Source: an optimization exercise on an open RTL-to-GDS flow (aim: small area, a short achievable clock period and few clock cycles per item). Production flows keep margins and buffers that such runs may drop.
RTL that was checked went through simulation tests only; none was proved equivalent to the original.
Some runs may be left out. An edit can pass the tests and still lose a function that they never use.
No functional check of the RTL was part of runs 3 and 9.

--- design/flow/config.mk ---
export PLATFORM = sky130hd
export DESIGN_NAME = axis_averaging_filter
export DESIGN_NICKNAME = axis_averaging_filter
export VERILOG_FILES = /design/flow/design.v
export SDC_FILE = /design/flow/constraint.sdc
export NUM_CORES = 8
export LEC_CHECK = 0
export CAP_MARGIN = 20
export CORE_MARGIN = 2
export CORE_UTILIZATION = 40
export SLEW_MARGIN = 20
--- design/flow/constraint.sdc ---
create_clock -name core_clock -period 8.5 [get_ports {clk}]
set_input_delay 1.7000 -clock core_clock [delete_from_list [all_inputs] [get_ports {clk}]]
set_output_delay 1.7000 -clock core_clock [all_outputs]
set_load 0.01 [all_outputs]
--- design/flow/design.v ---
module skid_buffer #(parameter WIDTH = 8)(
    input  logic clk, rstn, s_valid, m_ready,
    input  logic [WIDTH-1:0] s_data,
    output logic [WIDTH-1:0] m_data,
    output logic m_valid, s_ready
);
    assign s_ready = !m_valid || m_ready;
    wire load = s_valid && s_ready;
    always_ff @(posedge clk or negedge rstn)
        if (!rstn) m_valid <= 1'b0;
        else if (s_ready) m_valid <= s_valid;
    always_ff @(posedge clk)
        if (load) m_data <= s_data;
endmodule
module averaging_filter (
    input  logic [199:0] img,
    output logic [199:0] final_img
);
    function automatic logic [7:0] pix(input logic [199:0] im, input integer r, input integer c);
        if (r < 0 || r > 4 || c < 0 || c > 4) pix = 8'd0;
        else pix = im[(r*5 + c)*8 +: 8];
    endfunction
    genvar r, c;
    for (r = 0; r < 5; r++) begin : g_r
        for (c = 0; c < 5; c++) begin : g_c
            wire [11:0] s = pix(img, r-1, c-1) + pix(img, r-1, c) + pix(img, r-1, c+1)
                          + pix(img, r,   c-1) + pix(img, r,   c) + pix(img, r,   c+1)
                          + pix(img, r+1, c-1) + pix(img, r+1, c) + pix(img, r+1, c+1);
            assign final_img[(r*5 + c)*8 +: 8] = s / 4'd9;
        end
    end
endmodule
module axis_averaging_filter #(
    parameter R_I=5, C_I=5, W_I=8, R_K=3, C_K=3,
              DEPTH = $clog2(R_K*C_K),
              LATENCY = DEPTH + 1)(
    input                       clk, rstn,
    output                      s_axis_averaging_ready,
    input                       s_axis_averaging_valid,
    input  [R_I*C_I*W_I-1:0]    s_axis_averaging_data,
    input                       m_axis_averaging_ready,
    output                      m_axis_averaging_valid,
    output [R_I*C_I*W_I-1:0]    m_axis_averaging_data
);
    wire [R_I*C_I*W_I-1:0] f_data;
    averaging_filter AVERAGING_FILTER (
        .img(s_axis_averaging_data),
        .final_img(f_data)
    );
    skid_buffer #(.WIDTH(R_I*C_I*W_I)) SKID (
        .clk(clk), .rstn(rstn),
        .s_ready(s_axis_averaging_ready),
        .s_valid(s_axis_averaging_valid),
        .s_data (f_data),
        .m_ready(m_axis_averaging_ready),
        .m_valid(m_axis_averaging_valid),
        .m_data (m_axis_averaging_data)
    );
endmodule
--- design/flow/run.sh ---
#!/bin/bash
# synth_recipe.tcl (not shown) runs the flow's synth.tcl, then flattens the netlist and writes it again
# the make line also repeats each setting of config.mk as NAME=value (left out here)
make -C /OpenROAD-flow-scripts/flow DESIGN_CONFIG=/design/flow/config.mk WORK_HOME=/design/flow/orfs CLKGATE_MAP_FILE= SYNTH_SCRIPT=/design/flow/synth_recipe.tcl finish
**Run 1: metal 4**

Scale: 1 px per µm.
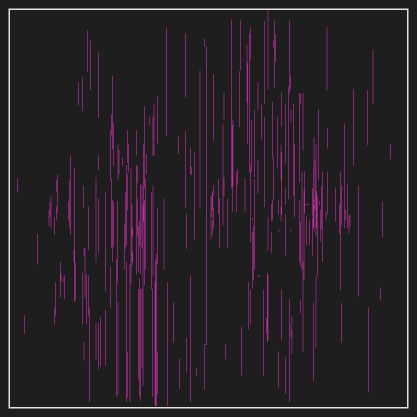
share of all routed wire	4.9%
wire length on this layer	13100 µm
final wirelength: 268000 µm
Vias: 70700

**Run 1: congestion heat map**

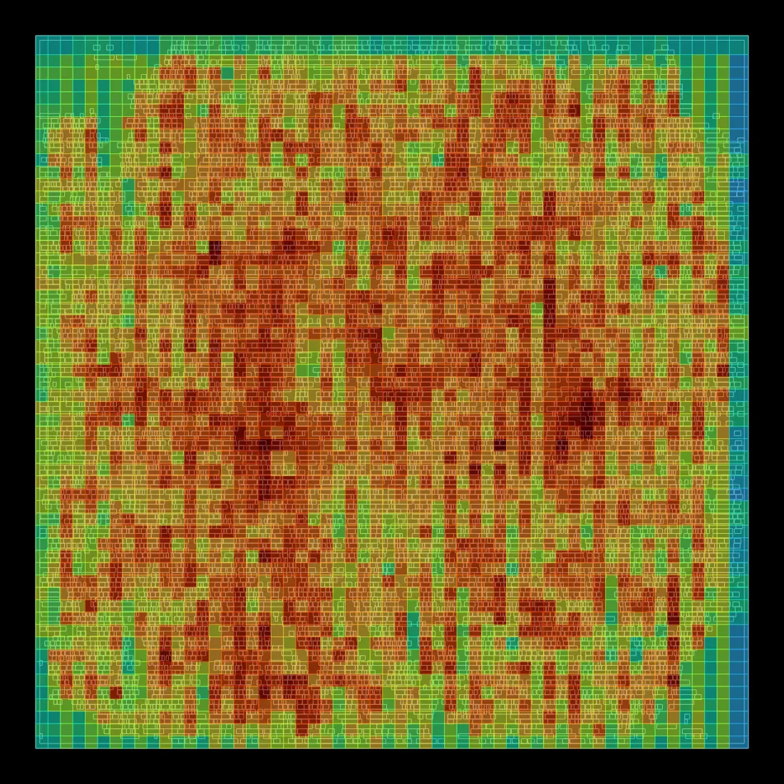
Top Usage Layer GRT: met2
met1 Use GR: 41.0%

==> key figures, run 1 <==
Timing
  • Clock skew: 25.3 ps
  • Relative slew slack: 44.7%
  • Count of final setup violators: 51
  • Pins Over Slew Limit: 0
  • Hold_ws: 559 ps
  • RSZ-0062 raised after global routing: true
  • Fin. Hold Viols: 0
  • Min Tclk post-route: 9780 ps
  • PnR worst setup slack: -1280 ps
  • Max frequency: 102 MHz
  • Worst Max-Slew Pin Slew: 823 ps
  • Fin crit share: 115%

Setup path
  • Worst Setup End Kind: register
  • Crit path max fanout: 6
  • Cells on worst reg2reg path: 3
  • Worst EP required: 8820 ps
  • Worst R2R Start: SKID.m_valid
  • WS Path Type: input pin to register
  • Setup slack, reg-to-reg: 6260 ps
  • Critical path's largest stage delay: 550 ps
  • CP endpoint: SKID.m_data[104]
  • Crit path DAT: 10100 ps
  • CP max-delay cell: fa_1
  • Worst Setup Start Kind: input pin
  • Worst r2r dst: SKID.m_data[45]

Global route
  • Pin count of the biggest net entering global routing: 107
  • Vias in the first global route: just over 70000
  • First-pass GRT wire length: 407000 µm
  • Grt ovf: 0
  • Initial antenna violation count: 32
  • Global Route Usage Sum: 33.2%

Synthesis
  • Register area share after synthesis: under 10%
  • Synth Warn #: 2
  • Top FF cell, synth: edfxtp_1
  • Top-count cell post-synth: inv_1
  • Yosys reg bits: 197
  • Synth area leaders: fa_1, edfxtp_1, ha_1
  • Ys async rst share: less than 1%
  • Syn_area_per_cell: 8.31 µm²
  • Post-synth top area share: 23.4%
  • Post-synth EDFFs: 196
  • Syn Inst Count: 7433
  • Synth unique cells: 140
  • Post-synthesis cell type with the largest combined area: fa_1

Clock network
  • CTS Buf Count: 17
  • Root Driver: clkbuf_16
  • Clk latency of the worst-skew pair: 590 ps
  • CTS Sinks: between 150 and 200
  • H-tree depth: 4
  • Clk slew on worst S/H paths: ~70 ps

Die
  • Core area: 154000 µm²
  • Die Area: 158000 µm²
  • Initial Util: 40.2%
  • Core Rows: 144
  • Chip Width: 397 µm
  • IO Pins: 406

Cells and area
  • Layout cells sized above 1: between 40% and 50%
  • Layout Nets: between 10000 and 15000
  • Util after Layout: about 66%

Run
  • Max Cap Viol: 0

Placement
  • Final HPWL DP: 223000 µm
  • Placer Congestion: 1.02
  • Pre-CTS WS: -2520 ps
  • Port bufs: 401

Drt
  • First-pass DRT Iterations: 8
  • Drt initial violations: around 4800
  • Drc violations: 0
  • DRT antenna net count: 0
  • Number of vias per cell: 5.52

Outcome
  • Status: complete, but fails checks
  • Layout check failures: setup timing

Hold path
  • Worst hold path class: register to register
Testbench counts for the RTL of run 1, summed over its fixed seeds: cycles 2,056, items 2,048.
**Run 1: metal layers overlaid**

Scale: 1 px per µm.
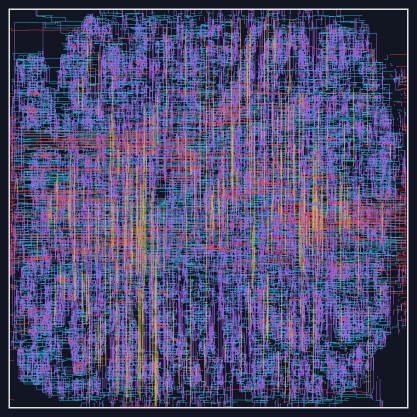
layer	colour	wire length
M5	blue	54.3 µm
M1	cyan	107 mm
M3	red	19600 µm
M4	yellow	13100 µm
M2	purple	128 mm

run 1: through the flow:
| stage | instances | instance area (µm²) |
|---|---|---|
| floorplan | 7436 | 65300 |
| detailed placement | 12300 | 91100 |
| global route | 12800 | 102000 |
| CTS | 12700 | 99200 |
| finish | 12800 | 102000 |
| global placement | 12300 | 91100 |
run 1: cells in the final DEF (no fill, tap or decap), types with 125 or more instances in the layout:
cell type and instances:
nor3_1 125, a21o_1 175, fa_1 646, a21oi_2 142, edfxtp_1 196, nand3_1 137
inv_1 1098, o21ai_0 267, a21oi_1 311, buf_4 2849, ha_4 135, clkdlybuf4s50_1 318
ha_1 299, nand2_1 356, nor2_1 404, xnor2_1 208, buf_6 130
run 1: worst max-delay path, delay by kind of cell:
kind            cells  cell delay, ps
simple gates        7            1790
fa+ha+maj           7            2680
compound gates     16            2590
mux                 1             350
xor+xnor            2             290
buf+inv             7             670
run 1: cell type report:
| cell class | instances | area [µm²] |
|---|---|---|
| fillers | 12600 | 52000 |
| flip-flops and latches | 197 | 5910 |
| multi-input cells | 5861 | 60000 |
| diodes | 24 | 60.1 |
| clock buffers | 18 | 429 |
| repair buffers | 3438 | 28000 |
| clock inverters | 14 | 130 |
| well taps | 2044 | 2560 |
| inverters | 1214 | 4590 |
run 1: cell families (layout without fill, tap and decap cells):
logic type      count (synthesis)  after routing  share of synthesized area [%]
simple gates                 1794           1794                           14.5
flops                         197            197                           9.57
xor+xnor                      398            398                           5.77
other cells                     1             28                        0.00607
mux                            89             89                           1.49
buf+inv                      1378           4684                           8.51
compound gates               2344           2344                           26.6
fa+ha+maj                    1232           1232                           33.5
run 1: layer usage:
metal	global-route usage, %	wire length, µm	up-vias
met5	0	54	-
met4	14.6	13100	10
met3	6.43	19600	530
met2	56.2	128000	2299
met1	41.0	107000	34800
li1	-	-	33200
run 1: flip-flops by register name, summed over array words and instances, names as in the netlist:
register and flops:
SKID.m_valid 1, SKID.m_data 196
run 1: timing repair:
| item | in CTS | in global routing |
|---|---|---|
| resized for setup | 1227 | 437 |
| gates cloned | 0 | 0 |
| endpoints found under the setup margin | 73 | 68 |
| setup buffers | 343 | 96 |
| pin swaps | 924 | 422 |
| hold buffers | 0 | 0 |
run 1: worst min path at each step:
stage / startpoint / to / cells after the start
2_1_floorplan: SKID.m_valid / SKID.m_valid / 2
3_3_place_gp: SKID.m_valid / SKID.m_valid / 2
3_5_place_dp: SKID.m_valid / SKID.m_valid / 2
4_1_cts: SKID.m_valid / SKID.m_valid / 2
5_1_grt: SKID.m_valid / SKID.m_valid / 2
6_report: SKID.m_valid / SKID.m_valid / 2
==> run 1 -> run 2 <==
--- a/design/flow/design.v
+++ b/design/flow/design.v
@@ -16,17 +16,54 @@
     input  logic [199:0] img,
+    output logic [299:0] sums
+);
+    logic [7:0]  p [5][5];
+    logic [9:0]  h [5][5];    
+    logic [11:0] s [5][5];    
+    always_comb begin
+        for (int r = 0; r < 5; r++)
+            for (int c = 0; c < 5; c++)
+                p[r][c] = img[(r*5 + c)*8 +: 8];
+    end
+    genvar r, c;
+    for (r = 0; r < 5; r++) begin : g_row
+        wire [8:0] ab = p[r][0] + p[r][1];
+        wire [8:0] bc = p[r][1] + p[r][2];
+        wire [8:0] de = p[r][3] + p[r][4];
+        assign h[r][0] = ab;
+        assign h[r][1] = ab + p[r][2];
+        assign h[r][2] = bc + p[r][3];
+        assign h[r][3] = de + p[r][2];
+        assign h[r][4] = de;
+    end
+    for (c = 0; c < 5; c++) begin : g_col
+        wire [10:0] ab = h[0][c] + h[1][c];
+        wire [10:0] bc = h[1][c] + h[2][c];
+        wire [10:0] de = h[3][c] + h[4][c];
+        assign s[0][c] = ab;
+        assign s[1][c] = ab + h[2][c];
+        assign s[2][c] = bc + h[3][c];
+        assign s[3][c] = de + h[2][c];
+        assign s[4][c] = de;
+    end
+    for (r = 0; r < 5; r++) begin : g_dr
+        for (c = 0; c < 5; c++) begin : g_dc
+            assign sums[(r*5 + c)*12 +: 12] = s[r][c];
+        end
+    end
+endmodule
+module divide_all (
+    input  logic [299:0] sums,
     output logic [199:0] final_img
 );
-    function automatic logic [7:0] pix(input logic [199:0] im, input integer r, input integer c);
-        if (r < 0 || r > 4 || c < 0 || c > 4) pix = 8'd0;
-        else pix = im[(r*5 + c)*8 +: 8];
-    endfunction
-    genvar r, c;
-    for (r = 0; r < 5; r++) begin : g_r
-        for (c = 0; c < 5; c++) begin : g_c
-            wire [11:0] s = pix(img, r-1, c-1) + pix(img, r-1, c) + pix(img, r-1, c+1)
-                          + pix(img, r,   c-1) + pix(img, r,   c) + pix(img, r,   c+1)
-                          + pix(img, r+1, c-1) + pix(img, r+1, c) + pix(img, r+1, c+1);
-            assign final_img[(r*5 + c)*8 +: 8] = s / 4'd9;
-        end
+    for (genvar i = 0; i < 25; i++) begin : g_d
+        div9 u_d (.s(sums[i*12 +: 12]), .q(final_img[i*8 +: 8]));
     end
+endmodule
+module div9 (
+    input  logic [11:0] s,
+    output logic [7:0]  q
+);
+    wire [13:0] t = {s, 3'b000} - s;
+    wire [19:0] u = {t, 6'b000000} + t + 20'd256;
+    assign q = u[19:12];
 endmodule
@@ -44,8 +81,8 @@
 );
-    wire [R_I*C_I*W_I-1:0] f_data;
+    wire [299:0] sums, sums_q;
     averaging_filter AVERAGING_FILTER (
         .img(s_axis_averaging_data),
-        .final_img(f_data)
+        .sums(sums)
     );
-    skid_buffer #(.WIDTH(R_I*C_I*W_I)) SKID (
+    skid_buffer #(.WIDTH(300)) SKID (
         .clk(clk), .rstn(rstn),
@@ -53,6 +90,10 @@
         .s_valid(s_axis_averaging_valid),
-        .s_data (f_data),
+        .s_data (sums),
         .m_ready(m_axis_averaging_ready),
         .m_valid(m_axis_averaging_valid),
-        .m_data (m_axis_averaging_data)
+        .m_data (sums_q)
+    );
+    divide_all DIVIDE (
+        .sums(sums_q),
+        .final_img(m_axis_averaging_data)
     );
==> run 2 against run 1 <==
Compared with the run above:
- now clean on timing, DRC and antenna
- hold slack got worse by 3.2 ps
- fmax increased by 29%
- sequential cell count grew 84
- synthesized area decreased by 24%
- synthesized cell count shrank 30%
- sequential share of layout area is 9.8 points higher
- final area is 47% lower
- global-route usage down 9.4 points
- register-to-register slack better by 20 ps
- critical path depth down 22
- cell count decreased by 43%
- critical path type is now register to output port
- critical endpoint is now m_axis_averaging_data[119]
==> key figures, run 2 <==
Outcome
  • Status: complete, no violations

Timing
  • Pins Over Slew Limit: 0
  • PnR worst setup slack: about 910 ps
  • Fin. Hold Viols: 0
  • Relative slew slack: a little under a quarter
  • RSZ-0062 raised after global routing: false
  • Min Tclk post-route: ~7600 ps
  • Max frequency: 132 MHz
  • Worst Max-Slew Pin Slew: 1140 ps
  • Count of final setup violators: 0
  • Fin crit share: 89.2%

Clock network
  • CTS Buf Count: 36
  • Post-cts sizing count: 0
  • Clk latency of the worst-skew pair: 560 ps
  • Root Driver: clkbuf_16
  • H-tree depth: 2
  • CTS Sinks: 281

Die
  • IO Pins: 406
  • Core area: 116000 µm²
  • Core Rows: 125
  • Chip Width: 346 µm
  • Initial Util: just over 40%
  • Die Area: between 100000 and 150000 µm²

Hold path
  • Hold path start: SKID.m_valid
  • Hold worst-path end: SKID.m_valid
  • Worst Hold Depth: 2

Global route
  • Initial antenna violation count: 19
  • First-pass GRT wire length: between 200000 and 250000 µm
  • Global Route Usage Sum: 23.8%
  • Pin count of the biggest net entering global routing: approximately 120

Placement
  • Placer Congestion: 0.992
  • Final HPWL DP: 127000 µm
  • Port bufs: 405
  • Pre-CTS WS: 702 ps

Synthesis
  • Top FF cell, synth: edfxtp_1
  • Syn_area_per_cell: roughly 8.9 µm²
  • Yosys reg bits: 281
  • Post-synthesis cell type with the largest combined area: ha_1
  • Top-count cell post-synth: ha_1
  • Synth unique cells: 91
  • Synth area leaders: ha_1, edfxtp_1, xnor2_1
  • Synth Warn #: 5
  • Ys async rst share: 0.356%
  • Post-synth EDFFs: 280
  • Post-synth top area share: 26.0%

Drt
  • Drt initial violations: 2425
  • Number of vias per cell: 5.31
  • Final wirelength: 146000 µm

Cells and area
  • Register area: 8430 µm²
  • Max reg flops: 280
  • Layout Nets: 7031
  • Most frequent cells in the layout: ha_1, inv_1, xnor2_1, clkdlybuf4s50_1, a21oi_1
  • Area of the multi-input gates: between 30000 and 40000 µm²
  • Biggest regs: SKID.m_data (280), SKID.m_valid (1)

Setup path
  • Worst Setup Start Kind: register
  • Setup slack, reg-to-reg: 6280 ps
  • Crit path DAT: 5890 ps
  • Worst r2r dst: SKID.m_data[161]
Testbench counts for the RTL of run 2, summed over its fixed seeds: cycles 2,056, items 2,048.
## run 2: cell count changes after synthesis, sizes merged, moves of 86 or more
cell    delta
inv      -368
clkbuf   -126
o21ai    -224
nand2    -226
ha       +506
xor2     +131
xnor2    +205
nand3     -86
a21oi    -121
a211oi   -101
nor2     -136
fa       -544
## run 2: metal layers
| layer | vias up | track usage, % | share of wire [%] |
|---|---|---|---|
| met1 | 18000 | 31.3 | 44 |
| met3 | 150 | 7.83 | 9.9 |
| met2 | 1073 | 37.6 | 43 |
| li1 | 19200 | - | - |
| met4 | 14 | 5.78 | 2.2 |
| met5 | - | 0.560 | 0.12 |
## run 2: cells by family (layout without fill, tap and decap cells)
logic type	after synthesis	count (layout)	synth area share, %
flops	281	281	18.1
simple gates	1044	1044	11.3
fa+ha+maj	1146	1146	33.6
xor+xnor	730	730	13.8
buf+inv	845	1337	6.80
other cells	0	7	0
compound gates	1160	1160	16.2
mux	10	10	0.223
## run 2: cell type report
class | count | share of cell area [%]
timing repair buffer | 430 | 7.87
inverter | 842 | 5.85
clock inverter | 25 | 0.463
clock buffer | 40 | 1.73
antenna | 7 | 0.0324
tap | 1524 | 3.53
multi-input combinational | 4090 | 64.9
sequential | 281 | 15.6
## run 2: critical path, stage by stage, from the launching register on
cell	delay, ps
edfxtp_1	490
ha_1	370
nor4b_1	430
o221ai_1	270
o211ai_1	250
a21oi_1	120
xnor2_1	300
inv_1	160
ha_1	330
ha_1	340
nand4_1	110
nor2_1	190
a41oi_1	140
nand2_1	160
nand3_1	160
a2111oi_2	420
nand2_1	120
xnor2_1	340
clkdlybuf4s50_1	630
## run 2: worst max path at each step
stage / slack (ps) / to / cells past startpoint / from
floorplan: 2000 / SKID.m_data[202] / 22 / s_axis_averaging_data[120]
global placement: 790 / SKID.m_data[202] / 23 / s_axis_averaging_data[128]
detailed placement: 700 / SKID.m_data[202] / 22 / s_axis_averaging_data[128]
CTS: 880 / m_axis_averaging_data[71] / 17 / SKID.m_data[98]
global route: 280 / m_axis_averaging_data[71] / 17 / SKID.m_data[98]
finish: 910 / m_axis_averaging_data[119] / 18 / SKID.m_data[168]
## run 2: through the flow
stage | utilization [%] | cell area, µm² | instances | hold WS [ps]
after floorplan | - | 46700 | 5216 | 622
after global placement | 45.6 | 52800 | 7167 | 526
after detailed placement | 45.6 | 52800 | 7167 | 538
after CTS | 46.6 | 54000 | 7232 | 554
after global routing | 46.6 | 54000 | 7237 | 614
final | 46.6 | 54000 | 7239 | 556
**Run 2: metal layers overlaid**

Scale: 1 px per µm.
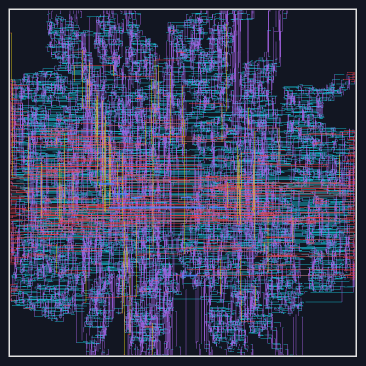
layer	colour	wire length
M3	red	14500 µm
M5	blue	168 µm
M2	purple	63.1 mm
M1	cyan	64.6 mm
M4	yellow	3210 µm

**Run 2: gate families picked out**

Scale: 1.5 px per µm.
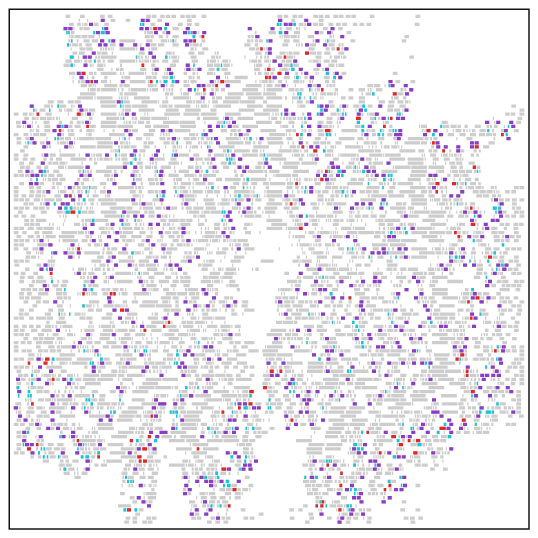
family	colour	cells	where
and/or cells	red	118	widely spread
nand cells	cyan	356	widely spread
xor and xnor cells	purple	730	widely spread
fin cells: 7239
commonest non-fill, non-tap cell in the layout: ha_1
fraction of area in multi-input gates: 64.9%

**Run 2: metal 4**

Scale: 1 px per µm.
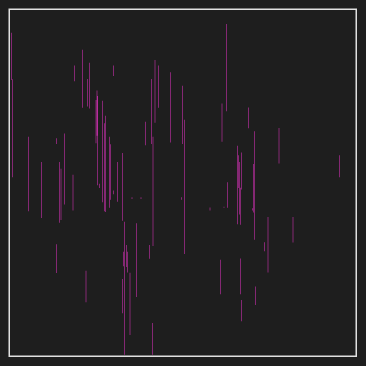
wire length on this layer	3210 µm
nets with wire on the layer	55
main direction	vertical
longest straight run	134 µm

--- run 3: outline of the changes from run 2 ---
design/flow/design.v: 100 -> 1783 lines; modules unchanged: 3
  averaging_filter: edited, 39 -> 1704 lines
  fa: new, 7 lines
  ha: new, 7 lines
  div9: edited, 8 -> 12 lines
==> module fa as of run 3 <==
module fa (
    input  logic a, b, c,
    output logic s, co
);
    assign s  = a ^ b ^ c;
    assign co = (a & b) | (a & c) | (b & c);
endmodule
==> module ha as of run 3 <==
module ha (
    input  logic a, b,
    output logic s, co
);
    assign s  = a ^ b;
    assign co = a & b;
endmodule
==> module div9 as of run 3 <==
module div9 (input logic [11:0] s, output logic [7:0] q);
    logic [3:0] rem [9];
    always_comb begin
        logic [4:0] t;
        rem[0] = s[11:8];
        for (int i = 0; i < 8; i++) begin
            t = {rem[i], s[7-i]};
            q[7-i] = t >= 5'd9;
            rem[i+1] = q[7-i] ? 4'(t - 5'd9) : t[3:0];
        end
    end
endmodule
==> design/flow/flow/run.sh (new file) <==
#!/bin/bash
# Layout flow: the standard ORFS flow, except that some leaf modules of the
# design are technology-mapped here first (premap.py) and handed to the
# standard synthesis as fixed cell netlists. Registers are not touched.
set -uo pipefail
cd "$(dirname "$0")/.."
python3 flow/premap.py > premap.log 2>&1 || { echo "premap failed, standard flow"; cp design.v design_premapped.v; }
bash standard.sh VERILOG_FILES=$PWD/design_premapped.v > standard.log 2>&1
==> design/flow/flow/premap.json (new file) <==
{
  "fa": {"ports": "input a, input b, input c, output s, output co",
         "cell": "sky130_fd_sc_hd__fa_1", "pins": {"A": "a", "B": "b", "CIN": "c", "SUM": "s", "COUT": "co"}},
  "ha": {"ports": "input a, input b, output s, output co",
         "cell": "sky130_fd_sc_hd__ha_1", "pins": {"A": "a", "B": "b", "SUM": "s", "COUT": "co"}},
  "div9": {"abc": ["strash", "&get -n", "&deepsyn -T 60 -S 1", "&put", "dch -f", "map -a", "topo"]}
}
==> design/flow/flow/premap.py (new file) <==
#!/usr/bin/env python3
"""Map the leaf modules listed in flow/premap.json to sky130hd cells.

Each entry is either {"cell": ..., "pins": {...}} (a module that is exactly one
library cell) or {"abc": [script lines]} (a combinational module mapped by
ABC). Writes design_premapped.v: design.v with those modules replaced by
their mapped netlists.
"""
import json, os, re, subprocess, sys

lib = os.path.join(os.environ['FLOW_HOME'], 'platforms', os.environ.get('FLOW_PLATFORM', 'sky130hd'),
                   'lib', 'sky130_fd_sc_hd__tt_025C_1v80.lib')
cfg = json.load(open('flow/premap.json'))
src = open('design.v').read()

def module_text(name):
    m = re.search(r'^\s*module\s+' + re.escape(name) + r'\b.*?^\s*endmodule\b', src, re.S | re.M)
    return m

out = src
mapped = []
for name, spec in cfg.items():
    m = module_text(name)
    if not m:
        print(f'module {name} not in design, skipped'); continue
    if 'cell' in spec:
        ports = re.search(r'module\s+' + name + r'\s*\((.*?)\);', m.group(0), re.S).group(1)
        conns = ', '.join(f'.{p}({s})' for p, s in spec['pins'].items())
        decl = spec['ports']
        mapped.append(f'module {name} ({decl});\n  {spec["cell"]} u_cell ({conns});\nendmodule\n')
    else:
        os.makedirs('premap', exist_ok=True)
        with open(f'premap/{name}.v', 'w') as f:
            f.write(m.group(0) + '\n')
        with open(f'premap/{name}.abc', 'w') as f:
            f.write('\n'.join(spec['abc']) + '\n')
        ys = f'''read_liberty -lib {lib}
read_verilog -sv premap/{name}.v
synth -top {name} -flatten -nofsm -noshare
abc -liberty {lib} -script premap/{name}.abc
opt_clean -purge
stat -liberty {lib}
write_verilog -noattr -noexpr premap/{name}_mapped.v
'''
        open(f'premap/{name}.ys', 'w').write(ys)
        r = subprocess.run(['yosys', '-s', f'premap/{name}.ys'], capture_output=True, text=True)
        open(f'premap/{name}.log', 'w').write(r.stdout + r.stderr)
        if r.returncode != 0:
            sys.exit(f'yosys failed on {name}')
        mapped.append(open(f'premap/{name}_mapped.v').read())
    out = out.replace(m.group(0), f'// module {name}: premapped below\n')
open('design_premapped.v', 'w').write(out + '\n' + '\n'.join(mapped))
print('ok')
==> design/flow/standard.sh (new file) <==
#!/bin/bash
# synth_recipe.tcl (not shown) runs the flow's synth.tcl, then flattens the netlist and writes it again
# the make line also repeats each setting of config.mk as NAME=value (left out here)
make -C /OpenROAD-flow-scripts/flow DESIGN_CONFIG=/design/flow/config.mk WORK_HOME=/design/flow/orfs CLKGATE_MAP_FILE= SYNTH_SCRIPT=/design/flow/synth_recipe.tcl "${@:-finish}"
removed: design/flow/run.sh
==> run 3 against run 2 <==
Compared with the run above:
- still clean
- clock skew hardly changed
- utilization is 4.7 points higher
- die area is 39% lower
- global-route usage is 2.8 points higher
- via count is 42% lower
- sequential share of layout area is 7.8 points higher
==> key figures, run 3 <==
Outcome
  • Status: complete, no violations

Cells and area
  • Layout cells sized above 1: 7.29%
  • Biggest regs: SKID.m_data (280), SKID.m_valid (1)
  • Max reg flops: 280
  • Area of the multi-input gates: 18400 µm²
  • Syn-to-layout area delta: 27.0%
  • Register area: 8430 µm²
  • Most frequent cells in the layout: clkinv_1, fa_1, nand2_1, clkdlybuf4s50_1, nor2_1
  • Layout Nets: 4217
  • Util after Layout: 51.4%
  • Design Area, Final: approximately 36000 µm²
  • Biggest register: SKID.m_data
  • Fill cells: 6500
  • Commonest non-fill, non-tap cell in the layout: clkinv_1

Die
  • Core Rows: between 90 and 100
  • Die Area: 73100 µm²
  • Chip Width: roughly 270 µm
  • Core area: 70100 µm²
  • Die height: 270 µm
  • Initial Util: around two fifths
  • IO Pins: about 400

Synthesis
  • Syn Inst Count: 2868
  • Synth unique cells: 26
  • Mapped cell area: 28400 µm²
  • Post-synth top cells: clkinv_1, fa_1, nand2_1, nor2_1, edfxtp_1
  • Post-synth EDFFs: 280
  • Top FF cell, synth: edfxtp_1
  • Register area share after synthesis: 29.7%
  • Syn_area_per_cell: 9.89 µm²
  • Post-synth top area share: 33.0%
  • Synth area leaders: fa_1, edfxtp_1, clkinv_1
  • Ys async rst share: less than 1%
  • Yosys reg bits: 281
  • Post-synthesis cell type with the largest combined area: fa_1
  • Top-count cell post-synth: clkinv_1
  • Synth Warn #: 1

Setup path
  • Worst Setup End Kind: register
  • Crit path max fanout: 2
  • Worst setup path startpoint: s_axis_averaging_data[49]
  • Worst EP required: approximately 8800 ps
  • Crit path DAT: 8270 ps
  • Worst Setup Start Kind: input pin
  • WS Path Type: input pin to register
  • Worst R2R Start: SKID.m_valid

Placement
  • Final HPWL DP: 85600 µm
  • Placer Congestion: 0.949
  • Port bufs: 401
  • Area post-placement: between 30000 and 40000 µm²
  • Pre-CTS WS: 13.3 ps

Timing
  • Fin. Hold Viols: 0
  • PnR worst setup slack: 531 ps
  • Worst Max-Slew Pin Slew: about 1100 ps
  • Relative slew slack: 29.3%
  • Max frequency: about 130 MHz
  • Min Tclk post-route: 7970 ps
  • Count of final setup violators: 0
  • Clock skew: 14.7 ps
  • Setup TNS: 0 ps
  • Fin crit share: a little over nine tenths
  • Pins Over Slew Limit: 0

Hold path
  • Worst hold path class: register to register
  • Hold path start: SKID.m_valid

Clock network
  • CTS tree: built
  • Clk latency of the worst-skew pair: 560 ps
  • Root Driver: clkbuf_16
  • CTS Buf Count: 37
  • CTS hold repair buffers: 0
  • CTS Sinks: 281
  • Clk buf depth: 3
  • H-tree depth: 2
  • Clk slew on worst S/H paths: about 60 ps

Global route
  • Grt ovf: 0
  • Vias in the first global route: 21800
  • Top Usage Layer GRT: met2
  • Pin count of the biggest net entering global routing: 151
  • Routing usage on met3: 7.77%
  • Global Route Usage Sum: approximately a quarter
  • Initial antenna violation count: 14
  • First-pass GRT wire length: 141000 µm

Drt
  • Drt initial violations: approximately 1700
  • First-pass DRT Iterations: 5
  • DRT antenna net count: 0
  • Drc violations: 0
  • Number of vias per cell: 5.00

Run
  • Max Cap Viol: 0
run 3: cell types whose count changed after synthesis, moves of 72 or more:
cell      previous run  this run
o21bai_1            77         0
nor3_1             135        50
a21o_1             154         0
clkinv_1             0       550
a21oi_1            356        75
nor2_1             328       400
nand2_1            169       400
ha_1               968        90
inv_1              842         0
xor2_1             231        50
xnor2_1            495         0
fa_1               178       468
run 3: timing repair:
action | 4_1_cts | 5_1_grt
resized for setup | 1 | 130
endpoints found under the hold margin | 0 | 0
pin swaps | 0 | 4
endpoints found under the setup margin | 1 | 42
buffers inserted | 0 | 6
run 3: worst max-delay path, cell delays in order:
cell and delay, ps:
clkdlybuf4s50_1 580, buf_4 230, fa_1 440, fa_1 440
fa_1 520, fa_1 500, fa_1 400, fa_1 390
fa_1 380, fa_1 640, fa_1 540, fa_1 460
fa_1 380, fa_1 380, ha_1 280
run 3: worst paths after layout:
path | endpoint | slack, ps | cells past startpoint
min reg2reg | SKID.m_valid | 540 | 2
max | SKID.m_data[94] | 530 | 15
max in group asynchronous | SKID.m_valid | 7110 | 1
min in group asynchronous | SKID.m_valid | 1290 | 1
min | SKID.m_valid | 540 | 2
max reg2reg | SKID.m_data[273] | 5930 | 3
run 3: through the flow:
stage / hold WS [ps] / cells
6_report: 540 / 4433
5_1_grt: 594 / 4425
4_1_cts: 550 / 4418
3_5_place_dp: 536 / 4350
3_3_place_gp: 531 / 4350
2_1_floorplan: 593 / 2923
run 3: layer usage:
layer	share of wire (%)	vias up	wire length (µm)
met5	0.059	-	57
met4	3.0	10	2940
met3	9.6	127	9330
met2	44	851	42800
met1	43	10700	41800
li1	-	10500	-
run 3: final cells by class:
type / instances / area share (%)
inverters: 550 / 5.73
well taps: 940 / 3.26
flip-flops and latches: 281 / 23.4
clock inverters: 22 / 0.472
diodes: 9 / 0.0625
clock buffers: 46 / 2.78
repair buffers: 493 / 13.1
multi-input cells: 2092 / 51.1
run 3: kinds of logic (layout without fill, tap and decap cells):
| family | Yosys count | in the layout | synth area share [%] |
|---|---|---|---|
| flops | 281 | 281 | 29.7 |
| xor+xnor | 50 | 50 | 1.54 |
| fa+ha+maj | 583 | 583 | 37.9 |
| compound gates | 475 | 475 | 10.1 |
| buf+inv | 550 | 1111 | 7.28 |
| simple gates | 903 | 903 | 12.6 |
| other cells | 1 | 65 | 0.0132 |
| mux | 25 | 25 | 0.882 |
**Run 3: congestion heat map**

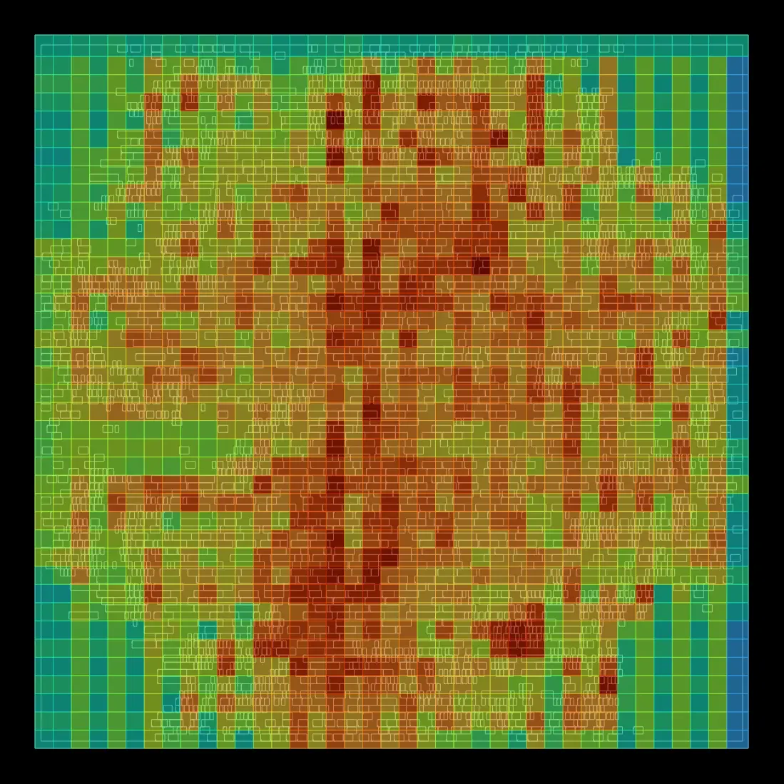
met1 Use GR: 37.2%
met2 usage: 40.6%

**Run 3: metal layers overlaid**

Scale: 1.5 px per µm.
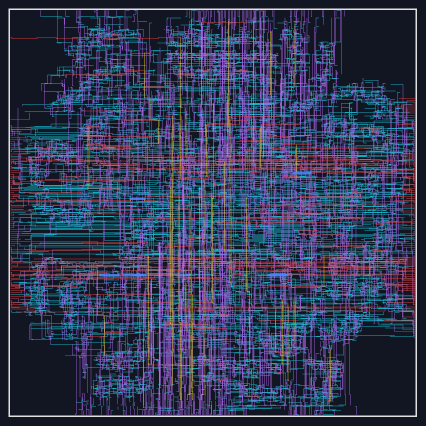
layer	colour	wire length
M3	red	9330 µm
M2	purple	42.8 mm
M1	cyan	41.8 mm
M4	yellow	2940 µm
M5	blue	58.0 µm
final wirelength: 97000 µm
Vias: 22200
routed len/inst: 21.9 µm

**Run 3: gate families picked out**

Scale: 1.5 px per µm.
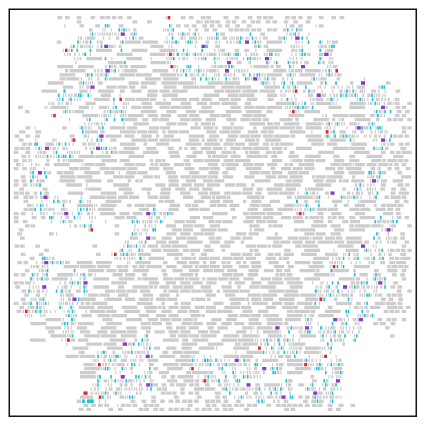
family	colour	cells	where
and/or cells	red	26	widely spread
nand cells	cyan	427	widely spread
xor and xnor cells	purple	50	widely spread

==> run 3 -> run 4 <==
--- a/design/flow/design.v
+++ b/design/flow/design.v
@@ -16,3 +16,3 @@
     input  logic [199:0] img,
-    output logic [299:0] sums           
+    output logic [279:0] sums           
 );
@@ -1692,35 +1692,57 @@
     ha u_s1115 (.a(c1056), .b(c1114), .s(s1115), .co(c1116));
-    assign sums[11:0] = {1'b0, 1'b0, c528, s527, s525, s523, s521, s519, s517, s515, s513, s511};
-    assign sums[23:12] = {1'b0, c644, s643, s641, s639, s637, s635, s633, s631, s629, s627, s625};
-    assign sums[35:24] = {1'b0, c770, s769, s767, s765, s763, s761, s759, s757, s755, s753, s751};
-    assign sums[47:36] = {1'b0, c896, s895, s893, s891, s889, s887, s885, s883, s881, s879, s877};
-    assign sums[59:48] = {1'b0, 1'b0, c1020, s1019, s1017, s1015, s1013, s1011, s1009, s1007, s1005, s1003};
-    assign sums[71:60] = {1'b0, c584, s583, s581, s579, s577, s575, s573, s571, s569, s567, s565};
-    assign sums[83:72] = {c706, s705, s703, s701, s699, s697, s695, s693, s691, s689, s687, s685};
-    assign sums[95:84] = {c832, s831, s829, s827, s825, s823, s821, s819, s817, s815, s813, s811};
-    assign sums[107:96] = {c958, s957, s955, s953, s951, s949, s947, s945, s943, s941, s939, s937};
-    assign sums[119:108] = {1'b0, c1076, s1075, s1073, s1071, s1069, s1067, s1065, s1063, s1061, s1059, s1057};
-    assign sums[131:120] = {1'b0, c604, s603, s601, s599, s597, s595, s593, s591, s589, s587, s585};
-    assign sums[143:132] = {c728, s727, s725, s723, s721, s719, s717, s715, s713, s711, s709, s707};
-    assign sums[155:144] = {c854, s853, s851, s849, s847, s845, s843, s841, s839, s837, s835, s833};
-    assign sums[167:156] = {c980, s979, s977, s975, s973, s971, s969, s967, s965, s963, s961, s959};
-    assign sums[179:168] = {1'b0, c1096, s1095, s1093, s1091, s1089, s1087, s1085, s1083, s1081, s1079, s1077};
-    assign sums[191:180] = {1'b0, c624, s623, s621, s619, s617, s615, s613, s611, s609, s607, s605};
-    assign sums[203:192] = {c750, s749, s747, s745, s743, s741, s739, s737, s735, s733, s731, s729};
-    assign sums[215:204] = {c876, s875, s873, s871, s869, s867, s865, s863, s861, s859, s857, s855};
-    assign sums[227:216] = {c1002, s1001, s999, s997, s995, s993, s991, s989, s987, s985, s983, s981};
-    assign sums[239:228] = {1'b0, c1116, s1115, s1113, s1111, s1109, s1107, s1105, s1103, s1101, s1099, s1097};
-    assign sums[251:240] = {1'b0, 1'b0, c564, s563, s561, s559, s557, s555, s553, s551, s549, s547};
-    assign sums[263:252] = {1'b0, c684, s683, s681, s679, s677, s675, s673, s671, s669, s667, s665};
-    assign sums[275:264] = {1'b0, c810, s809, s807, s805, s803, s801, s799, s797, s795, s793, s791};
-    assign sums[287:276] = {1'b0, c936, s935, s933, s931, s929, s927, s925, s923, s921, s919, s917};
-    assign sums[299:288] = {1'b0, 1'b0, c1056, s1055, s1053, s1051, s1049, s1047, s1045, s1043, s1041, s1039};
+    assign sums[9:0] = {c528, s527, s525, s523, s521, s519, s517, s515, s513, s511};
+    assign sums[20:10] = {c644, s643, s641, s639, s637, s635, s633, s631, s629, s627, s625};
+    assign sums[31:21] = {c770, s769, s767, s765, s763, s761, s759, s757, s755, s753, s751};
+    assign sums[42:32] = {c896, s895, s893, s891, s889, s887, s885, s883, s881, s879, s877};
+    assign sums[52:43] = {c1020, s1019, s1017, s1015, s1013, s1011, s1009, s1007, s1005, s1003};
+    assign sums[63:53] = {c584, s583, s581, s579, s577, s575, s573, s571, s569, s567, s565};
+    assign sums[75:64] = {c706, s705, s703, s701, s699, s697, s695, s693, s691, s689, s687, s685};
+    assign sums[87:76] = {c832, s831, s829, s827, s825, s823, s821, s819, s817, s815, s813, s811};
+    assign sums[99:88] = {c958, s957, s955, s953, s951, s949, s947, s945, s943, s941, s939, s937};
+    assign sums[110:100] = {c1076, s1075, s1073, s1071, s1069, s1067, s1065, s1063, s1061, s1059, s1057};
+    assign sums[121:111] = {c604, s603, s601, s599, s597, s595, s593, s591, s589, s587, s585};
+    assign sums[133:122] = {c728, s727, s725, s723, s721, s719, s717, s715, s713, s711, s709, s707};
+    assign sums[145:134] = {c854, s853, s851, s849, s847, s845, s843, s841, s839, s837, s835, s833};
+    assign sums[157:146] = {c980, s979, s977, s975, s973, s971, s969, s967, s965, s963, s961, s959};
+    assign sums[168:158] = {c1096, s1095, s1093, s1091, s1089, s1087, s1085, s1083, s1081, s1079, s1077};
+    assign sums[179:169] = {c624, s623, s621, s619, s617, s615, s613, s611, s609, s607, s605};
+    assign sums[191:180] = {c750, s749, s747, s745, s743, s741, s739, s737, s735, s733, s731, s729};
+    assign sums[203:192] = {c876, s875, s873, s871, s869, s867, s865, s863, s861, s859, s857, s855};
+    assign sums[215:204] = {c1002, s1001, s999, s997, s995, s993, s991, s989, s987, s985, s983, s981};
+    assign sums[226:216] = {c1116, s1115, s1113, s1111, s1109, s1107, s1105, s1103, s1101, s1099, s1097};
+    assign sums[236:227] = {c564, s563, s561, s559, s557, s555, s553, s551, s549, s547};
+    assign sums[247:237] = {c684, s683, s681, s679, s677, s675, s673, s671, s669, s667, s665};
+    assign sums[258:248] = {c810, s809, s807, s805, s803, s801, s799, s797, s795, s793, s791};
+    assign sums[269:259] = {c936, s935, s933, s931, s929, s927, s925, s923, s921, s919, s917};
+    assign sums[279:270] = {c1056, s1055, s1053, s1051, s1049, s1047, s1045, s1043, s1041, s1039};
 endmodule
 module divide_all (
-    input  logic [299:0] sums,
+    input  logic [279:0] sums,
     output logic [199:0] final_img
 );
-    for (genvar i = 0; i < 25; i++) begin : g_d
-        div9 u_d (.s(sums[i*12 +: 12]), .q(final_img[i*8 +: 8]));
-    end
+    div9_w10 u_div_0_0 (.s(sums[9:0]), .q(final_img[7:0]));
+    div9_w11 u_div_0_1 (.s(sums[20:10]), .q(final_img[15:8]));
+    div9_w11 u_div_0_2 (.s(sums[31:21]), .q(final_img[23:16]));
+    div9_w11 u_div_0_3 (.s(sums[42:32]), .q(final_img[31:24]));
+    div9_w10 u_div_0_4 (.s(sums[52:43]), .q(final_img[39:32]));
+    div9_w11 u_div_1_0 (.s(sums[63:53]), .q(final_img[47:40]));
+    div9_w12 u_div_1_1 (.s(sums[75:64]), .q(final_img[55:48]));
+    div9_w12 u_div_1_2 (.s(sums[87:76]), .q(final_img[63:56]));
+    div9_w12 u_div_1_3 (.s(sums[99:88]), .q(final_img[71:64]));
+    div9_w11 u_div_1_4 (.s(sums[110:100]), .q(final_img[79:72]));
+    div9_w11 u_div_2_0 (.s(sums[121:111]), .q(final_img[87:80]));
+    div9_w12 u_div_2_1 (.s(sums[133:122]), .q(final_img[95:88]));
+    div9_w12 u_div_2_2 (.s(sums[145:134]), .q(final_img[103:96]));
+    div9_w12 u_div_2_3 (.s(sums[157:146]), .q(final_img[111:104]));
+    div9_w11 u_div_2_4 (.s(sums[168:158]), .q(final_img[119:112]));
+    div9_w11 u_div_3_0 (.s(sums[179:169]), .q(final_img[127:120]));
+    div9_w12 u_div_3_1 (.s(sums[191:180]), .q(final_img[135:128]));
+    div9_w12 u_div_3_2 (.s(sums[203:192]), .q(final_img[143:136]));
+    div9_w12 u_div_3_3 (.s(sums[215:204]), .q(final_img[151:144]));
+    div9_w11 u_div_3_4 (.s(sums[226:216]), .q(final_img[159:152]));
+    div9_w10 u_div_4_0 (.s(sums[236:227]), .q(final_img[167:160]));
+    div9_w11 u_div_4_1 (.s(sums[247:237]), .q(final_img[175:168]));
+    div9_w11 u_div_4_2 (.s(sums[258:248]), .q(final_img[183:176]));
+    div9_w11 u_div_4_3 (.s(sums[269:259]), .q(final_img[191:184]));
+    div9_w10 u_div_4_4 (.s(sums[279:270]), .q(final_img[199:192]));
 endmodule
@@ -1740,13 +1762,10 @@
 endmodule
-module div9 (input logic [11:0] s, output logic [7:0] q);
-    logic [3:0] rem [9];
-    always_comb begin
-        logic [4:0] t;
-        rem[0] = s[11:8];
-        for (int i = 0; i < 8; i++) begin
-            t = {rem[i], s[7-i]};
-            q[7-i] = t >= 5'd9;
-            rem[i+1] = q[7-i] ? 4'(t - 5'd9) : t[3:0];
-        end
-    end
+module div9_w10 (input logic [9:0] s, output logic [7:0] q);
+    assign q = 8'(s / 4'd9);
+endmodule
+module div9_w11 (input logic [10:0] s, output logic [7:0] q);
+    assign q = 8'(s / 4'd9);
+endmodule
+module div9_w12 (input logic [11:0] s, output logic [7:0] q);
+    assign q = 8'(s / 4'd9);
 endmodule
@@ -1764,3 +1783,3 @@
 );
-    wire [299:0] sums, sums_q;
+    wire [279:0] sums, sums_q;
     averaging_filter AVERAGING_FILTER (
@@ -1769,3 +1788,3 @@
     );
-    skid_buffer #(.WIDTH(300)) SKID (
+    skid_buffer #(.WIDTH(280)) SKID (
         .clk(clk), .rstn(rstn),
==> design/flow/flow/run.sh (replaced) <==
#!/bin/bash
# Layout flow: the standard ORFS flow (standard.sh), except that
#  - the combinational leaf modules listed in flow/premap.json are mapped to
#    cells first (premap.py) and handed to the standard synthesis as fixed
#    netlists; registers and all other logic go through standard synthesis;
#  - the port buffers are sky130_fd_sc_hd__buf_1 cells.
# Each tool's output goes to a log file in this folder.
set -uo pipefail
cd "$(dirname "$0")/.."
if ! python3 flow/premap.py > premap.log 2>&1; then
    echo "premap failed, using the design as is" >> premap.log
    cp design.v design_premapped.v
fi
bash standard.sh VERILOG_FILES=$PWD/design_premapped.v \
    BUFFER_PORTS_ARGS="-buffer_cell sky130_fd_sc_hd__buf_1" > standard.log 2>&1
--- a/design/flow/flow/premap.json
+++ b/design/flow/flow/premap.json
@@ -5,3 +5,5 @@
          "cell": "sky130_fd_sc_hd__ha_1", "pins": {"A": "a", "B": "b", "SUM": "s", "COUT": "co"}},
-  "div9": {"abc": ["strash", "&get -n", "&deepsyn -T 60 -S 1", "&put", "dch -f", "map -a", "topo"]}
+  "div9_w10": {"abc": ["strash", "&get -n", "&deepsyn -T 60 -S 1", "&put", "dch -f", "&get -n", "&nf -R 1000", "&put"]},
+  "div9_w11": {"abc": ["strash", "&get -n", "&deepsyn -T 60 -S 1", "&put", "dch -f", "&get -n", "&nf -R 1000", "&put"]},
+  "div9_w12": {"abc": ["strash", "&get -n", "&deepsyn -T 60 -S 1", "&put", "dch -f", "&get -n", "&nf -R 1000", "&put"]}
 }
--- a/design/flow/flow/premap.py
+++ b/design/flow/flow/premap.py
@@ -13,2 +13,4 @@
 cfg = json.load(open('flow/premap.json'))
+# the platform's don't-use cells (sky130hd config.mk: probe and lpflow cells)
+dont_use = '-dont_use *probe* -dont_use *lpflow*'
 src = open('design.v').read()
@@ -21,2 +23,3 @@
 mapped = []
+jobs = []
 for name, spec in cfg.items():
@@ -39,3 +42,3 @@
 synth -top {name} -flatten -nofsm -noshare
-abc -liberty {lib} -script premap/{name}.abc
+abc -liberty {lib} {dont_use} -script premap/{name}.abc
 opt_clean -purge
@@ -45,8 +48,9 @@
         open(f'premap/{name}.ys', 'w').write(ys)
-        r = subprocess.run(['yosys', '-s', f'premap/{name}.ys'], capture_output=True, text=True)
-        open(f'premap/{name}.log', 'w').write(r.stdout + r.stderr)
-        if r.returncode != 0:
-            sys.exit(f'yosys failed on {name}')
-        mapped.append(open(f'premap/{name}_mapped.v').read())
+        log = open(f'premap/{name}.log', 'w')
+        jobs.append((name, subprocess.Popen(['yosys', '-s', f'premap/{name}.ys'], stdout=log, stderr=subprocess.STDOUT)))
     out = out.replace(m.group(0), f'// module {name}: premapped below\n')
+for name, p in jobs:
+    if p.wait() != 0:
+        sys.exit(f'yosys failed on {name}')
+    mapped.append(open(f'premap/{name}_mapped.v').read())
 open('design_premapped.v', 'w').write(out + '\n' + '\n'.join(mapped))
==> run 4 against run 3 <==
Compared with the run above:
- still clean on timing, DRC and antenna
- die area shrank 7.1%
- synthesized area shrank 7.2%
- sequential share of layout area grew 4.2 points
- sequential cell count is the same
- final area shrank 15%
- non-clock buffer count shrank 54
- register-to-register slack is essentially flat
- highest routed layer unchanged
==> key figures, run 4 <==
Timing
  • PnR worst setup slack: 269 ps
  • Pins Over Slew Limit: 0
  • Fin crit share: 96.8%
  • Max frequency: around 120 MHz
  • Relative slew slack: 30.6%
  • Fin. Hold Viols: 0
  • Clock skew: between 10 and 15 ps
  • Count of final setup violators: 0
  • Setup TNS: 0 ps
  • Min Tclk post-route: 8230 ps
  • Worst Max-Slew Pin Slew: 1040 ps

Die
  • IO Pins: 406
  • Initial Util: 40.2%
  • Die Area: around 68000 µm²
  • Core area: 65500 µm²
  • Chip Width: 261 µm
  • Core Rows: 94
  • Die height: 261 µm

Clock network
  • Clk latency of the worst-skew pair: 570 ps
  • CTS hold repair buffers: 0
  • Clk slew on worst S/H paths: 60 ps
  • CTS tree: built
  • Root Driver: clkbuf_16
  • CTS Sinks: 281
  • Clk buf depth: 3
  • H-tree depth: 2
  • CTS Buf Count: 36

Setup path
  • Crit path DAT: 6530 ps
  • Critical path's largest stage delay: ~430 ps
  • Worst EP required: ~6800 ps
  • CP most frequent cell: a21oi_1
  • CP max-delay cell: edfxtp_1
  • Worst Setup End Kind: output port
  • WS Path Type: register to output port
  • Worst Setup Start Kind: register
  • Crit path max fanout: 4
  • Cells on worst reg2reg path: 3

Placement
  • Final HPWL DP: 77400 µm
  • Port bufs: 401
  • Inst Count DP: 3443
  • Placer Congestion: 0.945
  • Pre-CTS WS: 143 ps
  • Area post-placement: around 29000 µm²

Synthesis
  • Post-synthesis cell type with the largest combined area: fa_1
  • Ys async rst share: 0.356%
  • Top-count cell post-synth: fa_1
  • Post-synth EDFFs: 280
  • Top FF cell, synth: edfxtp_1
  • Yosys reg bits: 281
  • Synth area leaders: fa_1, edfxtp_1, ha_1
  • Synth Warn #: 1
  • Syn_area_per_cell: ~12 µm²
  • Syn Inst Count: 2142
  • Synth unique cells: 36
  • Post-synth top cells: fa_1, edfxtp_1, nand2_1
  • Mapped cell area: 26300 µm²
  • Post-synth top area share: 35.6%
  • Register area share after synthesis: 32.0%

Cells and area
  • Biggest register: SKID.m_data
  • Max reg flops: 280
  • Design Area, Final: 30600 µm²
  • Layout Nets: 3380
  • Fin cells: 3515
  • Layout cells sized above 1: 4.24%
  • Most frequent cells in the layout: fa_1, buf_1, edfxtp_1, nand2_1, clkinv_1
  • Biggest regs: SKID.m_data (280), SKID.m_valid (1)
  • Commonest non-fill, non-tap cell in the layout: fa_1
  • Syn-to-layout area delta: 16.1%
  • Fill cells: a little under 6000

Drt
  • DRT antenna net count: 0
  • First-pass DRT Iterations: 7
  • Number of vias per cell: 5.41
  • Drt initial violations: 1522
  • Drc violations: 0

Global route
  • Global Route Usage Sum: 26.1%
  • Grt ovf: 0
  • Vias in the first global route: 19500
  • Pin count of the biggest net entering global routing: 151
  • Initial antenna violation count: 10
  • First-pass GRT wire length: around 130000 µm

Run
  • Max Cap Viol: 0

Outcome
  • Status: complete, no violations

Hold path
  • Worst hold path class: register to register
  • Worst Hold Depth: 2
Testbench counts for the RTL of run 4, summed over its fixed seeds: cycles 2,056, items 2,048.
-- run 4: cell types whose count changed after synthesis, moves of 61 or more --
cell | before | now
nor2_1 | 400 | 157
nand2_1 | 400 | 177
nor2b_1 | 0 | 67
clkinv_1 | 550 | 152
xnor2_1 | 0 | 61
o21ai_0 | 200 | 84
-- run 4: worst paths after layout --
check / startpoint / end / slack (ps)
setup / recovery: SKID.m_data[37] / m_axis_averaging_data[24] / 270
hold / removal: SKID.m_valid / SKID.m_valid / 580
setup reg to reg: SKID.m_valid / SKID.m_data[195] / 5920
hold reg to reg: SKID.m_valid / SKID.m_valid / 580
max in group asynchronous: rstn / SKID.m_valid / 7510
min in group asynchronous: rstn / SKID.m_valid / 890
-- run 4: cell families after synthesis --
logic type,count (synthesis),share of synthesized area (%)
other,1,0.0142
AOI/OAI and AO/OA,377,9.33
adders and majority gates,570,40.3
DFF,281,32.0
and+or+nand+nor,608,11.1
xor gates and xnor gates,149,4.95
buffers and inverters,156,2.28
-- run 4: per-stage QoR --
stage	hold WS, ps
after floorplan	593
after global placement	558
after detailed placement	574
after CTS	588
after global routing	636
final	581
-- run 4: area by class of cell --
type | count | area [µm²] | area share, %
Timing Repair Buffer | 439 | 1800 | 5.90
Clock buffer | 43 | 948 | 3.10
Clock inverter | 21 | 279 | 0.913
Multi-Input combinational cell | 1708 | 17400 | 57.0
Antenna cell | 7 | 17.5 | 0.0573
Sequential cell | 281 | 8430 | 27.6
Tap cell | 864 | 1080 | 3.54
Inverter | 152 | 571 | 1.87
-- run 4: critical path, delay by kind of cell (launching register included) --
| family | cells | cell delay (ps) |
|---|---|---|
| DFF | 1 | 430 |
| AOI/OAI and AO/OA | 9 | 2130 |
| adders and majority gates | 1 | 390 |
| xor gates and xnor gates | 5 | 1000 |
| and+or+nand+nor | 9 | 1720 |
| buffers and inverters | 2 | 310 |
-- run 4: timing repair --
item / CTS / global route
buffers inserted: 0 / 1
pin swaps: 0 / 2
gates cloned: 0 / 0
resized for setup: 2 / 40
endpoints found under the setup margin: 1 / 14
-- run 4: metal layers --
layer  vias to the layer above  track usage (%)  wire length (µm)
met5                         -                0               126
met4                         8             9.67              3380
met3                       148             5.06              7260
met1                      9614             35.2             35900
li1                       8386                -                 -
met2                       862             42.0             41300
**Run 4: sizing map**

Scale: 2 px per µm.
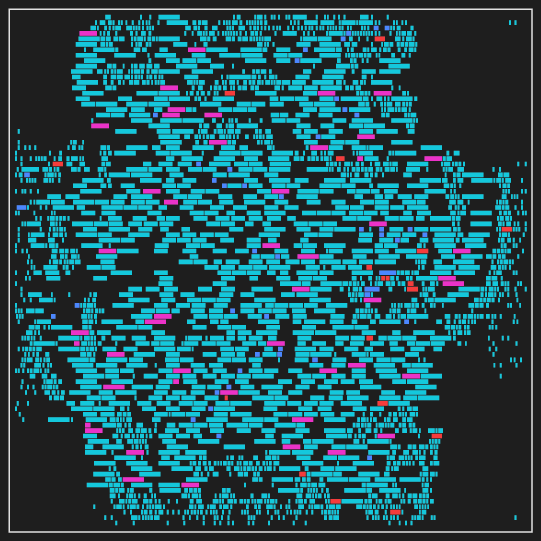
size	colour	cells	share
x1 and smaller	cyan	2532	96%
x3 and x4	blue	46	1.7%
x6 and larger	magenta	48	1.8%
x2	red	18	0.68%

**Run 4: metal 4**

Scale: 1.5 px per µm.
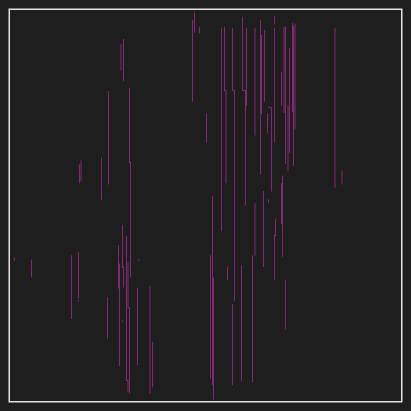
share of all routed wire	3.9%
longest straight run	140 µm
nets with wire on the layer	53
final wirelength: 87900 µm
Vias: 19000

**Run 4: congestion heat map**

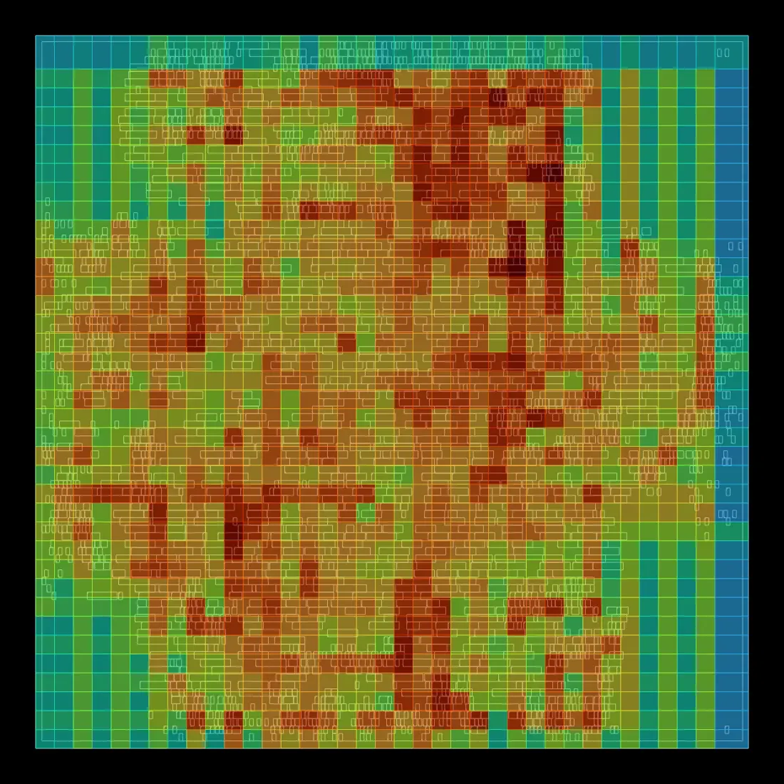
routing usage on met3: 5.06%
met2 usage: 42.0%
routed len/inst: 25.0 µm
met1 Use GR: 35.2%
Util after Layout: 46.7%

==> run 4 -> run 5 <==
--- a/design/flow/config.mk
+++ b/design/flow/config.mk
@@ -10,2 +10,3 @@
 export CORE_UTILIZATION = 40
+export SETUP_SLACK_MARGIN = 1.5
 export SLEW_MARGIN = 20
==> run 5 against run 4 <==
Compared with the run above:
- via count rose by 24%
- non-clock buffer count rose by 696
- synthesized area did not move
- cell count rose by 20%
- first-iteration DRC count rose by 32%
- sequential share of layout area fell by 6.6 points
- count of clock-buffer cells in the layout rose by 1
- die area did not move
- sequential cell count did not move
- largest cell class unchanged
- utilization rose by 15 points
==> key figures, run 5 <==
Synthesis
  • Top FF cell, synth: edfxtp_1
  • Mux contribution to synthesized area: 0%
  • Top-count cell post-synth: fa_1
  • Compound-Gate Fraction of Synth Area: 9.33%
  • Register area share after synthesis: 32.0%
  • Synth unique cells: 36
  • Synth Warn #: 1
  • Adder-cell share of the synthesized area: 40.3%
  • Syn_area_per_cell: 12.3 µm²
  • Yosys reg bits: 281
  • Ys async rst share: 0.356%
  • Largest family of logic cells by synthesized area: adder cells
  • Syn Inst Count: 2142
  • Mapped cell area: 26300 µm²
  • Post-synth top cells: fa_1, edfxtp_1, nand2_1
  • Synth area leaders: fa_1, edfxtp_1, ha_1
  • XOR/XNOR Fraction of Synth Area: 4.95%
  • Post-synthesis cell type with the largest combined area: fa_1
  • Post-synth EDFFs: 280
  • Synth Area in Simple Gates: 11.1%
  • Post-synth top area share: 35.6%

Timing
  • Count of final setup violators: 0
  • RSZ-0062 raised after global routing: true
  • Clock skew: 24.1 ps
  • Setup TNS: 0 ps
  • Fin crit share: 90.1%
  • Pins Over Slew Limit: 0
  • Max frequency: approximately 130 MHz
  • Worst Max-Slew Pin Slew: 1090 ps
  • Fin. Hold Viols: 0
  • Min Tclk post-route: 7660 ps
  • Relative slew slack: 27.4%

Placement
  • Area post-placement: 29800 µm²
  • Inst Count DP: 3415
  • Port bufs: around 400
  • Final HPWL DP: a little under 80000 µm
  • Placer Congestion: 0.966

Drt
  • First-pass DRT Iterations: 5
  • Drt initial violations: 2013
  • Number of vias per cell: 5.58
  • Routed len/inst: 26.7 µm
  • Drc violations: 0
  • DRT antenna net count: 0

Global route
  • Pin count of the biggest net entering global routing: 161
  • Vias in the first global route: 23200
  • First-pass GRT wire length: 144000 µm
  • Grt ovf: 0
  • Initial antenna violation count: 15

Cells and area
  • Layout cells sized above 1: between 40% and 50%
  • Fin cells: roughly 4200
  • Fill cells: 4818
  • Biggest register: SKID.m_data
  • Layout Nets: 4074
  • Commonest non-fill, non-tap cell in the layout: buf_4
  • Biggest regs: SKID.m_data (280), SKID.m_valid (1)
  • Max reg flops: 280
  • Most frequent cells in the layout: buf_4, buf_1, fa_2, edfxtp_1, buf_6

Clock network
  • CTS hold repair buffers: 0
  • Clk latency of the worst-skew pair: 570 ps
  • H-tree depth: 2
  • CTS Sinks: 281
  • Clk buf depth: 3
  • CTS Buf Count: 34
  • Clk slew on worst S/H paths: 60 ps
  • Root Driver: clkbuf_16
  • CTS tree: built

Setup path
  • Critical path's largest stage delay: 460 ps
  • Worst EP required: 6800 ps
  • WS Path Type: register to output port
  • CP max-delay cell: edfxtp_1
  • Worst Setup Start Kind: register
  • Worst Setup End Kind: output port
  • Crit path max fanout: 3
  • Crit path DAT: 5960 ps

Die
  • Die height: around 260 µm
  • Core Rows: 94
  • Chip Width: between 200 and 300 µm
  • IO Pins: 406
  • Initial Util: 40.2%
  • Die Area: 67900 µm²
  • Core area: 65500 µm²

Run
  • Max Cap Viol: 0

Outcome
  • Status: complete, no violations

Hold path
  • Worst hold path class: register to register
[run 5: cell counts after synthesis]
No cell type changed its count.
[run 5: what timing repair did]
action	in CTS	in global routing
resized for setup	399	669
endpoints found under the setup margin	74	78
buffers inserted	445	280
gates cloned	0	0
pin swaps	269	468
[run 5: path summary, 6_finish.rpt]
check	slack, ps	start	depth (start not counted)	to
min in group asynchronous	910	rstn	1	SKID.m_valid
worst min register to register	540	SKID.m_valid	2	SKID.m_valid
worst min-delay path	540	SKID.m_valid	2	SKID.m_valid
worst max register to register	6040	SKID.m_valid	3	SKID.m_data[133]
worst max-delay path	840	SKID.m_data[191]	29	m_axis_averaging_data[128]
max in group asynchronous	7500	rstn	1	SKID.m_valid
[run 5: critical path: cells and delay by family, from the launching register on]
family                 cells  cell delay [ps]
XOR/XNOR                   3              540
buffers and inverters      5              650
AO/OA/AOI/OAI             10             1660
flip-flops                 1              460
AND/OR/NAND/NOR           11             2070
[run 5: layout make-up]
class | count | area, µm² | area share (%)
Tap cell | 864 | 1080 | 2.69
Multi-Input combinational cell | 1708 | 21100 | 52.6
Antenna cell | 13 | 32.5 | 0.0809
Timing Repair Buffer | 1135 | 7830 | 19.5
Inverter | 152 | 587 | 1.46
Clock inverter | 18 | 160 | 0.398
Sequential cell | 281 | 8430 | 21.0
Clock buffer | 44 | 962 | 2.39
[run 5: kinds of logic after synthesis]
family,after synthesis
adder cells (fa/ha/maj),570
AO/OA/AOI/OAI,377
XOR/XNOR,149
other,1
buffers and inverters,156
flip-flops,281
AND/OR/NAND/NOR,608
[run 5: stage by stage]
| stage | setup slack [ps] | hold WS (ps) |
|---|---|---|
| after floorplan | 1130 | 593 |
| after global placement | 604 | 520 |
| final | 843 | 543 |
| after detailed placement | 549 | 534 |
| after CTS | 1010 | 547 |
| after global routing | 724 | 588 |
[run 5: metal layers]
metal  vias to the layer above  routed length, µm  global-route usage, %
met5                         -                 95                      0
met4                        14               7930                   15.3
met3                       426              10500                   6.30
met2                      1391              53900                   48.6
met1                     12000              40100                   37.1
li1                       9726                  -                      -
**Run 5: sizing map**

Scale: 2 px per µm.
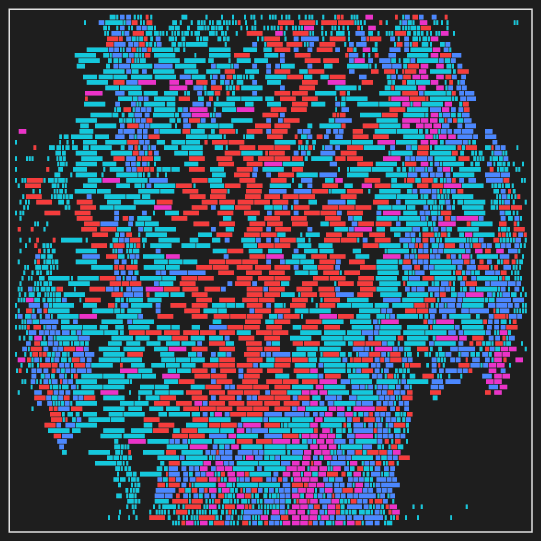
size	colour	cells	share
x6 and larger	magenta	213	6.4%
x1 and smaller	cyan	1672	50%
x2	red	654	20%
x3 and x4	blue	799	24%
nonclk buf count: 1135
PnR worst setup slack: 843 ps
Design Area, Final: 40200 µm²
Syn-to-layout area delta: 52.7%

**Run 5: metal 4**

Scale: 1.5 px per µm.
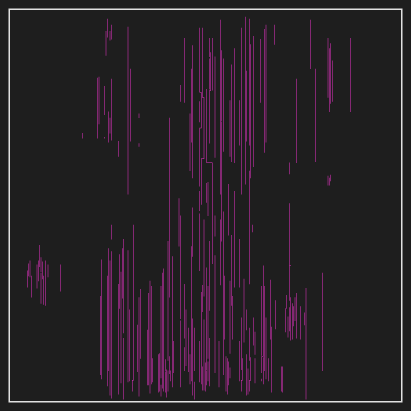
longest straight run	120 µm
wire length on this layer	7930 µm
main direction	vertical
share of all routed wire	7.0%
nets with wire on the layer	181
Vias: 23500
final wirelength: 113000 µm

**Run 5: congestion heat map**

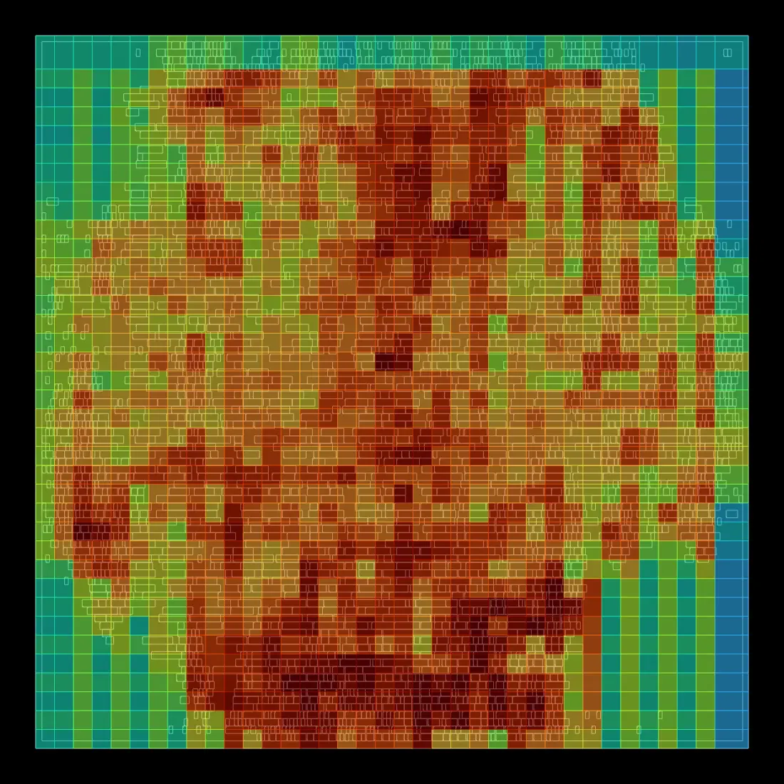
met1 Use GR: 37.1%
Util after Layout: 61.4%
routing usage on met3: 6.30%
Global Route Usage Sum: 29.6%
met2 usage: 48.6%

==> run 5 -> run 6 <==
--- a/design/flow/config.mk
+++ b/design/flow/config.mk
@@ -9,4 +9,4 @@
 export CORE_MARGIN = 2
-export CORE_UTILIZATION = 40
-export SETUP_SLACK_MARGIN = 1.5
+export CORE_UTILIZATION = 55
+export CTS_BUF_LIST = sky130_fd_sc_hd__clkbuf_4 sky130_fd_sc_hd__clkbuf_8
 export SLEW_MARGIN = 20
==> run 6 against run 5 <==
Compared with the run above:
- still clean
- synthesized area is the same
- non-clock buffer count shrank 707
- critical endpoint is now m_axis_averaging_data[16]
- largest cell class unchanged
==> key figures, run 6 <==
Synthesis
  • Synth unique cells: 36
  • Synth area leaders: fa_1, edfxtp_1, ha_1
  • Post-synth top cells: fa_1, edfxtp_1, nand2_1
  • Ys async rst share: 0.356%
  • Yosys reg bits: 281
  • Synth Warn #: 1
  • Top FF cell, synth: edfxtp_1
  • Syn_area_per_cell: 12.3 µm²
  • Syn Inst Count: 2142
  • Mapped cell area: between 20000 and 30000 µm²
  • Register area share after synthesis: 32.0%
  • Top-count cell post-synth: fa_1
  • Post-synthesis cell type with the largest combined area: fa_1
  • Post-synth top area share: 35.6%
  • Post-synth EDFFs: 280

Cells and area
  • Biggest regs: SKID.m_data (280), SKID.m_valid (1)
  • Biggest register: SKID.m_data
  • Fill cells: 3822
  • Most frequent cells in the layout: fa_1, buf_1, edfxtp_1, nand2_1, clkinv_1
  • Max reg flops: 280
  • Area of the multi-input gates: about 17000 µm²
  • Layout Nets: approximately 3400
  • Layout cells sized above 1: approximately 5.1%
  • Register area: 8430 µm²
  • Commonest non-fill, non-tap cell in the layout: fa_1

Clock network
  • CTS hold repair buffers: 0
  • Clk slew on worst S/H paths: approximately 60 ps
  • CTS Buf Count: between 50 and 60
  • H-tree depth: 2
  • CTS Sinks: 281
  • Clk latency of the worst-skew pair: about 660 ps
  • Root Driver: clkbuf_8
  • Clk buf depth: 3
  • CTS tree: built

Drt
  • Number of vias per cell: 5.85
  • DRT antenna net count: 0
  • Drt initial violations: 1764
  • Drc violations: 0
  • First-pass DRT Iterations: 6

Global route
  • Grt ovf: 0
  • First-pass GRT wire length: 119000 µm
  • Vias in the first global route: 19400
  • Pin count of the biggest net entering global routing: 164
  • Initial antenna violation count: 7

Timing
  • Count of final setup violators: 0
  • Worst Max-Slew Pin Slew: 1020 ps
  • Pins Over Slew Limit: 0
  • Max frequency: 122 MHz
  • Fin. Hold Viols: 0
  • Min Tclk post-route: 8200 ps
  • Clock skew: ~19 ps
  • Fin crit share: 96.5%
  • Hold_ws: 541 ps
  • Relative slew slack: 31.9%

Setup path
  • Worst Setup Start Kind: register
  • WS Path Type: register to output port
  • Worst Setup End Kind: output port
  • Worst EP required: 6800 ps
  • Crit path DAT: around 6500 ps
  • Crit path max fanout: 4

Run
  • Max Cap Viol: 0

Die
  • Core area: 47500 µm²
  • Die Area: between 40000 and 50000 µm²
  • Die height: 223 µm
  • IO Pins: 406
  • Chip Width: 223 µm
  • Initial Util: 55.4%
  • Core Rows: 80

Hold path
  • Worst hold path class: register to register

Placement
  • Final HPWL DP: a little over 70000 µm
  • Port bufs: 401
  • Placer Congestion: 0.963

Outcome
  • Status: complete, no violations
## run 6: metal layers
metal | share of wire [%] | track usage, % | up-vias
met5 | 0.042 | 0 | -
met4 | 3.9 | 11.5 | 6
met3 | 9.8 | 8.83 | 180
met2 | 45 | 51.9 | 972
met1 | 41 | 46.4 | 9661
li1 | - | - | 8392
## run 6: stage by stage
step	instances	TNS (ps)	instance area, µm²	worst slack, ps	utilization, %
2_1_floorplan	2145	0	26300	921	-
3_3_place_gp	3184	0	28800	240	60.6
3_5_place_dp	3184	0	28800	140	60.6
4_1_cts	3279	0	29800	15.3	62.8
5_1_grt	3280	-97.4	30000	-46.9	63.1
6_report	3284	0	30000	299	63.1
## run 6: worst paths after layout
kind                                 startpoint                   endpoint  slack [ps]  cells past startpoint
worst max-delay path            SKID.m_data[26]  m_axis_averaging_data[16]         300                     26
min in group asynchronous                  rstn               SKID.m_valid         810                      1
worst min register to register     SKID.m_valid               SKID.m_valid         540                      2
worst max register to register     SKID.m_valid           SKID.m_data[215]        6050                      3
max in group asynchronous                  rstn               SKID.m_valid        7590                      1
worst min-delay path               SKID.m_valid               SKID.m_valid         540                      2
## run 6: timing repair
item | in CTS | in global routing
resized for setup | 0 | 47
setup buffers | 0 | 0
setup endpoints to repair | 0 | 18
hold endpoints to repair | 0 | 0
## run 6: kinds of logic after synthesis
| logic type | after synthesis | synth area share, % |
|---|---|---|
| and+or+nand+nor | 608 | 11.1 |
| adders and majority gates | 570 | 40.3 |
| AOI/OAI and AO/OA | 377 | 9.33 |
| DFF | 281 | 32.0 |
| buffers and inverters | 156 | 2.28 |
| xor gates and xnor gates | 149 | 4.95 |
| other | 1 | 0.0142 |
## run 6: layout make-up
type	instances	share of cell area, %
timing repair buffer	428	5.74
clock inverter	33	0.813
clock buffer	62	2.66
inverter	152	1.90
multi-input combinational	1708	58.2
antenna	5	0.0417
tap	615	2.57
sequential	281	28.1
## run 6: worst max-delay path: stages, from the launching register on
cell	delay, ps
edfxtp_1	500
nand2b_1	200
maj3_1	390
nor2b_1	170
o21a_1	170
nor2_1	250
xor2_1	280
nand2_1	110
nor2_1	160
clkinv_1	100
a21oi_1	180
xnor2_1	110
or2_0	270
a311o_1	410
o21ai_0	110
xnor2_1	170
or2_0	270
a21oi_1	190
xor2_1	240
nand2_1	110
a311oi_1	390
a21oi_1	110
xor2_1	180
a21boi_0	140
o311a_1	340
a21oi_1	140
buf_1	170
**Run 6: metal layers overlaid**

Scale: 1.5 px per µm.
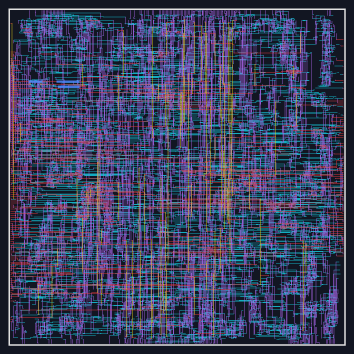
layer	colour	wire length
M4	yellow	3200 µm
M2	purple	37.0 mm
M5	blue	34.0 µm
M1	cyan	33.5 mm
M3	red	7990 µm
Global Route Usage Sum: 33.5%
Vias: 19200
routed len/inst: 24.9 µm
final wirelength: 81700 µm

**Run 6: sizing map**

Scale: 2 px per µm.
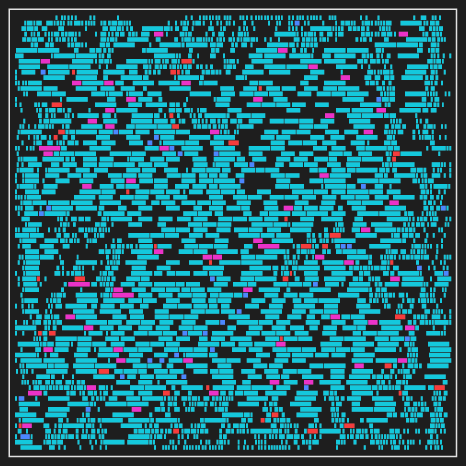
size	colour	cells	share
x2	red	41	1.5%
x1 and smaller	cyan	2528	95%
x6 and larger	magenta	58	2.2%
x3 and x4	blue	37	1.4%
PnR worst setup slack: 299 ps
Syn-to-layout area delta: 13.9%
nonclk buf count: 428
Design Area, Final: 30000 µm²

**Run 6: congestion heat map**

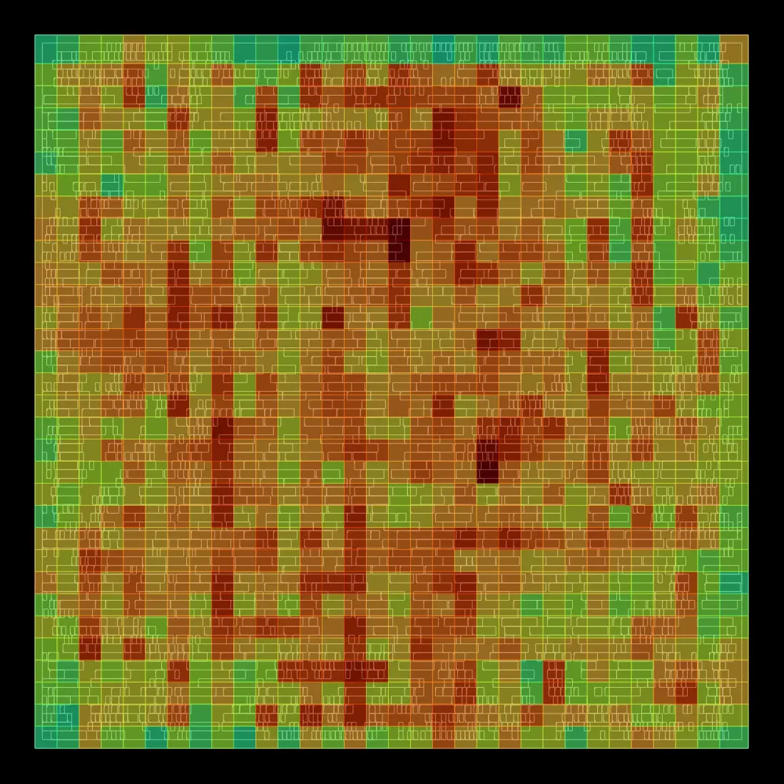
met2 usage: 51.9%
Util after Layout: 63.1%

==> run 6 -> run 7 <==
==> design/flow/flow/premap.json (replaced) <==
{
  "fa": {"ports": "input a, input b, input c, output s, output co",
         "cell": "sky130_fd_sc_hd__fa_1", "pins": {"A": "a", "B": "b", "CIN": "c", "SUM": "s", "COUT": "co"}},
  "ha": {"ports": "input a, input b, output s, output co",
         "cell": "sky130_fd_sc_hd__ha_1", "pins": {"A": "a", "B": "b", "SUM": "s", "COUT": "co"}},
  "div9_w10": {"abc": ["strash", "&get -n", "&deepsyn -T 60 -S 1", "&put", "dch -f", "map -D 3200", "topo"]},
  "div9_w11": {"abc": ["strash", "&get -n", "&deepsyn -T 60 -S 1", "&put", "dch -f", "map -D 3200", "topo"]},
  "div9_w12": {"abc": ["strash", "&get -n", "&deepsyn -T 60 -S 1", "&put", "dch -f", "map -D 3200", "topo"]}
}
==> run 7 against run 6 <==
Compared with the run above:
- final area rose by 2.0%
- worst setup slack improved by 560 ps
- critical endpoint is now m_axis_averaging_data[96]
- critical path type unchanged
- largest cell class unchanged
- utilization is 0.33 points lower
- sequential cell count did not move
- count of clock-buffer cells in the layout is 3 higher
- sequential share of layout area shrank 0.55 points
==> key figures, run 7 <==
Placement
  • Final HPWL DP: 74300 µm
  • Placer Congestion: 0.975
  • Pre-CTS WS: 191 ps
  • Port bufs: 401

Die
  • Core Rows: 81
  • Core area: 48700 µm²
  • Chip Width: 226 µm
  • IO Pins: 406
  • Die height: 226 µm
  • Initial Util: ~56%
  • Die Area: 51000 µm²

Timing
  • Max frequency: 131 MHz
  • Min Tclk post-route: 7640 ps
  • Clock skew: 23.3 ps
  • Worst Max-Slew Pin Slew: ~1000 ps
  • Relative slew slack: approximately a third
  • Count of final setup violators: 0
  • RSZ-0062 raised after global routing: false
  • Setup TNS: 0 ps
  • Fin crit share: 89.9%
  • PnR worst setup slack: 856 ps
  • Fin. Hold Viols: 0
  • Pins Over Slew Limit: 0

Synthesis
  • Syn_area_per_cell: 10.9 µm²
  • Synth Warn #: 1
  • Post-synthesis cell type with the largest combined area: fa_1
  • Post-synth top area share: 34.6%
  • Post-synth top cells: fa_1, nand2_1, clkinv_1
  • Top-count cell post-synth: fa_1
  • Yosys reg bits: 281
  • XOR/XNOR Fraction of Synth Area: 3.40%
  • Synth unique cells: 37
  • Compound-Gate Fraction of Synth Area: 8.73%
  • Largest family of logic cells by synthesized area: adder cells
  • Post-synth EDFFs: 280
  • Mux contribution to synthesized area: 0%
  • Register area share after synthesis: 31.2%
  • Mapped cell area: about 27000 µm²
  • Top FF cell, synth: edfxtp_1
  • Adder-cell share of the synthesized area: 38.8%
  • Syn Inst Count: about 2500
  • Ys async rst share: 0.356%
  • Synth Area in Simple Gates: 13.6%
  • Synth area leaders: fa_1, edfxtp_1, nand2_1

Global route
  • Vias in the first global route: 20500
  • Grt ovf: 0
  • Initial antenna violation count: 11
  • First-pass GRT wire length: roughly 120000 µm
  • Pin count of the biggest net entering global routing: 163
  • Global Route Usage Sum: 33.9%

Setup path
  • CP most frequent cell: nand2_1
  • CP max-delay cell: a21boi_0
  • Worst EP required: 6800 ps
  • WP buf/inv: 2
  • WS Path Type: register to output port
  • Crit path DAT: slightly below 6000 ps
  • Critical path's largest stage delay: ~560 ps
  • Worst Setup End Kind: output port
  • Crit path max fanout: 4
  • CP delay by family, top: compound AO/OA/AOI/OAI gates
  • Worst Setup Start Kind: register

Cells and area
  • Max reg flops: 280
  • Syn-to-layout area delta: 13.1%
  • Area of the multi-input gates: 17500 µm²
  • Biggest regs: SKID.m_data (280), SKID.m_valid (1)
  • Register area: around 8400 µm²
  • Most frequent cells in the layout: fa_1, nand2_1, buf_1, clkinv_1, edfxtp_1
  • Biggest register: SKID.m_data
  • Layout cells sized above 1: 6.56%
  • Layout Nets: 3726
  • Fill cells: 4066

Clock network
  • Setup bufs post-CTS: 0
  • Clk latency of the worst-skew pair: 660 ps
  • CTS hold repair buffers: 0
  • Root Driver: clkbuf_8
  • CTS Sinks: 281
  • H-tree depth: 2
  • Clk buf depth: 3
  • Clk slew on worst S/H paths: 70 ps
  • CTS tree: built
  • Post-cts sizing count: 0
  • CTS Buf Count: 51

Hold path
  • Worst hold path class: register to register

Drt
  • Final wirelength: 84600 µm
  • Routed len/inst: 23.0 µm
  • First-pass DRT Iterations: 7
  • Drt initial violations: ~1800
  • Drc violations: 0
  • Vias: roughly 21000
  • Number of vias per cell: 5.73
  • DRT antenna net count: 0

Outcome
  • Status: complete, no violations

Run
  • Max Cap Viol: 0
## run 7: changes by cell type in the layout (fill, tap and decap cells not counted), sizes merged, moves of 32 or more
cell | before | now
clkinv | 180 | 320
xnor2 | 61 | 29
nand2b | 49 | 2
nand2 | 177 | 466
nand3 | 22 | 134
nor2b | 67 | 0
## run 7: final timing paths
kind,cells after the start,start,slack [ps],endpoint
min in group asynchronous,1,rstn,810,SKID.m_valid
worst max-delay path,29,SKID.m_data[145],860,m_axis_averaging_data[96]
worst max register to register,3,SKID.m_valid,6050,SKID.m_data[92]
max in group asynchronous,1,rstn,7590,SKID.m_valid
worst min register to register,2,SKID.m_valid,550,SKID.m_valid
worst min-delay path,2,SKID.m_valid,550,SKID.m_valid
## run 7: logic make-up after synthesis
group | after synthesis
AO/OA/AOI/OAI | 372
buffers and inverters | 305
XOR/XNOR | 105
AND/OR/NAND/NOR | 868
other | 1
adder cells (fa/ha/maj) | 558
flip-flops | 281
## run 7: area by class of cell
class / instances / area share (%)
clock inverter: 25 / 0.708
antenna: 7 / 0.0573
multi-input combinational: 1907 / 57.1
tap: 664 / 2.72
sequential: 281 / 27.6
timing repair buffer: 422 / 5.48
inverter: 301 / 3.69
clock buffer: 65 / 2.66
## run 7: worst reg2reg max path: stages (launching register included)
cell and delay, ps:
dfrtp_1 410, nand2b_4 80, and2_4 690, buf_4 860
## run 7: per-layer routing
| metal | up-vias | wire length, µm | GRT usage (%) |
|---|---|---|---|
| li1 | 9346 | - | - |
| met1 | 10500 | 34000 | 46.5 |
| met2 | 1016 | 38900 | 52.6 |
| met3 | 156 | 8580 | 8.91 |
| met4 | 10 | 3110 | 11.8 |
| met5 | - | 69 | 0 |
## run 7: metrics by stage
stage	util, %	cell area (µm²)	hold WS (ps)	cells
finish	62.8	30600	547	3672
global route	62.7	30600	581	3666
CTS	62.7	30600	555	3665
detailed placement	60.6	29500	539	3575
global placement	60.6	29500	520	3575
floorplan	-	27100	593	2493
**Run 7: gate families picked out**

Scale: 2 px per µm.
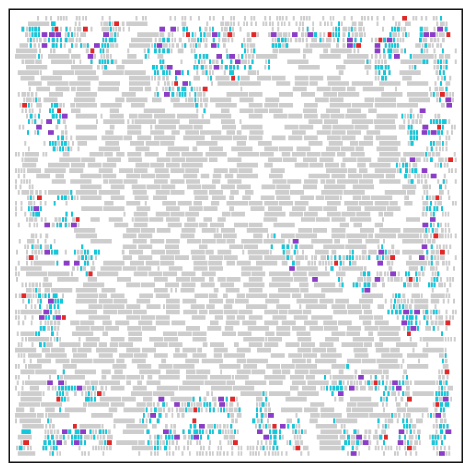
family	colour	cells	where
and/or cells	red	51	widely spread
xor and xnor cells	purple	105	widely spread
nand cells	cyan	618	widely spread
fraction of area in multi-input gates: 57.1%
fin cells: 3672
commonest non-fill, non-tap cell in the layout: fa_1

**Run 7: metal layers overlaid**

Scale: 1.5 px per µm.
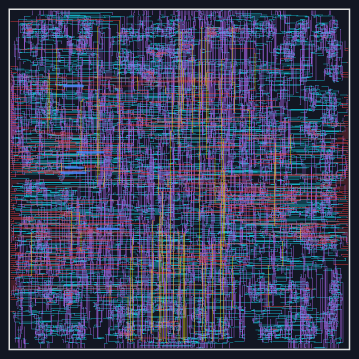
layer	colour	wire length
M5	blue	69.0 µm
M2	purple	38.9 mm
M3	red	8580 µm
M1	cyan	34.0 mm
M4	yellow	3110 µm

**Run 7: metal 4**

Scale: 1.5 px per µm.
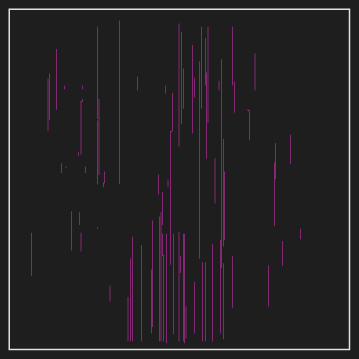
nets with wire on the layer	61
share of all routed wire	3.7%
main direction	vertical
longest straight run	139 µm
wire length on this layer	3110 µm

==> run 7 -> run 8 <==
--- a/design/flow/config.mk
+++ b/design/flow/config.mk
@@ -9,4 +9,3 @@
 export CORE_MARGIN = 2
-export CORE_UTILIZATION = 55
-export CTS_BUF_LIST = sky130_fd_sc_hd__clkbuf_4 sky130_fd_sc_hd__clkbuf_8
+export CORE_UTILIZATION = 40
 export SLEW_MARGIN = 20
==> run 8 against run 7 <==
Compared with the run above:
- critical path depth down 14
- fmax is 0.82% lower
- hold slack better by 16 ps
- synthesized area did not move
- worst setup slack lost 63 ps
- clock skew grew 2.6 ps
- first-iteration DRC count fell by 1.5%
==> key figures, run 8 <==
Timing
  • Relative slew slack: 25.9%
  • Fin crit share: 90.7%
  • Fin. Hold Viols: 0
  • Min Tclk post-route: 7710 ps
  • Worst Max-Slew Pin Slew: roughly 1100 ps
  • RSZ-0062 raised after global routing: false
  • Clock skew: approximately 26 ps
  • Pins Over Slew Limit: 0
  • Max frequency: 130 MHz
  • Count of final setup violators: 0
  • Setup TNS: 0 ps

Clock network
  • Clk latency of the worst-skew pair: 560 ps
  • Post-cts sizing count: 0
  • CTS Sinks: between 200 and 300
  • CTS Buf Count: 35
  • CTS tree: built
  • Clk slew on worst S/H paths: 60 ps
  • Clk buf depth: 3
  • Root Driver: clkbuf_16
  • H-tree depth: 2
  • Setup bufs post-CTS: 0
  • CTS hold repair buffers: 0

Synthesis
  • Post-synthesis cell type with the largest combined area: fa_1
  • Post-synth top cells: fa_1, nand2_1, clkinv_1
  • Top-count cell post-synth: fa_1
  • Post-synth EDFFs: between 200 and 300
  • Syn Inst Count: approximately 2500
  • Ys async rst share: 0.356%
  • Mapped cell area: 27100 µm²
  • Top FF cell, synth: edfxtp_1
  • Synth area leaders: fa_1, edfxtp_1, nand2_1
  • Synth Warn #: 1
  • Syn_area_per_cell: 10.9 µm²
  • Post-synth top area share: between 30% and 40%
  • Yosys reg bits: roughly 280
  • Synth unique cells: 37
  • Register area share after synthesis: 31.2%

Cells and area
  • Biggest regs: SKID.m_data (280), SKID.m_valid (1)
  • Biggest register: SKID.m_data
  • Most frequent cells in the layout: fa_1, nand2_1, buf_1, clkinv_1, edfxtp_1
  • Layout cells sized above 1: 5.81%
  • Max reg flops: 280
  • Syn-to-layout area delta: 14.6%
  • Layout Nets: 3716
  • Commonest non-fill, non-tap cell in the layout: fa_1

Hold path
  • Worst hold path class: register to register
  • Hold path start: SKID.m_valid
  • Hold worst-path end: SKID.m_valid
  • Worst Hold Depth: 2

Setup path
  • Cells on worst reg2reg path: 3
  • Worst Setup Start Kind: input pin
  • Setup slack, reg-to-reg: 6030 ps
  • Worst r2r dst: SKID.m_data[25]
  • WS Path Type: input pin to register
  • Crit path DAT: ~8000 ps
  • Crit path max fanout: 4
  • Worst Setup End Kind: register
  • Worst R2R Start: SKID.m_valid
  • Worst EP required: 8790 ps

Drt
  • DRT antenna net count: 0
  • Drc violations: 0
  • Number of vias per cell: roughly 5.4
  • First-pass DRT Iterations: 7
  • Drt initial violations: 1771

Placement
  • Port bufs: 401
  • Inst Count DP: 3790
  • Placer Congestion: 0.937
  • Final HPWL DP: 81600 µm

Die
  • Die height: roughly 260 µm
  • Initial Util: about two fifths
  • Chip Width: 264 µm
  • Die Area: 69700 µm²
  • Core Rows: 95
  • Core area: 67000 µm²
  • IO Pins: 406

Global route
  • Grt ovf: 0
  • Vias in the first global route: roughly 21000
  • First-pass GRT wire length: 135000 µm
  • Initial antenna violation count: 7
  • Pin count of the biggest net entering global routing: 170

Run
  • Max Cap Viol: 0

Outcome
  • Status: complete, no violations
-- run 8: cell counts after synthesis --
No cell type changed its count.
-- run 8: cells by family (layout without fill, tap and decap cells) --
group / count (synthesis) / after routing / synth area share (%)
compound gates: 372 / 372 / 8.73
xor+xnor: 105 / 105 / 3.40
fa+ha+maj: 558 / 558 / 38.8
buf+inv: 305 / 792 / 4.29
flops: 281 / 281 / 31.2
other cells: 1 / 7 / 0.0139
simple gates: 868 / 868 / 13.6
-- run 8: through the flow --
step                      setup slack [ps]  instance area (µm²)  utilization [%]  hold WS (ps)
after detailed placement               185                29900             44.5           567
after floorplan                        921                27100                -           593
final                                  793                31000             46.3           563
after CTS                              783                31000             46.2           578
after global routing                   612                31000             46.2           593
after global placement                 247                29900             44.5           530
-- run 8: worst max-delay path by stage --
| stage | from | end | slack, ps | cells past startpoint |
|---|---|---|---|---|
| 2_1_floorplan | s_axis_averaging_data[80] | SKID.m_data[132] | 920 | 14 |
| 3_3_place_gp | s_axis_averaging_data[112] | SKID.m_data[156] | 250 | 15 |
| 3_5_place_dp | s_axis_averaging_data[112] | SKID.m_data[156] | 190 | 15 |
| 4_1_cts | s_axis_averaging_data[112] | SKID.m_data[156] | 780 | 15 |
| 5_1_grt | s_axis_averaging_data[112] | SKID.m_data[156] | 610 | 15 |
| 6_report | s_axis_averaging_data[112] | SKID.m_data[156] | 790 | 15 |
-- run 8: metal layers --
metal | vias to the layer above | GRT usage (%) | wire length [µm]
li1 | 9303 | - | -
met1 | 10500 | 36.9 | 39000
met2 | 946 | 41.9 | 41700
met3 | 147 | 6.46 | 8820
met4 | 8 | 9.18 | 3330
met5 | - | 0 | 44
-- run 8: worst max-delay path, stage by stage --
cell	delay, ps
buf_1	170
ha_1	230
fa_1	370
fa_1	400
fa_1	430
fa_1	630
fa_1	490
fa_1	710
fa_1	550
fa_1	490
fa_1	390
fa_1	400
fa_1	390
fa_1	370
ha_1	280
-- run 8: area by class of cell --
type	instances	area, µm²
Antenna cell	3	7.51
Clock buffer	46	960
Clock inverter	17	185
Fill cell	6236	36000
Inverter	301	1130
Multi-Input combinational cell	1907	17500
Sequential cell	281	8430
Tap cell	873	1090
Timing Repair Buffer	428	1720
**Run 8: metal layers overlaid**

Scale: 1.5 px per µm.
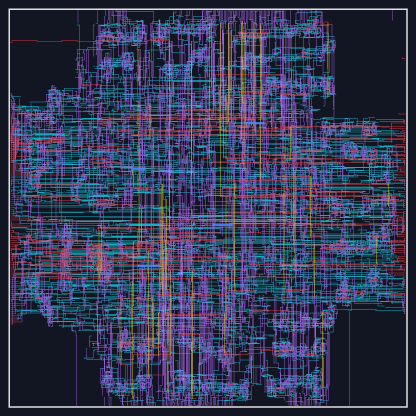
layer	colour	wire length
M1	cyan	39.0 mm
M2	purple	41.7 mm
M3	red	8820 µm
M4	yellow	3330 µm
M5	blue	44.4 µm
Vias: 20900
Global Route Usage Sum: 26.9%
routed len/inst: 24.1 µm
final wirelength: 92900 µm

**Run 8: congestion heat map**

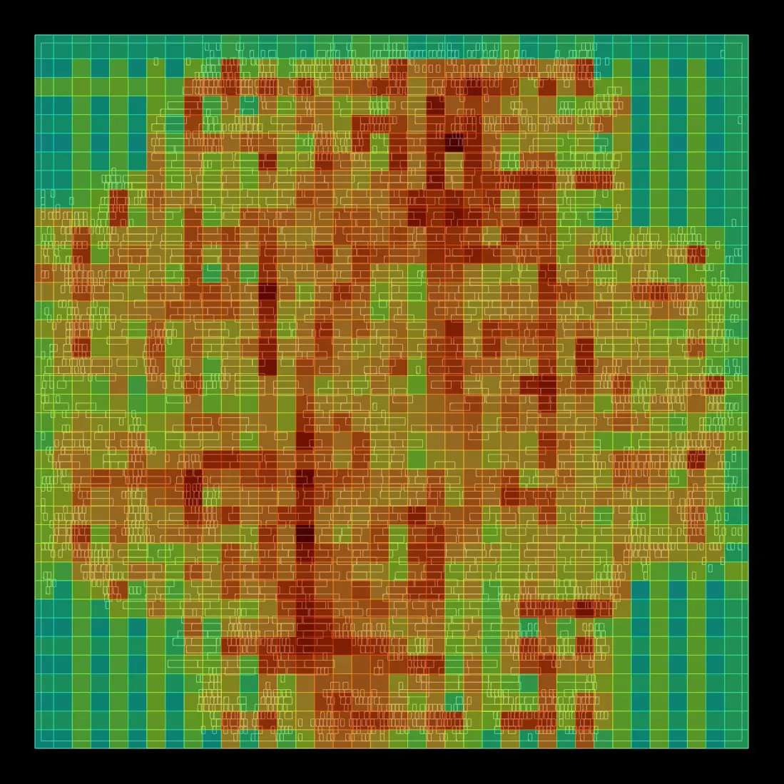
met1 Use GR: 36.9%
met2 usage: 41.9%

**Run 8: gate families picked out**

Scale: 2 px per µm.
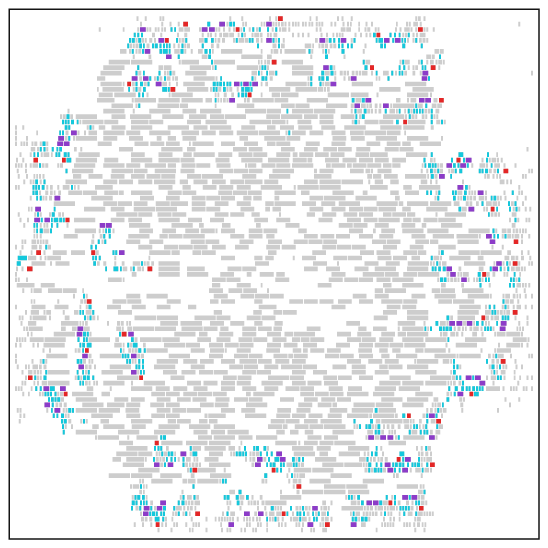
family	colour	cells	where
xor and xnor cells	purple	105	widely spread
and/or cells	red	51	widely spread
nand cells	cyan	618	widely spread
fraction of area in multi-input gates: 56.4%
fin cells: 3856

--- run 9: outline of the changes from run 8 ---
design/flow/design.v: 1802 -> 1774 lines; modules unchanged: 4
  averaging_filter: edited, 1704 -> 1659 lines
  divide_all: edited, 30 -> 30 lines
  div9_w10: edited, 3 -> 6 lines
  div9_w11: edited, 3 -> 6 lines
  div9_w11p: new, 7 lines
  div9_w12p: new, 7 lines
  removed: div9_w12
==> module div9_w10 as of run 9 <==
module div9_w10 (
    input  logic [9:0] s,
    output logic [7:0] q
);
    assign q = 8'(s / 4'd9);
endmodule
==> module div9_w12p as of run 9 <==
module div9_w12p (
    input  logic [11:0] s,
    output logic [7:0] q
);
    wire [11:0] sum = {s[11] & s[10], s[11] ^ s[10], s[9:0]};
    assign q = 8'(sum / 4'd9);
endmodule
==> module divide_all as of run 9 <==
module divide_all (
    input  logic [279:0] sums,
    output logic [199:0] final_img
);
    div9_w10 u_div_0_0 (.s(sums[9:0]), .q(final_img[7:0]));
    div9_w11 u_div_0_1 (.s(sums[20:10]), .q(final_img[15:8]));
    div9_w11 u_div_0_2 (.s(sums[31:21]), .q(final_img[23:16]));
    div9_w11 u_div_0_3 (.s(sums[42:32]), .q(final_img[31:24]));
    div9_w10 u_div_0_4 (.s(sums[52:43]), .q(final_img[39:32]));
    div9_w11p u_div_1_0 (.s(sums[63:53]), .q(final_img[47:40]));
    div9_w12p u_div_1_1 (.s(sums[75:64]), .q(final_img[55:48]));
    div9_w12p u_div_1_2 (.s(sums[87:76]), .q(final_img[63:56]));
    div9_w12p u_div_1_3 (.s(sums[99:88]), .q(final_img[71:64]));
    div9_w11p u_div_1_4 (.s(sums[110:100]), .q(final_img[79:72]));
    div9_w11p u_div_2_0 (.s(sums[121:111]), .q(final_img[87:80]));
    div9_w12p u_div_2_1 (.s(sums[133:122]), .q(final_img[95:88]));
    div9_w12p u_div_2_2 (.s(sums[145:134]), .q(final_img[103:96]));
    div9_w12p u_div_2_3 (.s(sums[157:146]), .q(final_img[111:104]));
    div9_w11p u_div_2_4 (.s(sums[168:158]), .q(final_img[119:112]));
    div9_w11p u_div_3_0 (.s(sums[179:169]), .q(final_img[127:120]));
    div9_w12p u_div_3_1 (.s(sums[191:180]), .q(final_img[135:128]));
    div9_w12p u_div_3_2 (.s(sums[203:192]), .q(final_img[143:136]));
    div9_w12p u_div_3_3 (.s(sums[215:204]), .q(final_img[151:144]));
    div9_w11p u_div_3_4 (.s(sums[226:216]), .q(final_img[159:152]));
    div9_w10 u_div_4_0 (.s(sums[236:227]), .q(final_img[167:160]));
    div9_w11 u_div_4_1 (.s(sums[247:237]), .q(final_img[175:168]));
    div9_w11 u_div_4_2 (.s(sums[258:248]), .q(final_img[183:176]));
    div9_w11 u_div_4_3 (.s(sums[269:259]), .q(final_img[191:184]));
    div9_w10 u_div_4_4 (.s(sums[279:270]), .q(final_img[199:192]));
endmodule
==> module div9_w11p as of run 9 <==
module div9_w11p (
    input  logic [10:0] s,
    output logic [7:0] q
);
    wire [10:0] sum = {s[10] & s[9], s[10] ^ s[9], s[8:0]};
    assign q = 8'(sum / 4'd9);
endmodule
==> module div9_w11 as of run 9 <==
module div9_w11 (
    input  logic [10:0] s,
    output logic [7:0] q
);
    assign q = 8'(s / 4'd9);
endmodule
==> design/flow/flow/premap.json (replaced) <==
{
  "fa": {"ports": "input a, input b, input c, output s, output co",
         "cell": "sky130_fd_sc_hd__fa_1", "pins": {"A": "a", "B": "b", "CIN": "c", "SUM": "s", "COUT": "co"}},
  "ha": {"ports": "input a, input b, output s, output co",
         "cell": "sky130_fd_sc_hd__ha_1", "pins": {"A": "a", "B": "b", "SUM": "s", "COUT": "co"}},
  "div9_*": {"abc": ["strash", "&get -n", "&deepsyn -T 60 -S 1", "&put", "dch -f", "map -D 3200", "topo"]}
}
--- a/design/flow/flow/premap.py
+++ b/design/flow/flow/premap.py
@@ -23,5 +23,10 @@
 mapped = []
 jobs = []
-for name, spec in cfg.items():
+import fnmatch
+names = re.findall(r'^\s*module\s+(\w+)', src, re.M)
+items = []
+for pat, spec in cfg.items():
+    items += [(n, spec) for n in names if fnmatch.fnmatchcase(n, pat)]
+for name, spec in items:
     m = module_text(name)
     if not m:
--- a/design/flow/config.mk
+++ b/design/flow/config.mk
@@ -8,4 +8,5 @@
 export CAP_MARGIN = 20
 export CORE_MARGIN = 2
-export CORE_UTILIZATION = 40
+export CORE_UTILIZATION = 55
+export CTS_BUF_LIST = sky130_fd_sc_hd__clkbuf_4 sky130_fd_sc_hd__clkbuf_8
 export SLEW_MARGIN = 20
==> run 9 against run 8 <==
Compared with the run above:
- still clean on timing, DRC and antenna
- hold slack worse by 22 ps
- synthesized area down 1.2%
- utilization up 17 points
- global-route usage up 7.1 points
- routed wire length down 10%
- sequential cell count down 10
- critical endpoint is now SKID.m_data[143]
==> key figures, run 9 <==
Clock network
  • CTS Sinks: between 200 and 300
  • Setup bufs post-CTS: 0
  • Clk slew on worst S/H paths: 60 ps
  • CTS tree: built
  • Post-cts sizing count: 0
  • Root Driver: clkbuf_8
  • Clk buf depth: 3
  • H-tree depth: 2
  • CTS hold repair buffers: 0
  • CTS Buf Count: 50
  • Clk latency of the worst-skew pair: 660 ps

Synthesis
  • Syn_area_per_cell: 10.4 µm²
  • Yosys reg bits: 271
  • Ys async rst share: 0.369%
  • Synth area leaders: fa_1, edfxtp_1, nand2_1
  • Post-synth top area share: 35.0%
  • Mapped cell area: around 27000 µm²
  • Register area share after synthesis: 30.4%
  • Post-synthesis cell type with the largest combined area: fa_1
  • Post-synth top cells: nand2_1, fa_1, clkinv_1
  • Synth unique cells: 33
  • Top FF cell, synth: edfxtp_1
  • Post-synth EDFFs: 270
  • Syn Inst Count: 2576
  • Top-count cell post-synth: nand2_1
  • Synth Warn #: 1

Global route
  • Vias in the first global route: 20600
  • Initial antenna violation count: 4
  • First-pass GRT wire length: 122000 µm
  • Pin count of the biggest net entering global routing: 142
  • Global Route Usage Sum: 33.9%
  • Grt ovf: 0

Hold path
  • Hold worst-path end: SKID.m_valid
  • Worst Hold Depth: 2
  • Hold path start: SKID.m_valid
  • Worst hold path class: register to register

Setup path
  • WP buf/inv: 1
  • Critical path, cell by cell: buf_1, ha_1, fa_1, fa_1, fa_1, fa_1, fa_1, fa_1, fa_1, fa_1, fa_1, fa_1, fa_1, fa_1
  • CP most frequent cell: fa_1
  • Crit path max fanout: 3
  • Crit path DAT: 7780 ps
  • Worst r2r dst: SKID.m_data[218]
  • Critical path's largest stage delay: 740 ps
  • Worst R2R Start: SKID.m_valid
  • Setup slack, reg-to-reg: 5970 ps
  • WS Path Type: input pin to register
  • Worst Setup Start Kind: input pin
  • Worst EP required: 8880 ps
  • Worst Setup End Kind: register
  • CP delay by family, top: adder cells
  • CP max-delay cell: fa_1
  • Cells on worst reg2reg path: 3

Cells and area
  • Syn-to-layout area delta: 12.7%
  • Layout cells sized above 1: between 5 and 6%
  • Max reg flops: 270
  • Area of the multi-input gates: ~17000 µm²
  • Register area: 8130 µm²
  • Biggest regs: SKID.m_data (270), SKID.m_valid (1)
  • Most frequent cells in the layout: nand2_1, fa_1, buf_1, clkinv_1, nor2_1
  • Commonest non-fill, non-tap cell in the layout: nand2_1
  • Util after Layout: 63.0%
  • Design Area, Final: 30200 µm²
  • Fill cells: 3918
  • Layout Nets: ~3800
  • Biggest register: SKID.m_data

Timing
  • Pins Over Slew Limit: 0
  • Clock skew: 26.3 ps
  • RSZ-0062 raised after global routing: false
  • Max frequency: 135 MHz
  • Fin crit share: 87.0%
  • Min Tclk post-route: 7390 ps
  • Fin. Hold Viols: 0
  • Relative slew slack: about 33%
  • Count of final setup violators: 0
  • Worst Max-Slew Pin Slew: 999 ps
  • Setup TNS: 0 ps

Drt
  • Final wirelength: 83600 µm
  • Drc violations: 0
  • Met2 WL: 37600 µm
  • Routed len/inst: ~23 µm
  • Number of vias per cell: about 5.6
  • Vias: a little over 20000
  • Drt initial violations: 1848
  • DRT antenna net count: 0
  • WL met1: between 30000 and 40000 µm
  • WL met3: 8280 µm
  • DR top layer: met4
  • First-pass DRT Iterations: 6

Die
  • Chip Width: 225 µm
  • IO Pins: between 400 and 500
  • Die height: 225 µm
  • Core area: 47800 µm²
  • Die Area: 50400 µm²
  • Core Rows: 80
  • Initial Util: a little under three fifths

Placement
  • Placer Congestion: ~1
  • Port bufs: 401
  • Area post-placement: 29100 µm²
  • Final HPWL DP: around 73000 µm

Outcome
  • Status: complete, no violations

Run
  • Max Cap Viol: 0
==> run 9: cell types whose count changed after synthesis, moves of 15 or more <==
cell,previous run,this run
nor2_1,178,280
nand3_1,134,83
o21ai_0,107,155
clkinv_1,301,340
a21o_2,18,0
or2_2,25,43
ha_1,90,75
nor3_1,21,36
o31ai_1,4,19
==> run 9: area by class of cell <==
cell class	instances	share of cell area [%]
diodes	4	0.0332
clock buffers	63	2.67
clock inverters	29	0.921
inverters	340	4.23
multi-input cells	1964	57.4
flip-flops and latches	271	27.0
well taps	615	2.55
repair buffers	407	5.18
==> run 9: worst max-delay path by stage <==
stage,start,to,slack (ps),depth (start not counted)
floorplan,s_axis_averaging_data[80],SKID.m_data[131],1120,13
global placement,s_axis_averaging_data[96],SKID.m_data[143],470,14
detailed placement,s_axis_averaging_data[96],SKID.m_data[143],450,14
CTS,s_axis_averaging_data[96],SKID.m_data[143],1150,14
global route,SKID.m_data[74],m_axis_averaging_data[48],780,25
finish,s_axis_averaging_data[96],SKID.m_data[143],1110,14
==> run 9: tightest hold or removal path, stage by stage (launching register included) <==
cell	delay, ps
dfrtp_1	390
nand2b_4	60
nand2b_1	60
==> run 9: layer usage <==
metal	vias to the layer above	track usage (%)
met5	-	0
met2	1024	52.0
met1	10100	46.3
met4	0	14.8
li1	9387	-
met3	189	8.61
==> run 9: kinds of logic (layout without fill, tap and decap cells) <==
kind of cell	after synthesis	count (layout)	share of synthesized area, %
and+or+nand+nor	958	958	15.1
buffers and inverters	344	839	4.88
xor gates and xnor gates	105	105	3.44
DFF	271	271	30.4
other	1	8	0.0140
AOI/OAI and AO/OA	354	354	7.64
adders and majority gates	543	543	38.5
==> run 9: per-stage QoR <==
stage | hold WS, ps | setup slack [ps] | std cells
after floorplan | 593 | 1120 | 2579
after global placement | 521 | 472 | 3597
after detailed placement | 533 | 449 | 3597
after CTS | 548 | 1150 | 3689
after global routing | 566 | 781 | 3689
final | 541 | 1110 | 3693
**Run 9: metal layers overlaid**

Scale: 1.5 px per µm.
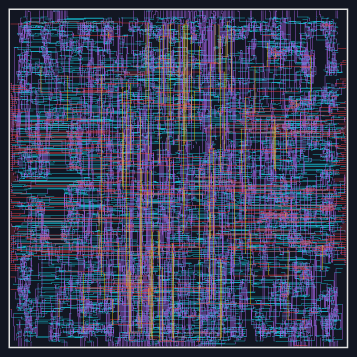
layer	colour	wire length
M2	purple	37.6 mm
M1	cyan	33.8 mm
M4	yellow	3890 µm
M3	red	8280 µm

**Run 9: sizing map**

Scale: 2 px per µm.
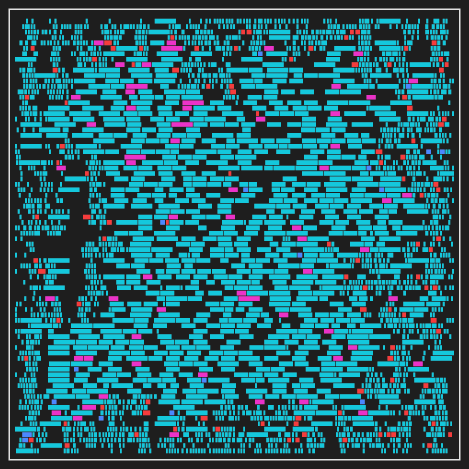
size	colour	cells	share
x6 and larger	magenta	60	2.0%
x3 and x4	blue	17	0.55%
x2	red	102	3.3%
x1 and smaller	cyan	2895	94%

**Run 9: gate families picked out**

Scale: 2 px per µm.
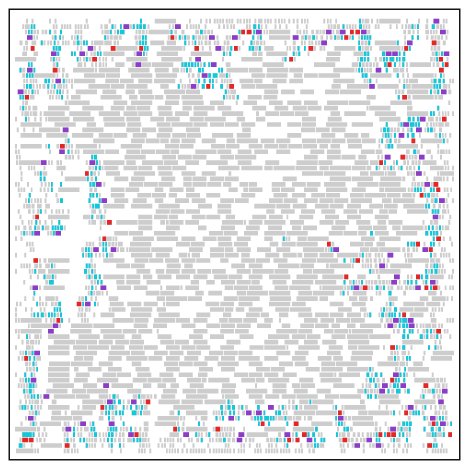
family	colour	cells	where
nand cells	cyan	564	widely spread
and/or cells	red	78	widely spread
xor and xnor cells	purple	105	widely spread

==> run 9 -> run 10 <==
--- a/design/flow/design.v
+++ b/design/flow/design.v
@@ -1713,3 +1713,4 @@
 );
-    assign q = 8'(s / 4'd9);
+    wire [10:0] t = s[10] ? {2'b10, s[8:0]} : s;
+    assign q = 8'(t / 4'd9);
 endmodule
@@ -1720,3 +1721,4 @@
     wire [10:0] sum = {s[10] & s[9], s[10] ^ s[9], s[8:0]};
-    assign q = 8'(sum / 4'd9);
+    wire [10:0] t = sum[10] ? {2'b10, sum[8:0]} : sum;
+    assign q = 8'(t / 4'd9);
 endmodule
@@ -1727,3 +1729,4 @@
     wire [11:0] sum = {s[11] & s[10], s[11] ^ s[10], s[9:0]};
-    assign q = 8'(sum / 4'd9);
+    wire [11:0] t = sum[11] ? {4'b1000, sum[7:0]} : sum;
+    assign q = 8'(t / 4'd9);
 endmodule
==> run 10 against run 9 <==
Compared with the run above:
- fmax down 0.96%
- register-to-register slack better by 150 ps
- first-iteration DRC count down 8.6%
- largest cell class unchanged
- routed wire length up 2.7%
- synthesized area down 0.58%
==> key figures, run 10 <==
Synthesis
  • Post-synth top area share: a little over a third
  • Synth area leaders: fa_1, edfxtp_1, nand2_1
  • Compound-Gate Fraction of Synth Area: about a tenth
  • Syn_area_per_cell: 10.3 µm²
  • Adder-cell share of the synthesized area: 39.0%
  • Ys async rst share: less than 1%
  • Mapped cell area: 26600 µm²
  • Top-count cell post-synth: fa_1
  • Syn Inst Count: between 2000 and 3000
  • Register area share after synthesis: 30.6%
  • Yosys reg bits: 271
  • Synth Area in Simple Gates: 13.1%

Timing
  • Min Tclk post-route: 7460 ps
  • Fin crit share: 87.8%
  • Max frequency: approximately 130 MHz
  • Count of final setup violators: 0
  • Fin. Hold Viols: 0
  • Relative slew slack: 29.3%
  • Hold_ws: 563 ps
  • Pins Over Slew Limit: 0
  • RSZ-0062 raised after global routing: false
  • Clock skew: 20.8 ps
  • Setup TNS: 0 ps

Clock network
  • Clk slew on worst S/H paths: around 60 ps
  • CTS Buf Count: 49
  • CTS Sinks: 271
  • Root Driver: clkbuf_8
  • CTS tree: built
  • Post-cts sizing count: 0
  • CTS hold repair buffers: 0
  • Clk latency of the worst-skew pair: between 600 and 700 ps

Drt
  • Routed len/inst: about 23 µm
  • Drc violations: 0
  • Number of vias per cell: 5.78
  • Final wirelength: 85800 µm
  • Vias: 21300
  • First-pass DRT Iterations: 6
  • Drt initial violations: 1689

Placement
  • Area post-placement: 28900 µm²
  • Final HPWL DP: 75200 µm
  • Inst Count DP: 3593
  • Placer Congestion: 0.985

Die
  • Die height: 224 µm
  • Die Area: 50100 µm²
  • Core area: 47700 µm²
  • Initial Util: about 56%
  • Core Rows: 80
  • Chip Width: 224 µm

Setup path
  • Crit path max fanout: 4
  • Worst EP required: slightly below 9000 ps
  • Crit path DAT: 7830 ps
  • Worst Setup Start Kind: input pin
  • Worst Setup End Kind: register

Global route
  • Initial antenna violation count: 3
  • Grt ovf: 0
  • Vias in the first global route: roughly 21000
  • Global Route Usage Sum: around a third
  • First-pass GRT wire length: about 130000 µm

Cells and area
  • Max reg flops: 270
  • Biggest regs: SKID.m_data (270), SKID.m_valid (1)
  • Util after Layout: 62.7%
  • Commonest non-fill, non-tap cell in the layout: fa_1
  • Biggest register: SKID.m_data
  • Layout cells sized above 1: 4.37%
  • Layout Nets: 3776

Outcome
  • Status: complete, no violations

Run
  • Max Cap Viol: 0

Hold path
  • Worst hold path class: register to register
Testbench counts for the RTL of run 10, summed over its fixed seeds: cycles 2,056, items 2,048.
==> run 10: cell types whose count changed in the layout (fill, tap and decap cells not counted), moves of 12 or more <==
| cell | before | now |
|---|---|---|
| xor2_1 | 82 | 40 |
| a31oi_1 | 13 | 67 |
| nor2_1 | 280 | 247 |
| xnor2_1 | 23 | 8 |
| or2_2 | 43 | 4 |
| nand2_1 | 469 | 442 |
| a22oi_1 | 18 | 6 |
| clkinv_1 | 354 | 430 |
| and2_2 | 24 | 12 |
| o211ai_1 | 10 | 37 |
==> run 10: path summary, 6_finish.rpt <==
| kind | startpoint | to | slack (ps) | cells after the start |
|---|---|---|---|---|
| min reg2reg | SKID.m_valid | SKID.m_valid | 560 | 2 |
| max in group asynchronous | rstn | SKID.m_valid | 7600 | 1 |
| max reg2reg | SKID.m_valid | SKID.m_data[64] | 6120 | 3 |
| min in group asynchronous | rstn | SKID.m_valid | 800 | 1 |
| min | SKID.m_valid | SKID.m_valid | 560 | 2 |
| max | s_axis_averaging_data[80] | SKID.m_data[131] | 1040 | 14 |
==> run 10: critical path, cell delays in order <==
cell and delay, ps:
buf_1 120, ha_1 220, fa_1 380, fa_1 460, fa_1 820, fa_1 600, fa_1 460, fa_1 420
fa_1 410, fa_1 430, fa_1 480, fa_1 460, fa_1 410, fa_1 450
==> run 10: per-stage QoR <==
step	worst slack [ps]
3_5_place_dp	402
2_1_floorplan	1120
5_1_grt	469
4_1_cts	1090
6_report	1040
3_3_place_gp	454
==> run 10: cell type report <==
class | instances | area (µm²)
flip-flops and latches | 271 | 8130
clock buffers | 58 | 742
fillers | 3929 | 17800
repair buffers | 409 | 1580
inverters | 415 | 1560
multi-input cells | 1883 | 16900
well taps | 615 | 769
clock inverters | 33 | 284
==> run 10: logic make-up after synthesis <==
| family | after synthesis |
|---|---|
| AOI/OAI and AO/OA | 435 |
| xor gates and xnor gates | 48 |
| adders and majority gates | 549 |
| buffers and inverters | 419 |
| DFF | 271 |
| other | 1 |
| and+or+nand+nor | 847 |
==> run 10: routing by layer <==
layer  up-vias  part of all wire, %  GRT usage (%)
met5         -                0.040              0
met4         6                  5.0           15.7
met3       190                  8.9           7.15
met2      1075                   44           53.2
met1     10500                   42           49.3
li1       9500                    -              -
**Run 10: metal layers overlaid**

Scale: 1.5 px per µm.
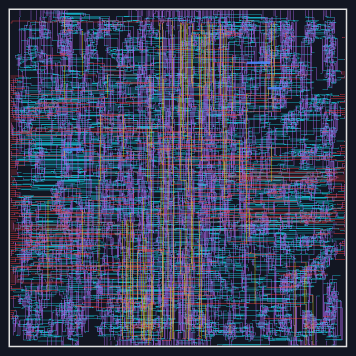
layer	colour	wire length
M3	red	7620 µm
M2	purple	38.2 mm
M4	yellow	4300 µm
M5	blue	34.0 µm
M1	cyan	35.7 mm

**Run 10: sizing map**

Scale: 2 px per µm.
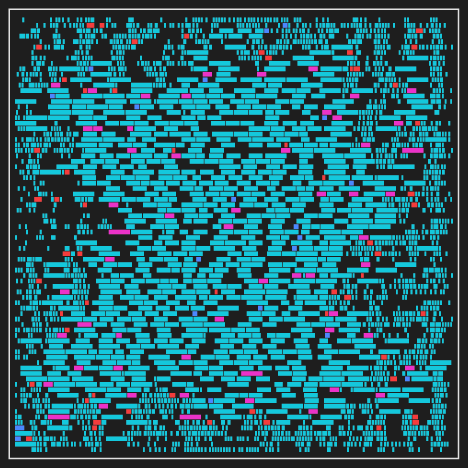
size	colour	cells	share
x6 and larger	magenta	57	1.9%
x1 and smaller	cyan	2935	96%
x2	red	57	1.9%
x3 and x4	blue	20	0.65%
Design Area, Final: 29900 µm²
PnR worst setup slack: 1040 ps
Syn-to-layout area delta: 12.6%
nonclk buf count: 409

**Run 10: gate families picked out**

Scale: 2 px per µm.
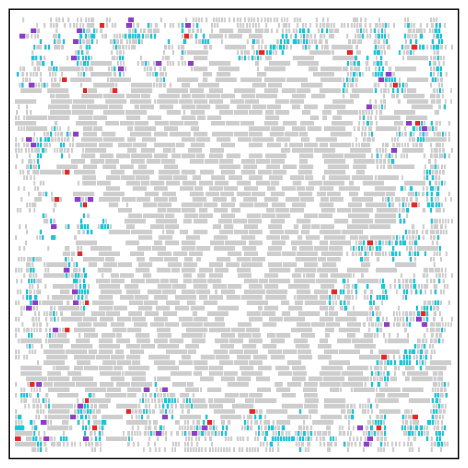
family	colour	cells	where
nand cells	cyan	543	widely spread
and/or cells	red	30	widely spread
xor and xnor cells	purple	48	widely spread
fin cells: 3684
fraction of area in multi-input gates: 56.4%

--- run 11: outline of the changes from run 10 ---
new, not shown: design/flow/flow/div9_w10.v
new, not shown: design/flow/flow/div9_w11.v
new, not shown: design/flow/flow/div9_w11p.v
new, not shown: design/flow/flow/div9_w12p.v
changed, not shown: design/flow/flow/premap.json
changed, not shown: design/flow/flow/premap.py
==> run 11 against run 10 <==
Compared with the run above:
- clock skew grew 0.57 ps
- synthesized area shrank 2.5%
- sequential cell count is the same
- still clean on timing, DRC and antenna
- register-to-register slack lost 50 ps
==> key figures, run 11 <==
Setup path
  • WS Path Type: register to output port
  • Crit path DAT: approximately 6200 ps
  • Worst Setup End Kind: output port
  • Worst setup path startpoint: SKID.m_data[144]
  • Crit path max fanout: 4
  • Worst r2r dst: SKID.m_data[215]
  • CP endpoint: m_axis_averaging_data[96]
  • Cells on worst reg2reg path: 3
  • Setup slack, reg-to-reg: approximately 6100 ps
  • Worst R2R Start: SKID.m_valid
  • Worst Setup Start Kind: register
  • Worst EP required: 6800 ps

Cells and area
  • Fin cells: 3500
  • Layout Nets: 3595
  • Biggest regs: SKID.m_data (270), SKID.m_valid (1)
  • Commonest non-fill, non-tap cell in the layout: fa_1
  • Biggest register: SKID.m_data
  • Layout cells sized above 1: 6.27%
  • Most frequent cells in the layout: fa_1, nand2_1, buf_1, clkinv_1, edfxtp_1
  • Max reg flops: between 200 and 300
  • Area of the multi-input gates: 16800 µm²
  • Register area: 8130 µm²
  • Syn-to-layout area delta: 13.0%
  • Fill cells: 3855

Timing
  • Clock skew: 21.3 ps
  • Fin. Hold Viols: 0
  • RSZ-0062 raised after global routing: false
  • Relative slew slack: between 30% and 40%
  • Hold_ws: 567 ps
  • PnR worst setup slack: 593 ps
  • Setup TNS: 0 ps
  • Count of final setup violators: 0
  • Max frequency: 126 MHz
  • Fin crit share: 93.0%
  • Pins Over Slew Limit: 0
  • Min Tclk post-route: 7910 ps
  • Worst Max-Slew Pin Slew: 985 ps

Hold path
  • Worst hold path class: register to register

Die
  • Core Rows: ~80
  • Die height: 221 µm
  • Chip Width: 221 µm
  • Initial Util: 55.7%
  • Core area: 46600 µm²
  • Die Area: 48900 µm²
  • IO Pins: 406

Global route
  • Global Route Usage Sum: 33.7%
  • Grt ovf: 0
  • Initial antenna violation count: 12
  • Vias in the first global route: 20000
  • Pin count of the biggest net entering global routing: 157
  • First-pass GRT wire length: ~120000 µm

Placement
  • Inst Count DP: 3403
  • Final HPWL DP: 71800 µm
  • Pre-CTS WS: between 300 and 400 ps
  • Port bufs: 401
  • Placer Congestion: 0.961

Synthesis
  • Synth area leaders: fa_1, edfxtp_1, nand2_1
  • Syn Inst Count: 2387
  • Synth Area in Simple Gates: 15.1%
  • Syn_area_per_cell: 10.9 µm²
  • Synth Warn #: 1
  • Post-synth EDFFs: 270
  • Post-synth top cells: fa_1, nand2_1, edfxtp_1
  • Register area share after synthesis: between 30% and 40%
  • Synth unique cells: 35
  • XOR/XNOR Fraction of Synth Area: 2.33%
  • Mapped cell area: 25900 µm²
  • Top-count cell post-synth: fa_1
  • Compound-Gate Fraction of Synth Area: 7.28%
  • Adder-cell share of the synthesized area: 40.0%
  • Mux contribution to synthesized area: 0%
  • Post-synthesis cell type with the largest combined area: fa_1
  • Ys async rst share: 0.369%
  • Yosys reg bits: 271
  • Post-synth top area share: 36.1%
  • Top FF cell, synth: edfxtp_1
  • Largest family of logic cells by synthesized area: adder cells

Clock network
  • Clk buf depth: 3
  • CTS Sinks: 271
  • CTS tree: built
  • Clk latency of the worst-skew pair: ~640 ps
  • Clk slew on worst S/H paths: 50 ps
  • CTS Buf Count: 50
  • CTS hold repair buffers: 0
  • Setup bufs post-CTS: 0
  • H-tree depth: 2
  • Root Driver: clkbuf_8
  • Post-cts sizing count: 0

Drt
  • DRT antenna net count: 0
  • First-pass DRT Iterations: 6
  • Number of vias per cell: 5.71
  • Drt initial violations: ~1900
  • Drc violations: 0

Run
  • Max Cap Viol: 0

Outcome
  • Status: complete, no violations
run 11: routing by layer:
layer	share of wire (%)	up-vias	global-route usage (%)
li1	-	8952	-
met1	42	9900	47.8
met2	45	956	51.9
met3	9.6	163	8.48
met4	3.5	12	10.3
met5	0.092	-	0
run 11: kinds of logic (layout without fill, tap and decap cells):
group | after synthesis | count (layout)
other | 1 | 10
adder cells (fa/ha/maj) | 549 | 549
AO/OA/AOI/OAI | 309 | 309
XOR/XNOR | 69 | 69
AND/OR/NAND/NOR | 916 | 916
buffers and inverters | 272 | 769
flip-flops | 271 | 271
run 11: how the worst min path moves through the flow:
stage / startpoint / to / slack (ps) / depth (start not counted)
after floorplan: SKID.m_valid / SKID.m_valid / 590 / 2
after detailed placement: SKID.m_valid / SKID.m_valid / 560 / 2
after CTS: SKID.m_valid / SKID.m_valid / 580 / 2
final: SKID.m_valid / SKID.m_valid / 570 / 2
after global routing: SKID.m_valid / SKID.m_valid / 600 / 2
after global placement: SKID.m_valid / SKID.m_valid / 530 / 2
run 11: final cells by class:
class                      instances  area share [%]
tap                              607            2.59
timing repair buffer             410            5.41
sequential                       271            27.7
inverter                         268            3.43
clock buffer                      61            2.69
antenna                            6          0.0512
multi-input combinational       1847            57.2
clock inverter                    30           0.845
run 11: stage by stage:
stage                     area [µm²]  util [%]
after detailed placement       28300      60.7
final                          29300      63.0
after CTS                      29300      62.9
after floorplan                26000         -
after global routing           29300      62.9
after global placement         28300      60.7
run 11: worst max-delay path, cell delays in order, from the launching register on:
cell and delay [ps]:
edfxtp_1 400, nor2_1 220, nor2_1 110, a31oi_1 210, or2_2 160, nand2_1 60
a21oi_1 220, nand2_1 140, nand3_1 90, nand2_1 70, o21ai_0 210, xnor2_1 220
nand2_1 160, nand4_1 80, o21ai_0 620, xor2_1 320, a21oi_1 100, or2_2 290
nand2_1 80, xor2_1 390, nor2_1 100, o211ai_1 210, nand2_1 110, o21a_1 250
nand2_1 80, o211ai_1 90, a32oi_1 360, buf_1 200
**Run 11: metal layers overlaid**

Scale: 1.5 px per µm.
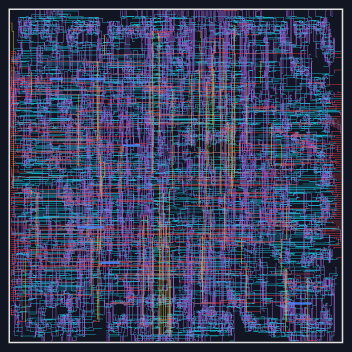
layer	colour	wire length
M1	cyan	34.1 mm
M5	blue	75.4 µm
M3	red	7820 µm
M2	purple	36.7 mm
M4	yellow	2860 µm

**Run 11: congestion heat map**

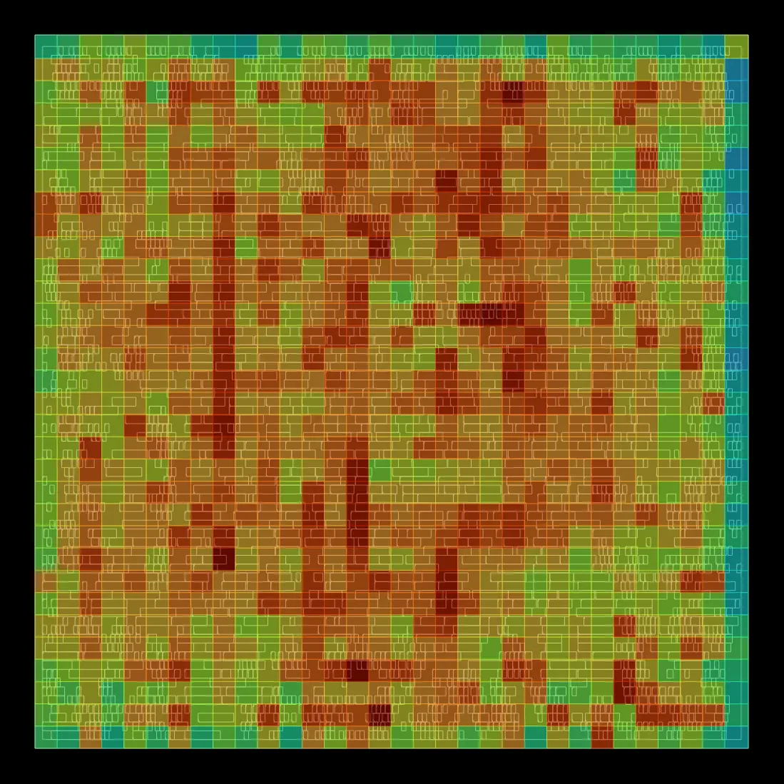
routed len/inst: 23.3 µm
Util after Layout: 63.0%

**Run 11: metal 4**

Scale: 1.5 px per µm.
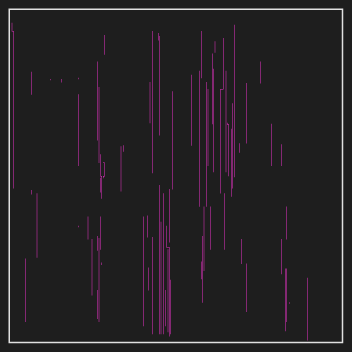
share of all routed wire	3.5%
nets with wire on the layer	52
main direction	vertical
wire length on this layer	2860 µm
final wirelength: 81600 µm
Vias: 20000

[static timing again, ports no longer ideal]
The flow's constraints put no driver on any port. The routed layouts listed below were extracted and timed again, unchanged, in two steps.
Step 1 (the two cells are an assumption about what drives the block):
set clk [get_ports {clk}]
set_driving_cell -lib_cell sky130_fd_sc_hd__clkbuf_16 $clk
set_driving_cell -lib_cell sky130_fd_sc_hd__buf_2 [delete_from_list [all_inputs] $clk]
Step 2 adds t to the input delays and takes it off the output delays; t is the mean of the earliest and latest rising clock arrival at the registers after step 1. Input paths then give back, and output paths get back, about the clock's delay inside the block.
Three values: ideal, step 1, step 2; two values: the first two.
| run | t (ns) | setup WS [ns] | worst setup path at the end | worst slew at a driven data input, ns | pins driven straight from the clock port |
|---|---|---|---|---|---|
| run 1 | 0.665 | -1.281 / -1.295 / -1.960 | input to register | 0.21 | 1 |
| run 2 | 0.628 | 0.915 / 0.837 / 0.565 | input to register | 0.20 | 1 |
| run 3 | 0.617 | 0.531 / 0.510 / -0.058 | input to register | 0.15 | 1 |
| run 4 | 0.617 | 0.269 / 0.211 / 0.135 | input to register | 0.13 | 1 |
| run 5 | 0.615 | 0.843 / 0.778 / 0.671 | input to register | 0.16 | 1 |
| run 6 | 0.701 | 0.299 / 0.236 / 0.200 | input to register | 0.12 | 1 |
| run 7 | 0.705 | 0.856 / 0.793 / 0.176 | input to register | 0.15 | 1 |
| run 8 | 0.613 | 0.793 / 0.835 / 0.222 | input to register | 0.15 | 1 |
| run 9 | 0.700 | 1.109 / 1.140 / 0.441 | input to register | 0.12 | 1 |
| run 10 | 0.695 | 1.037 / 1.011 / 0.372 | input to register | 0.09 | 1 |
| run 11 | 0.686 | 0.593 / 0.534 / 0.342 | input to register | 0.11 | 1 |
Met with ideal ports but missed after step 2: setup timing in run 3. The setup slack of run 7, which loses most, moves by -0.063 ns with the drivers and by -0.680 ns with both steps.
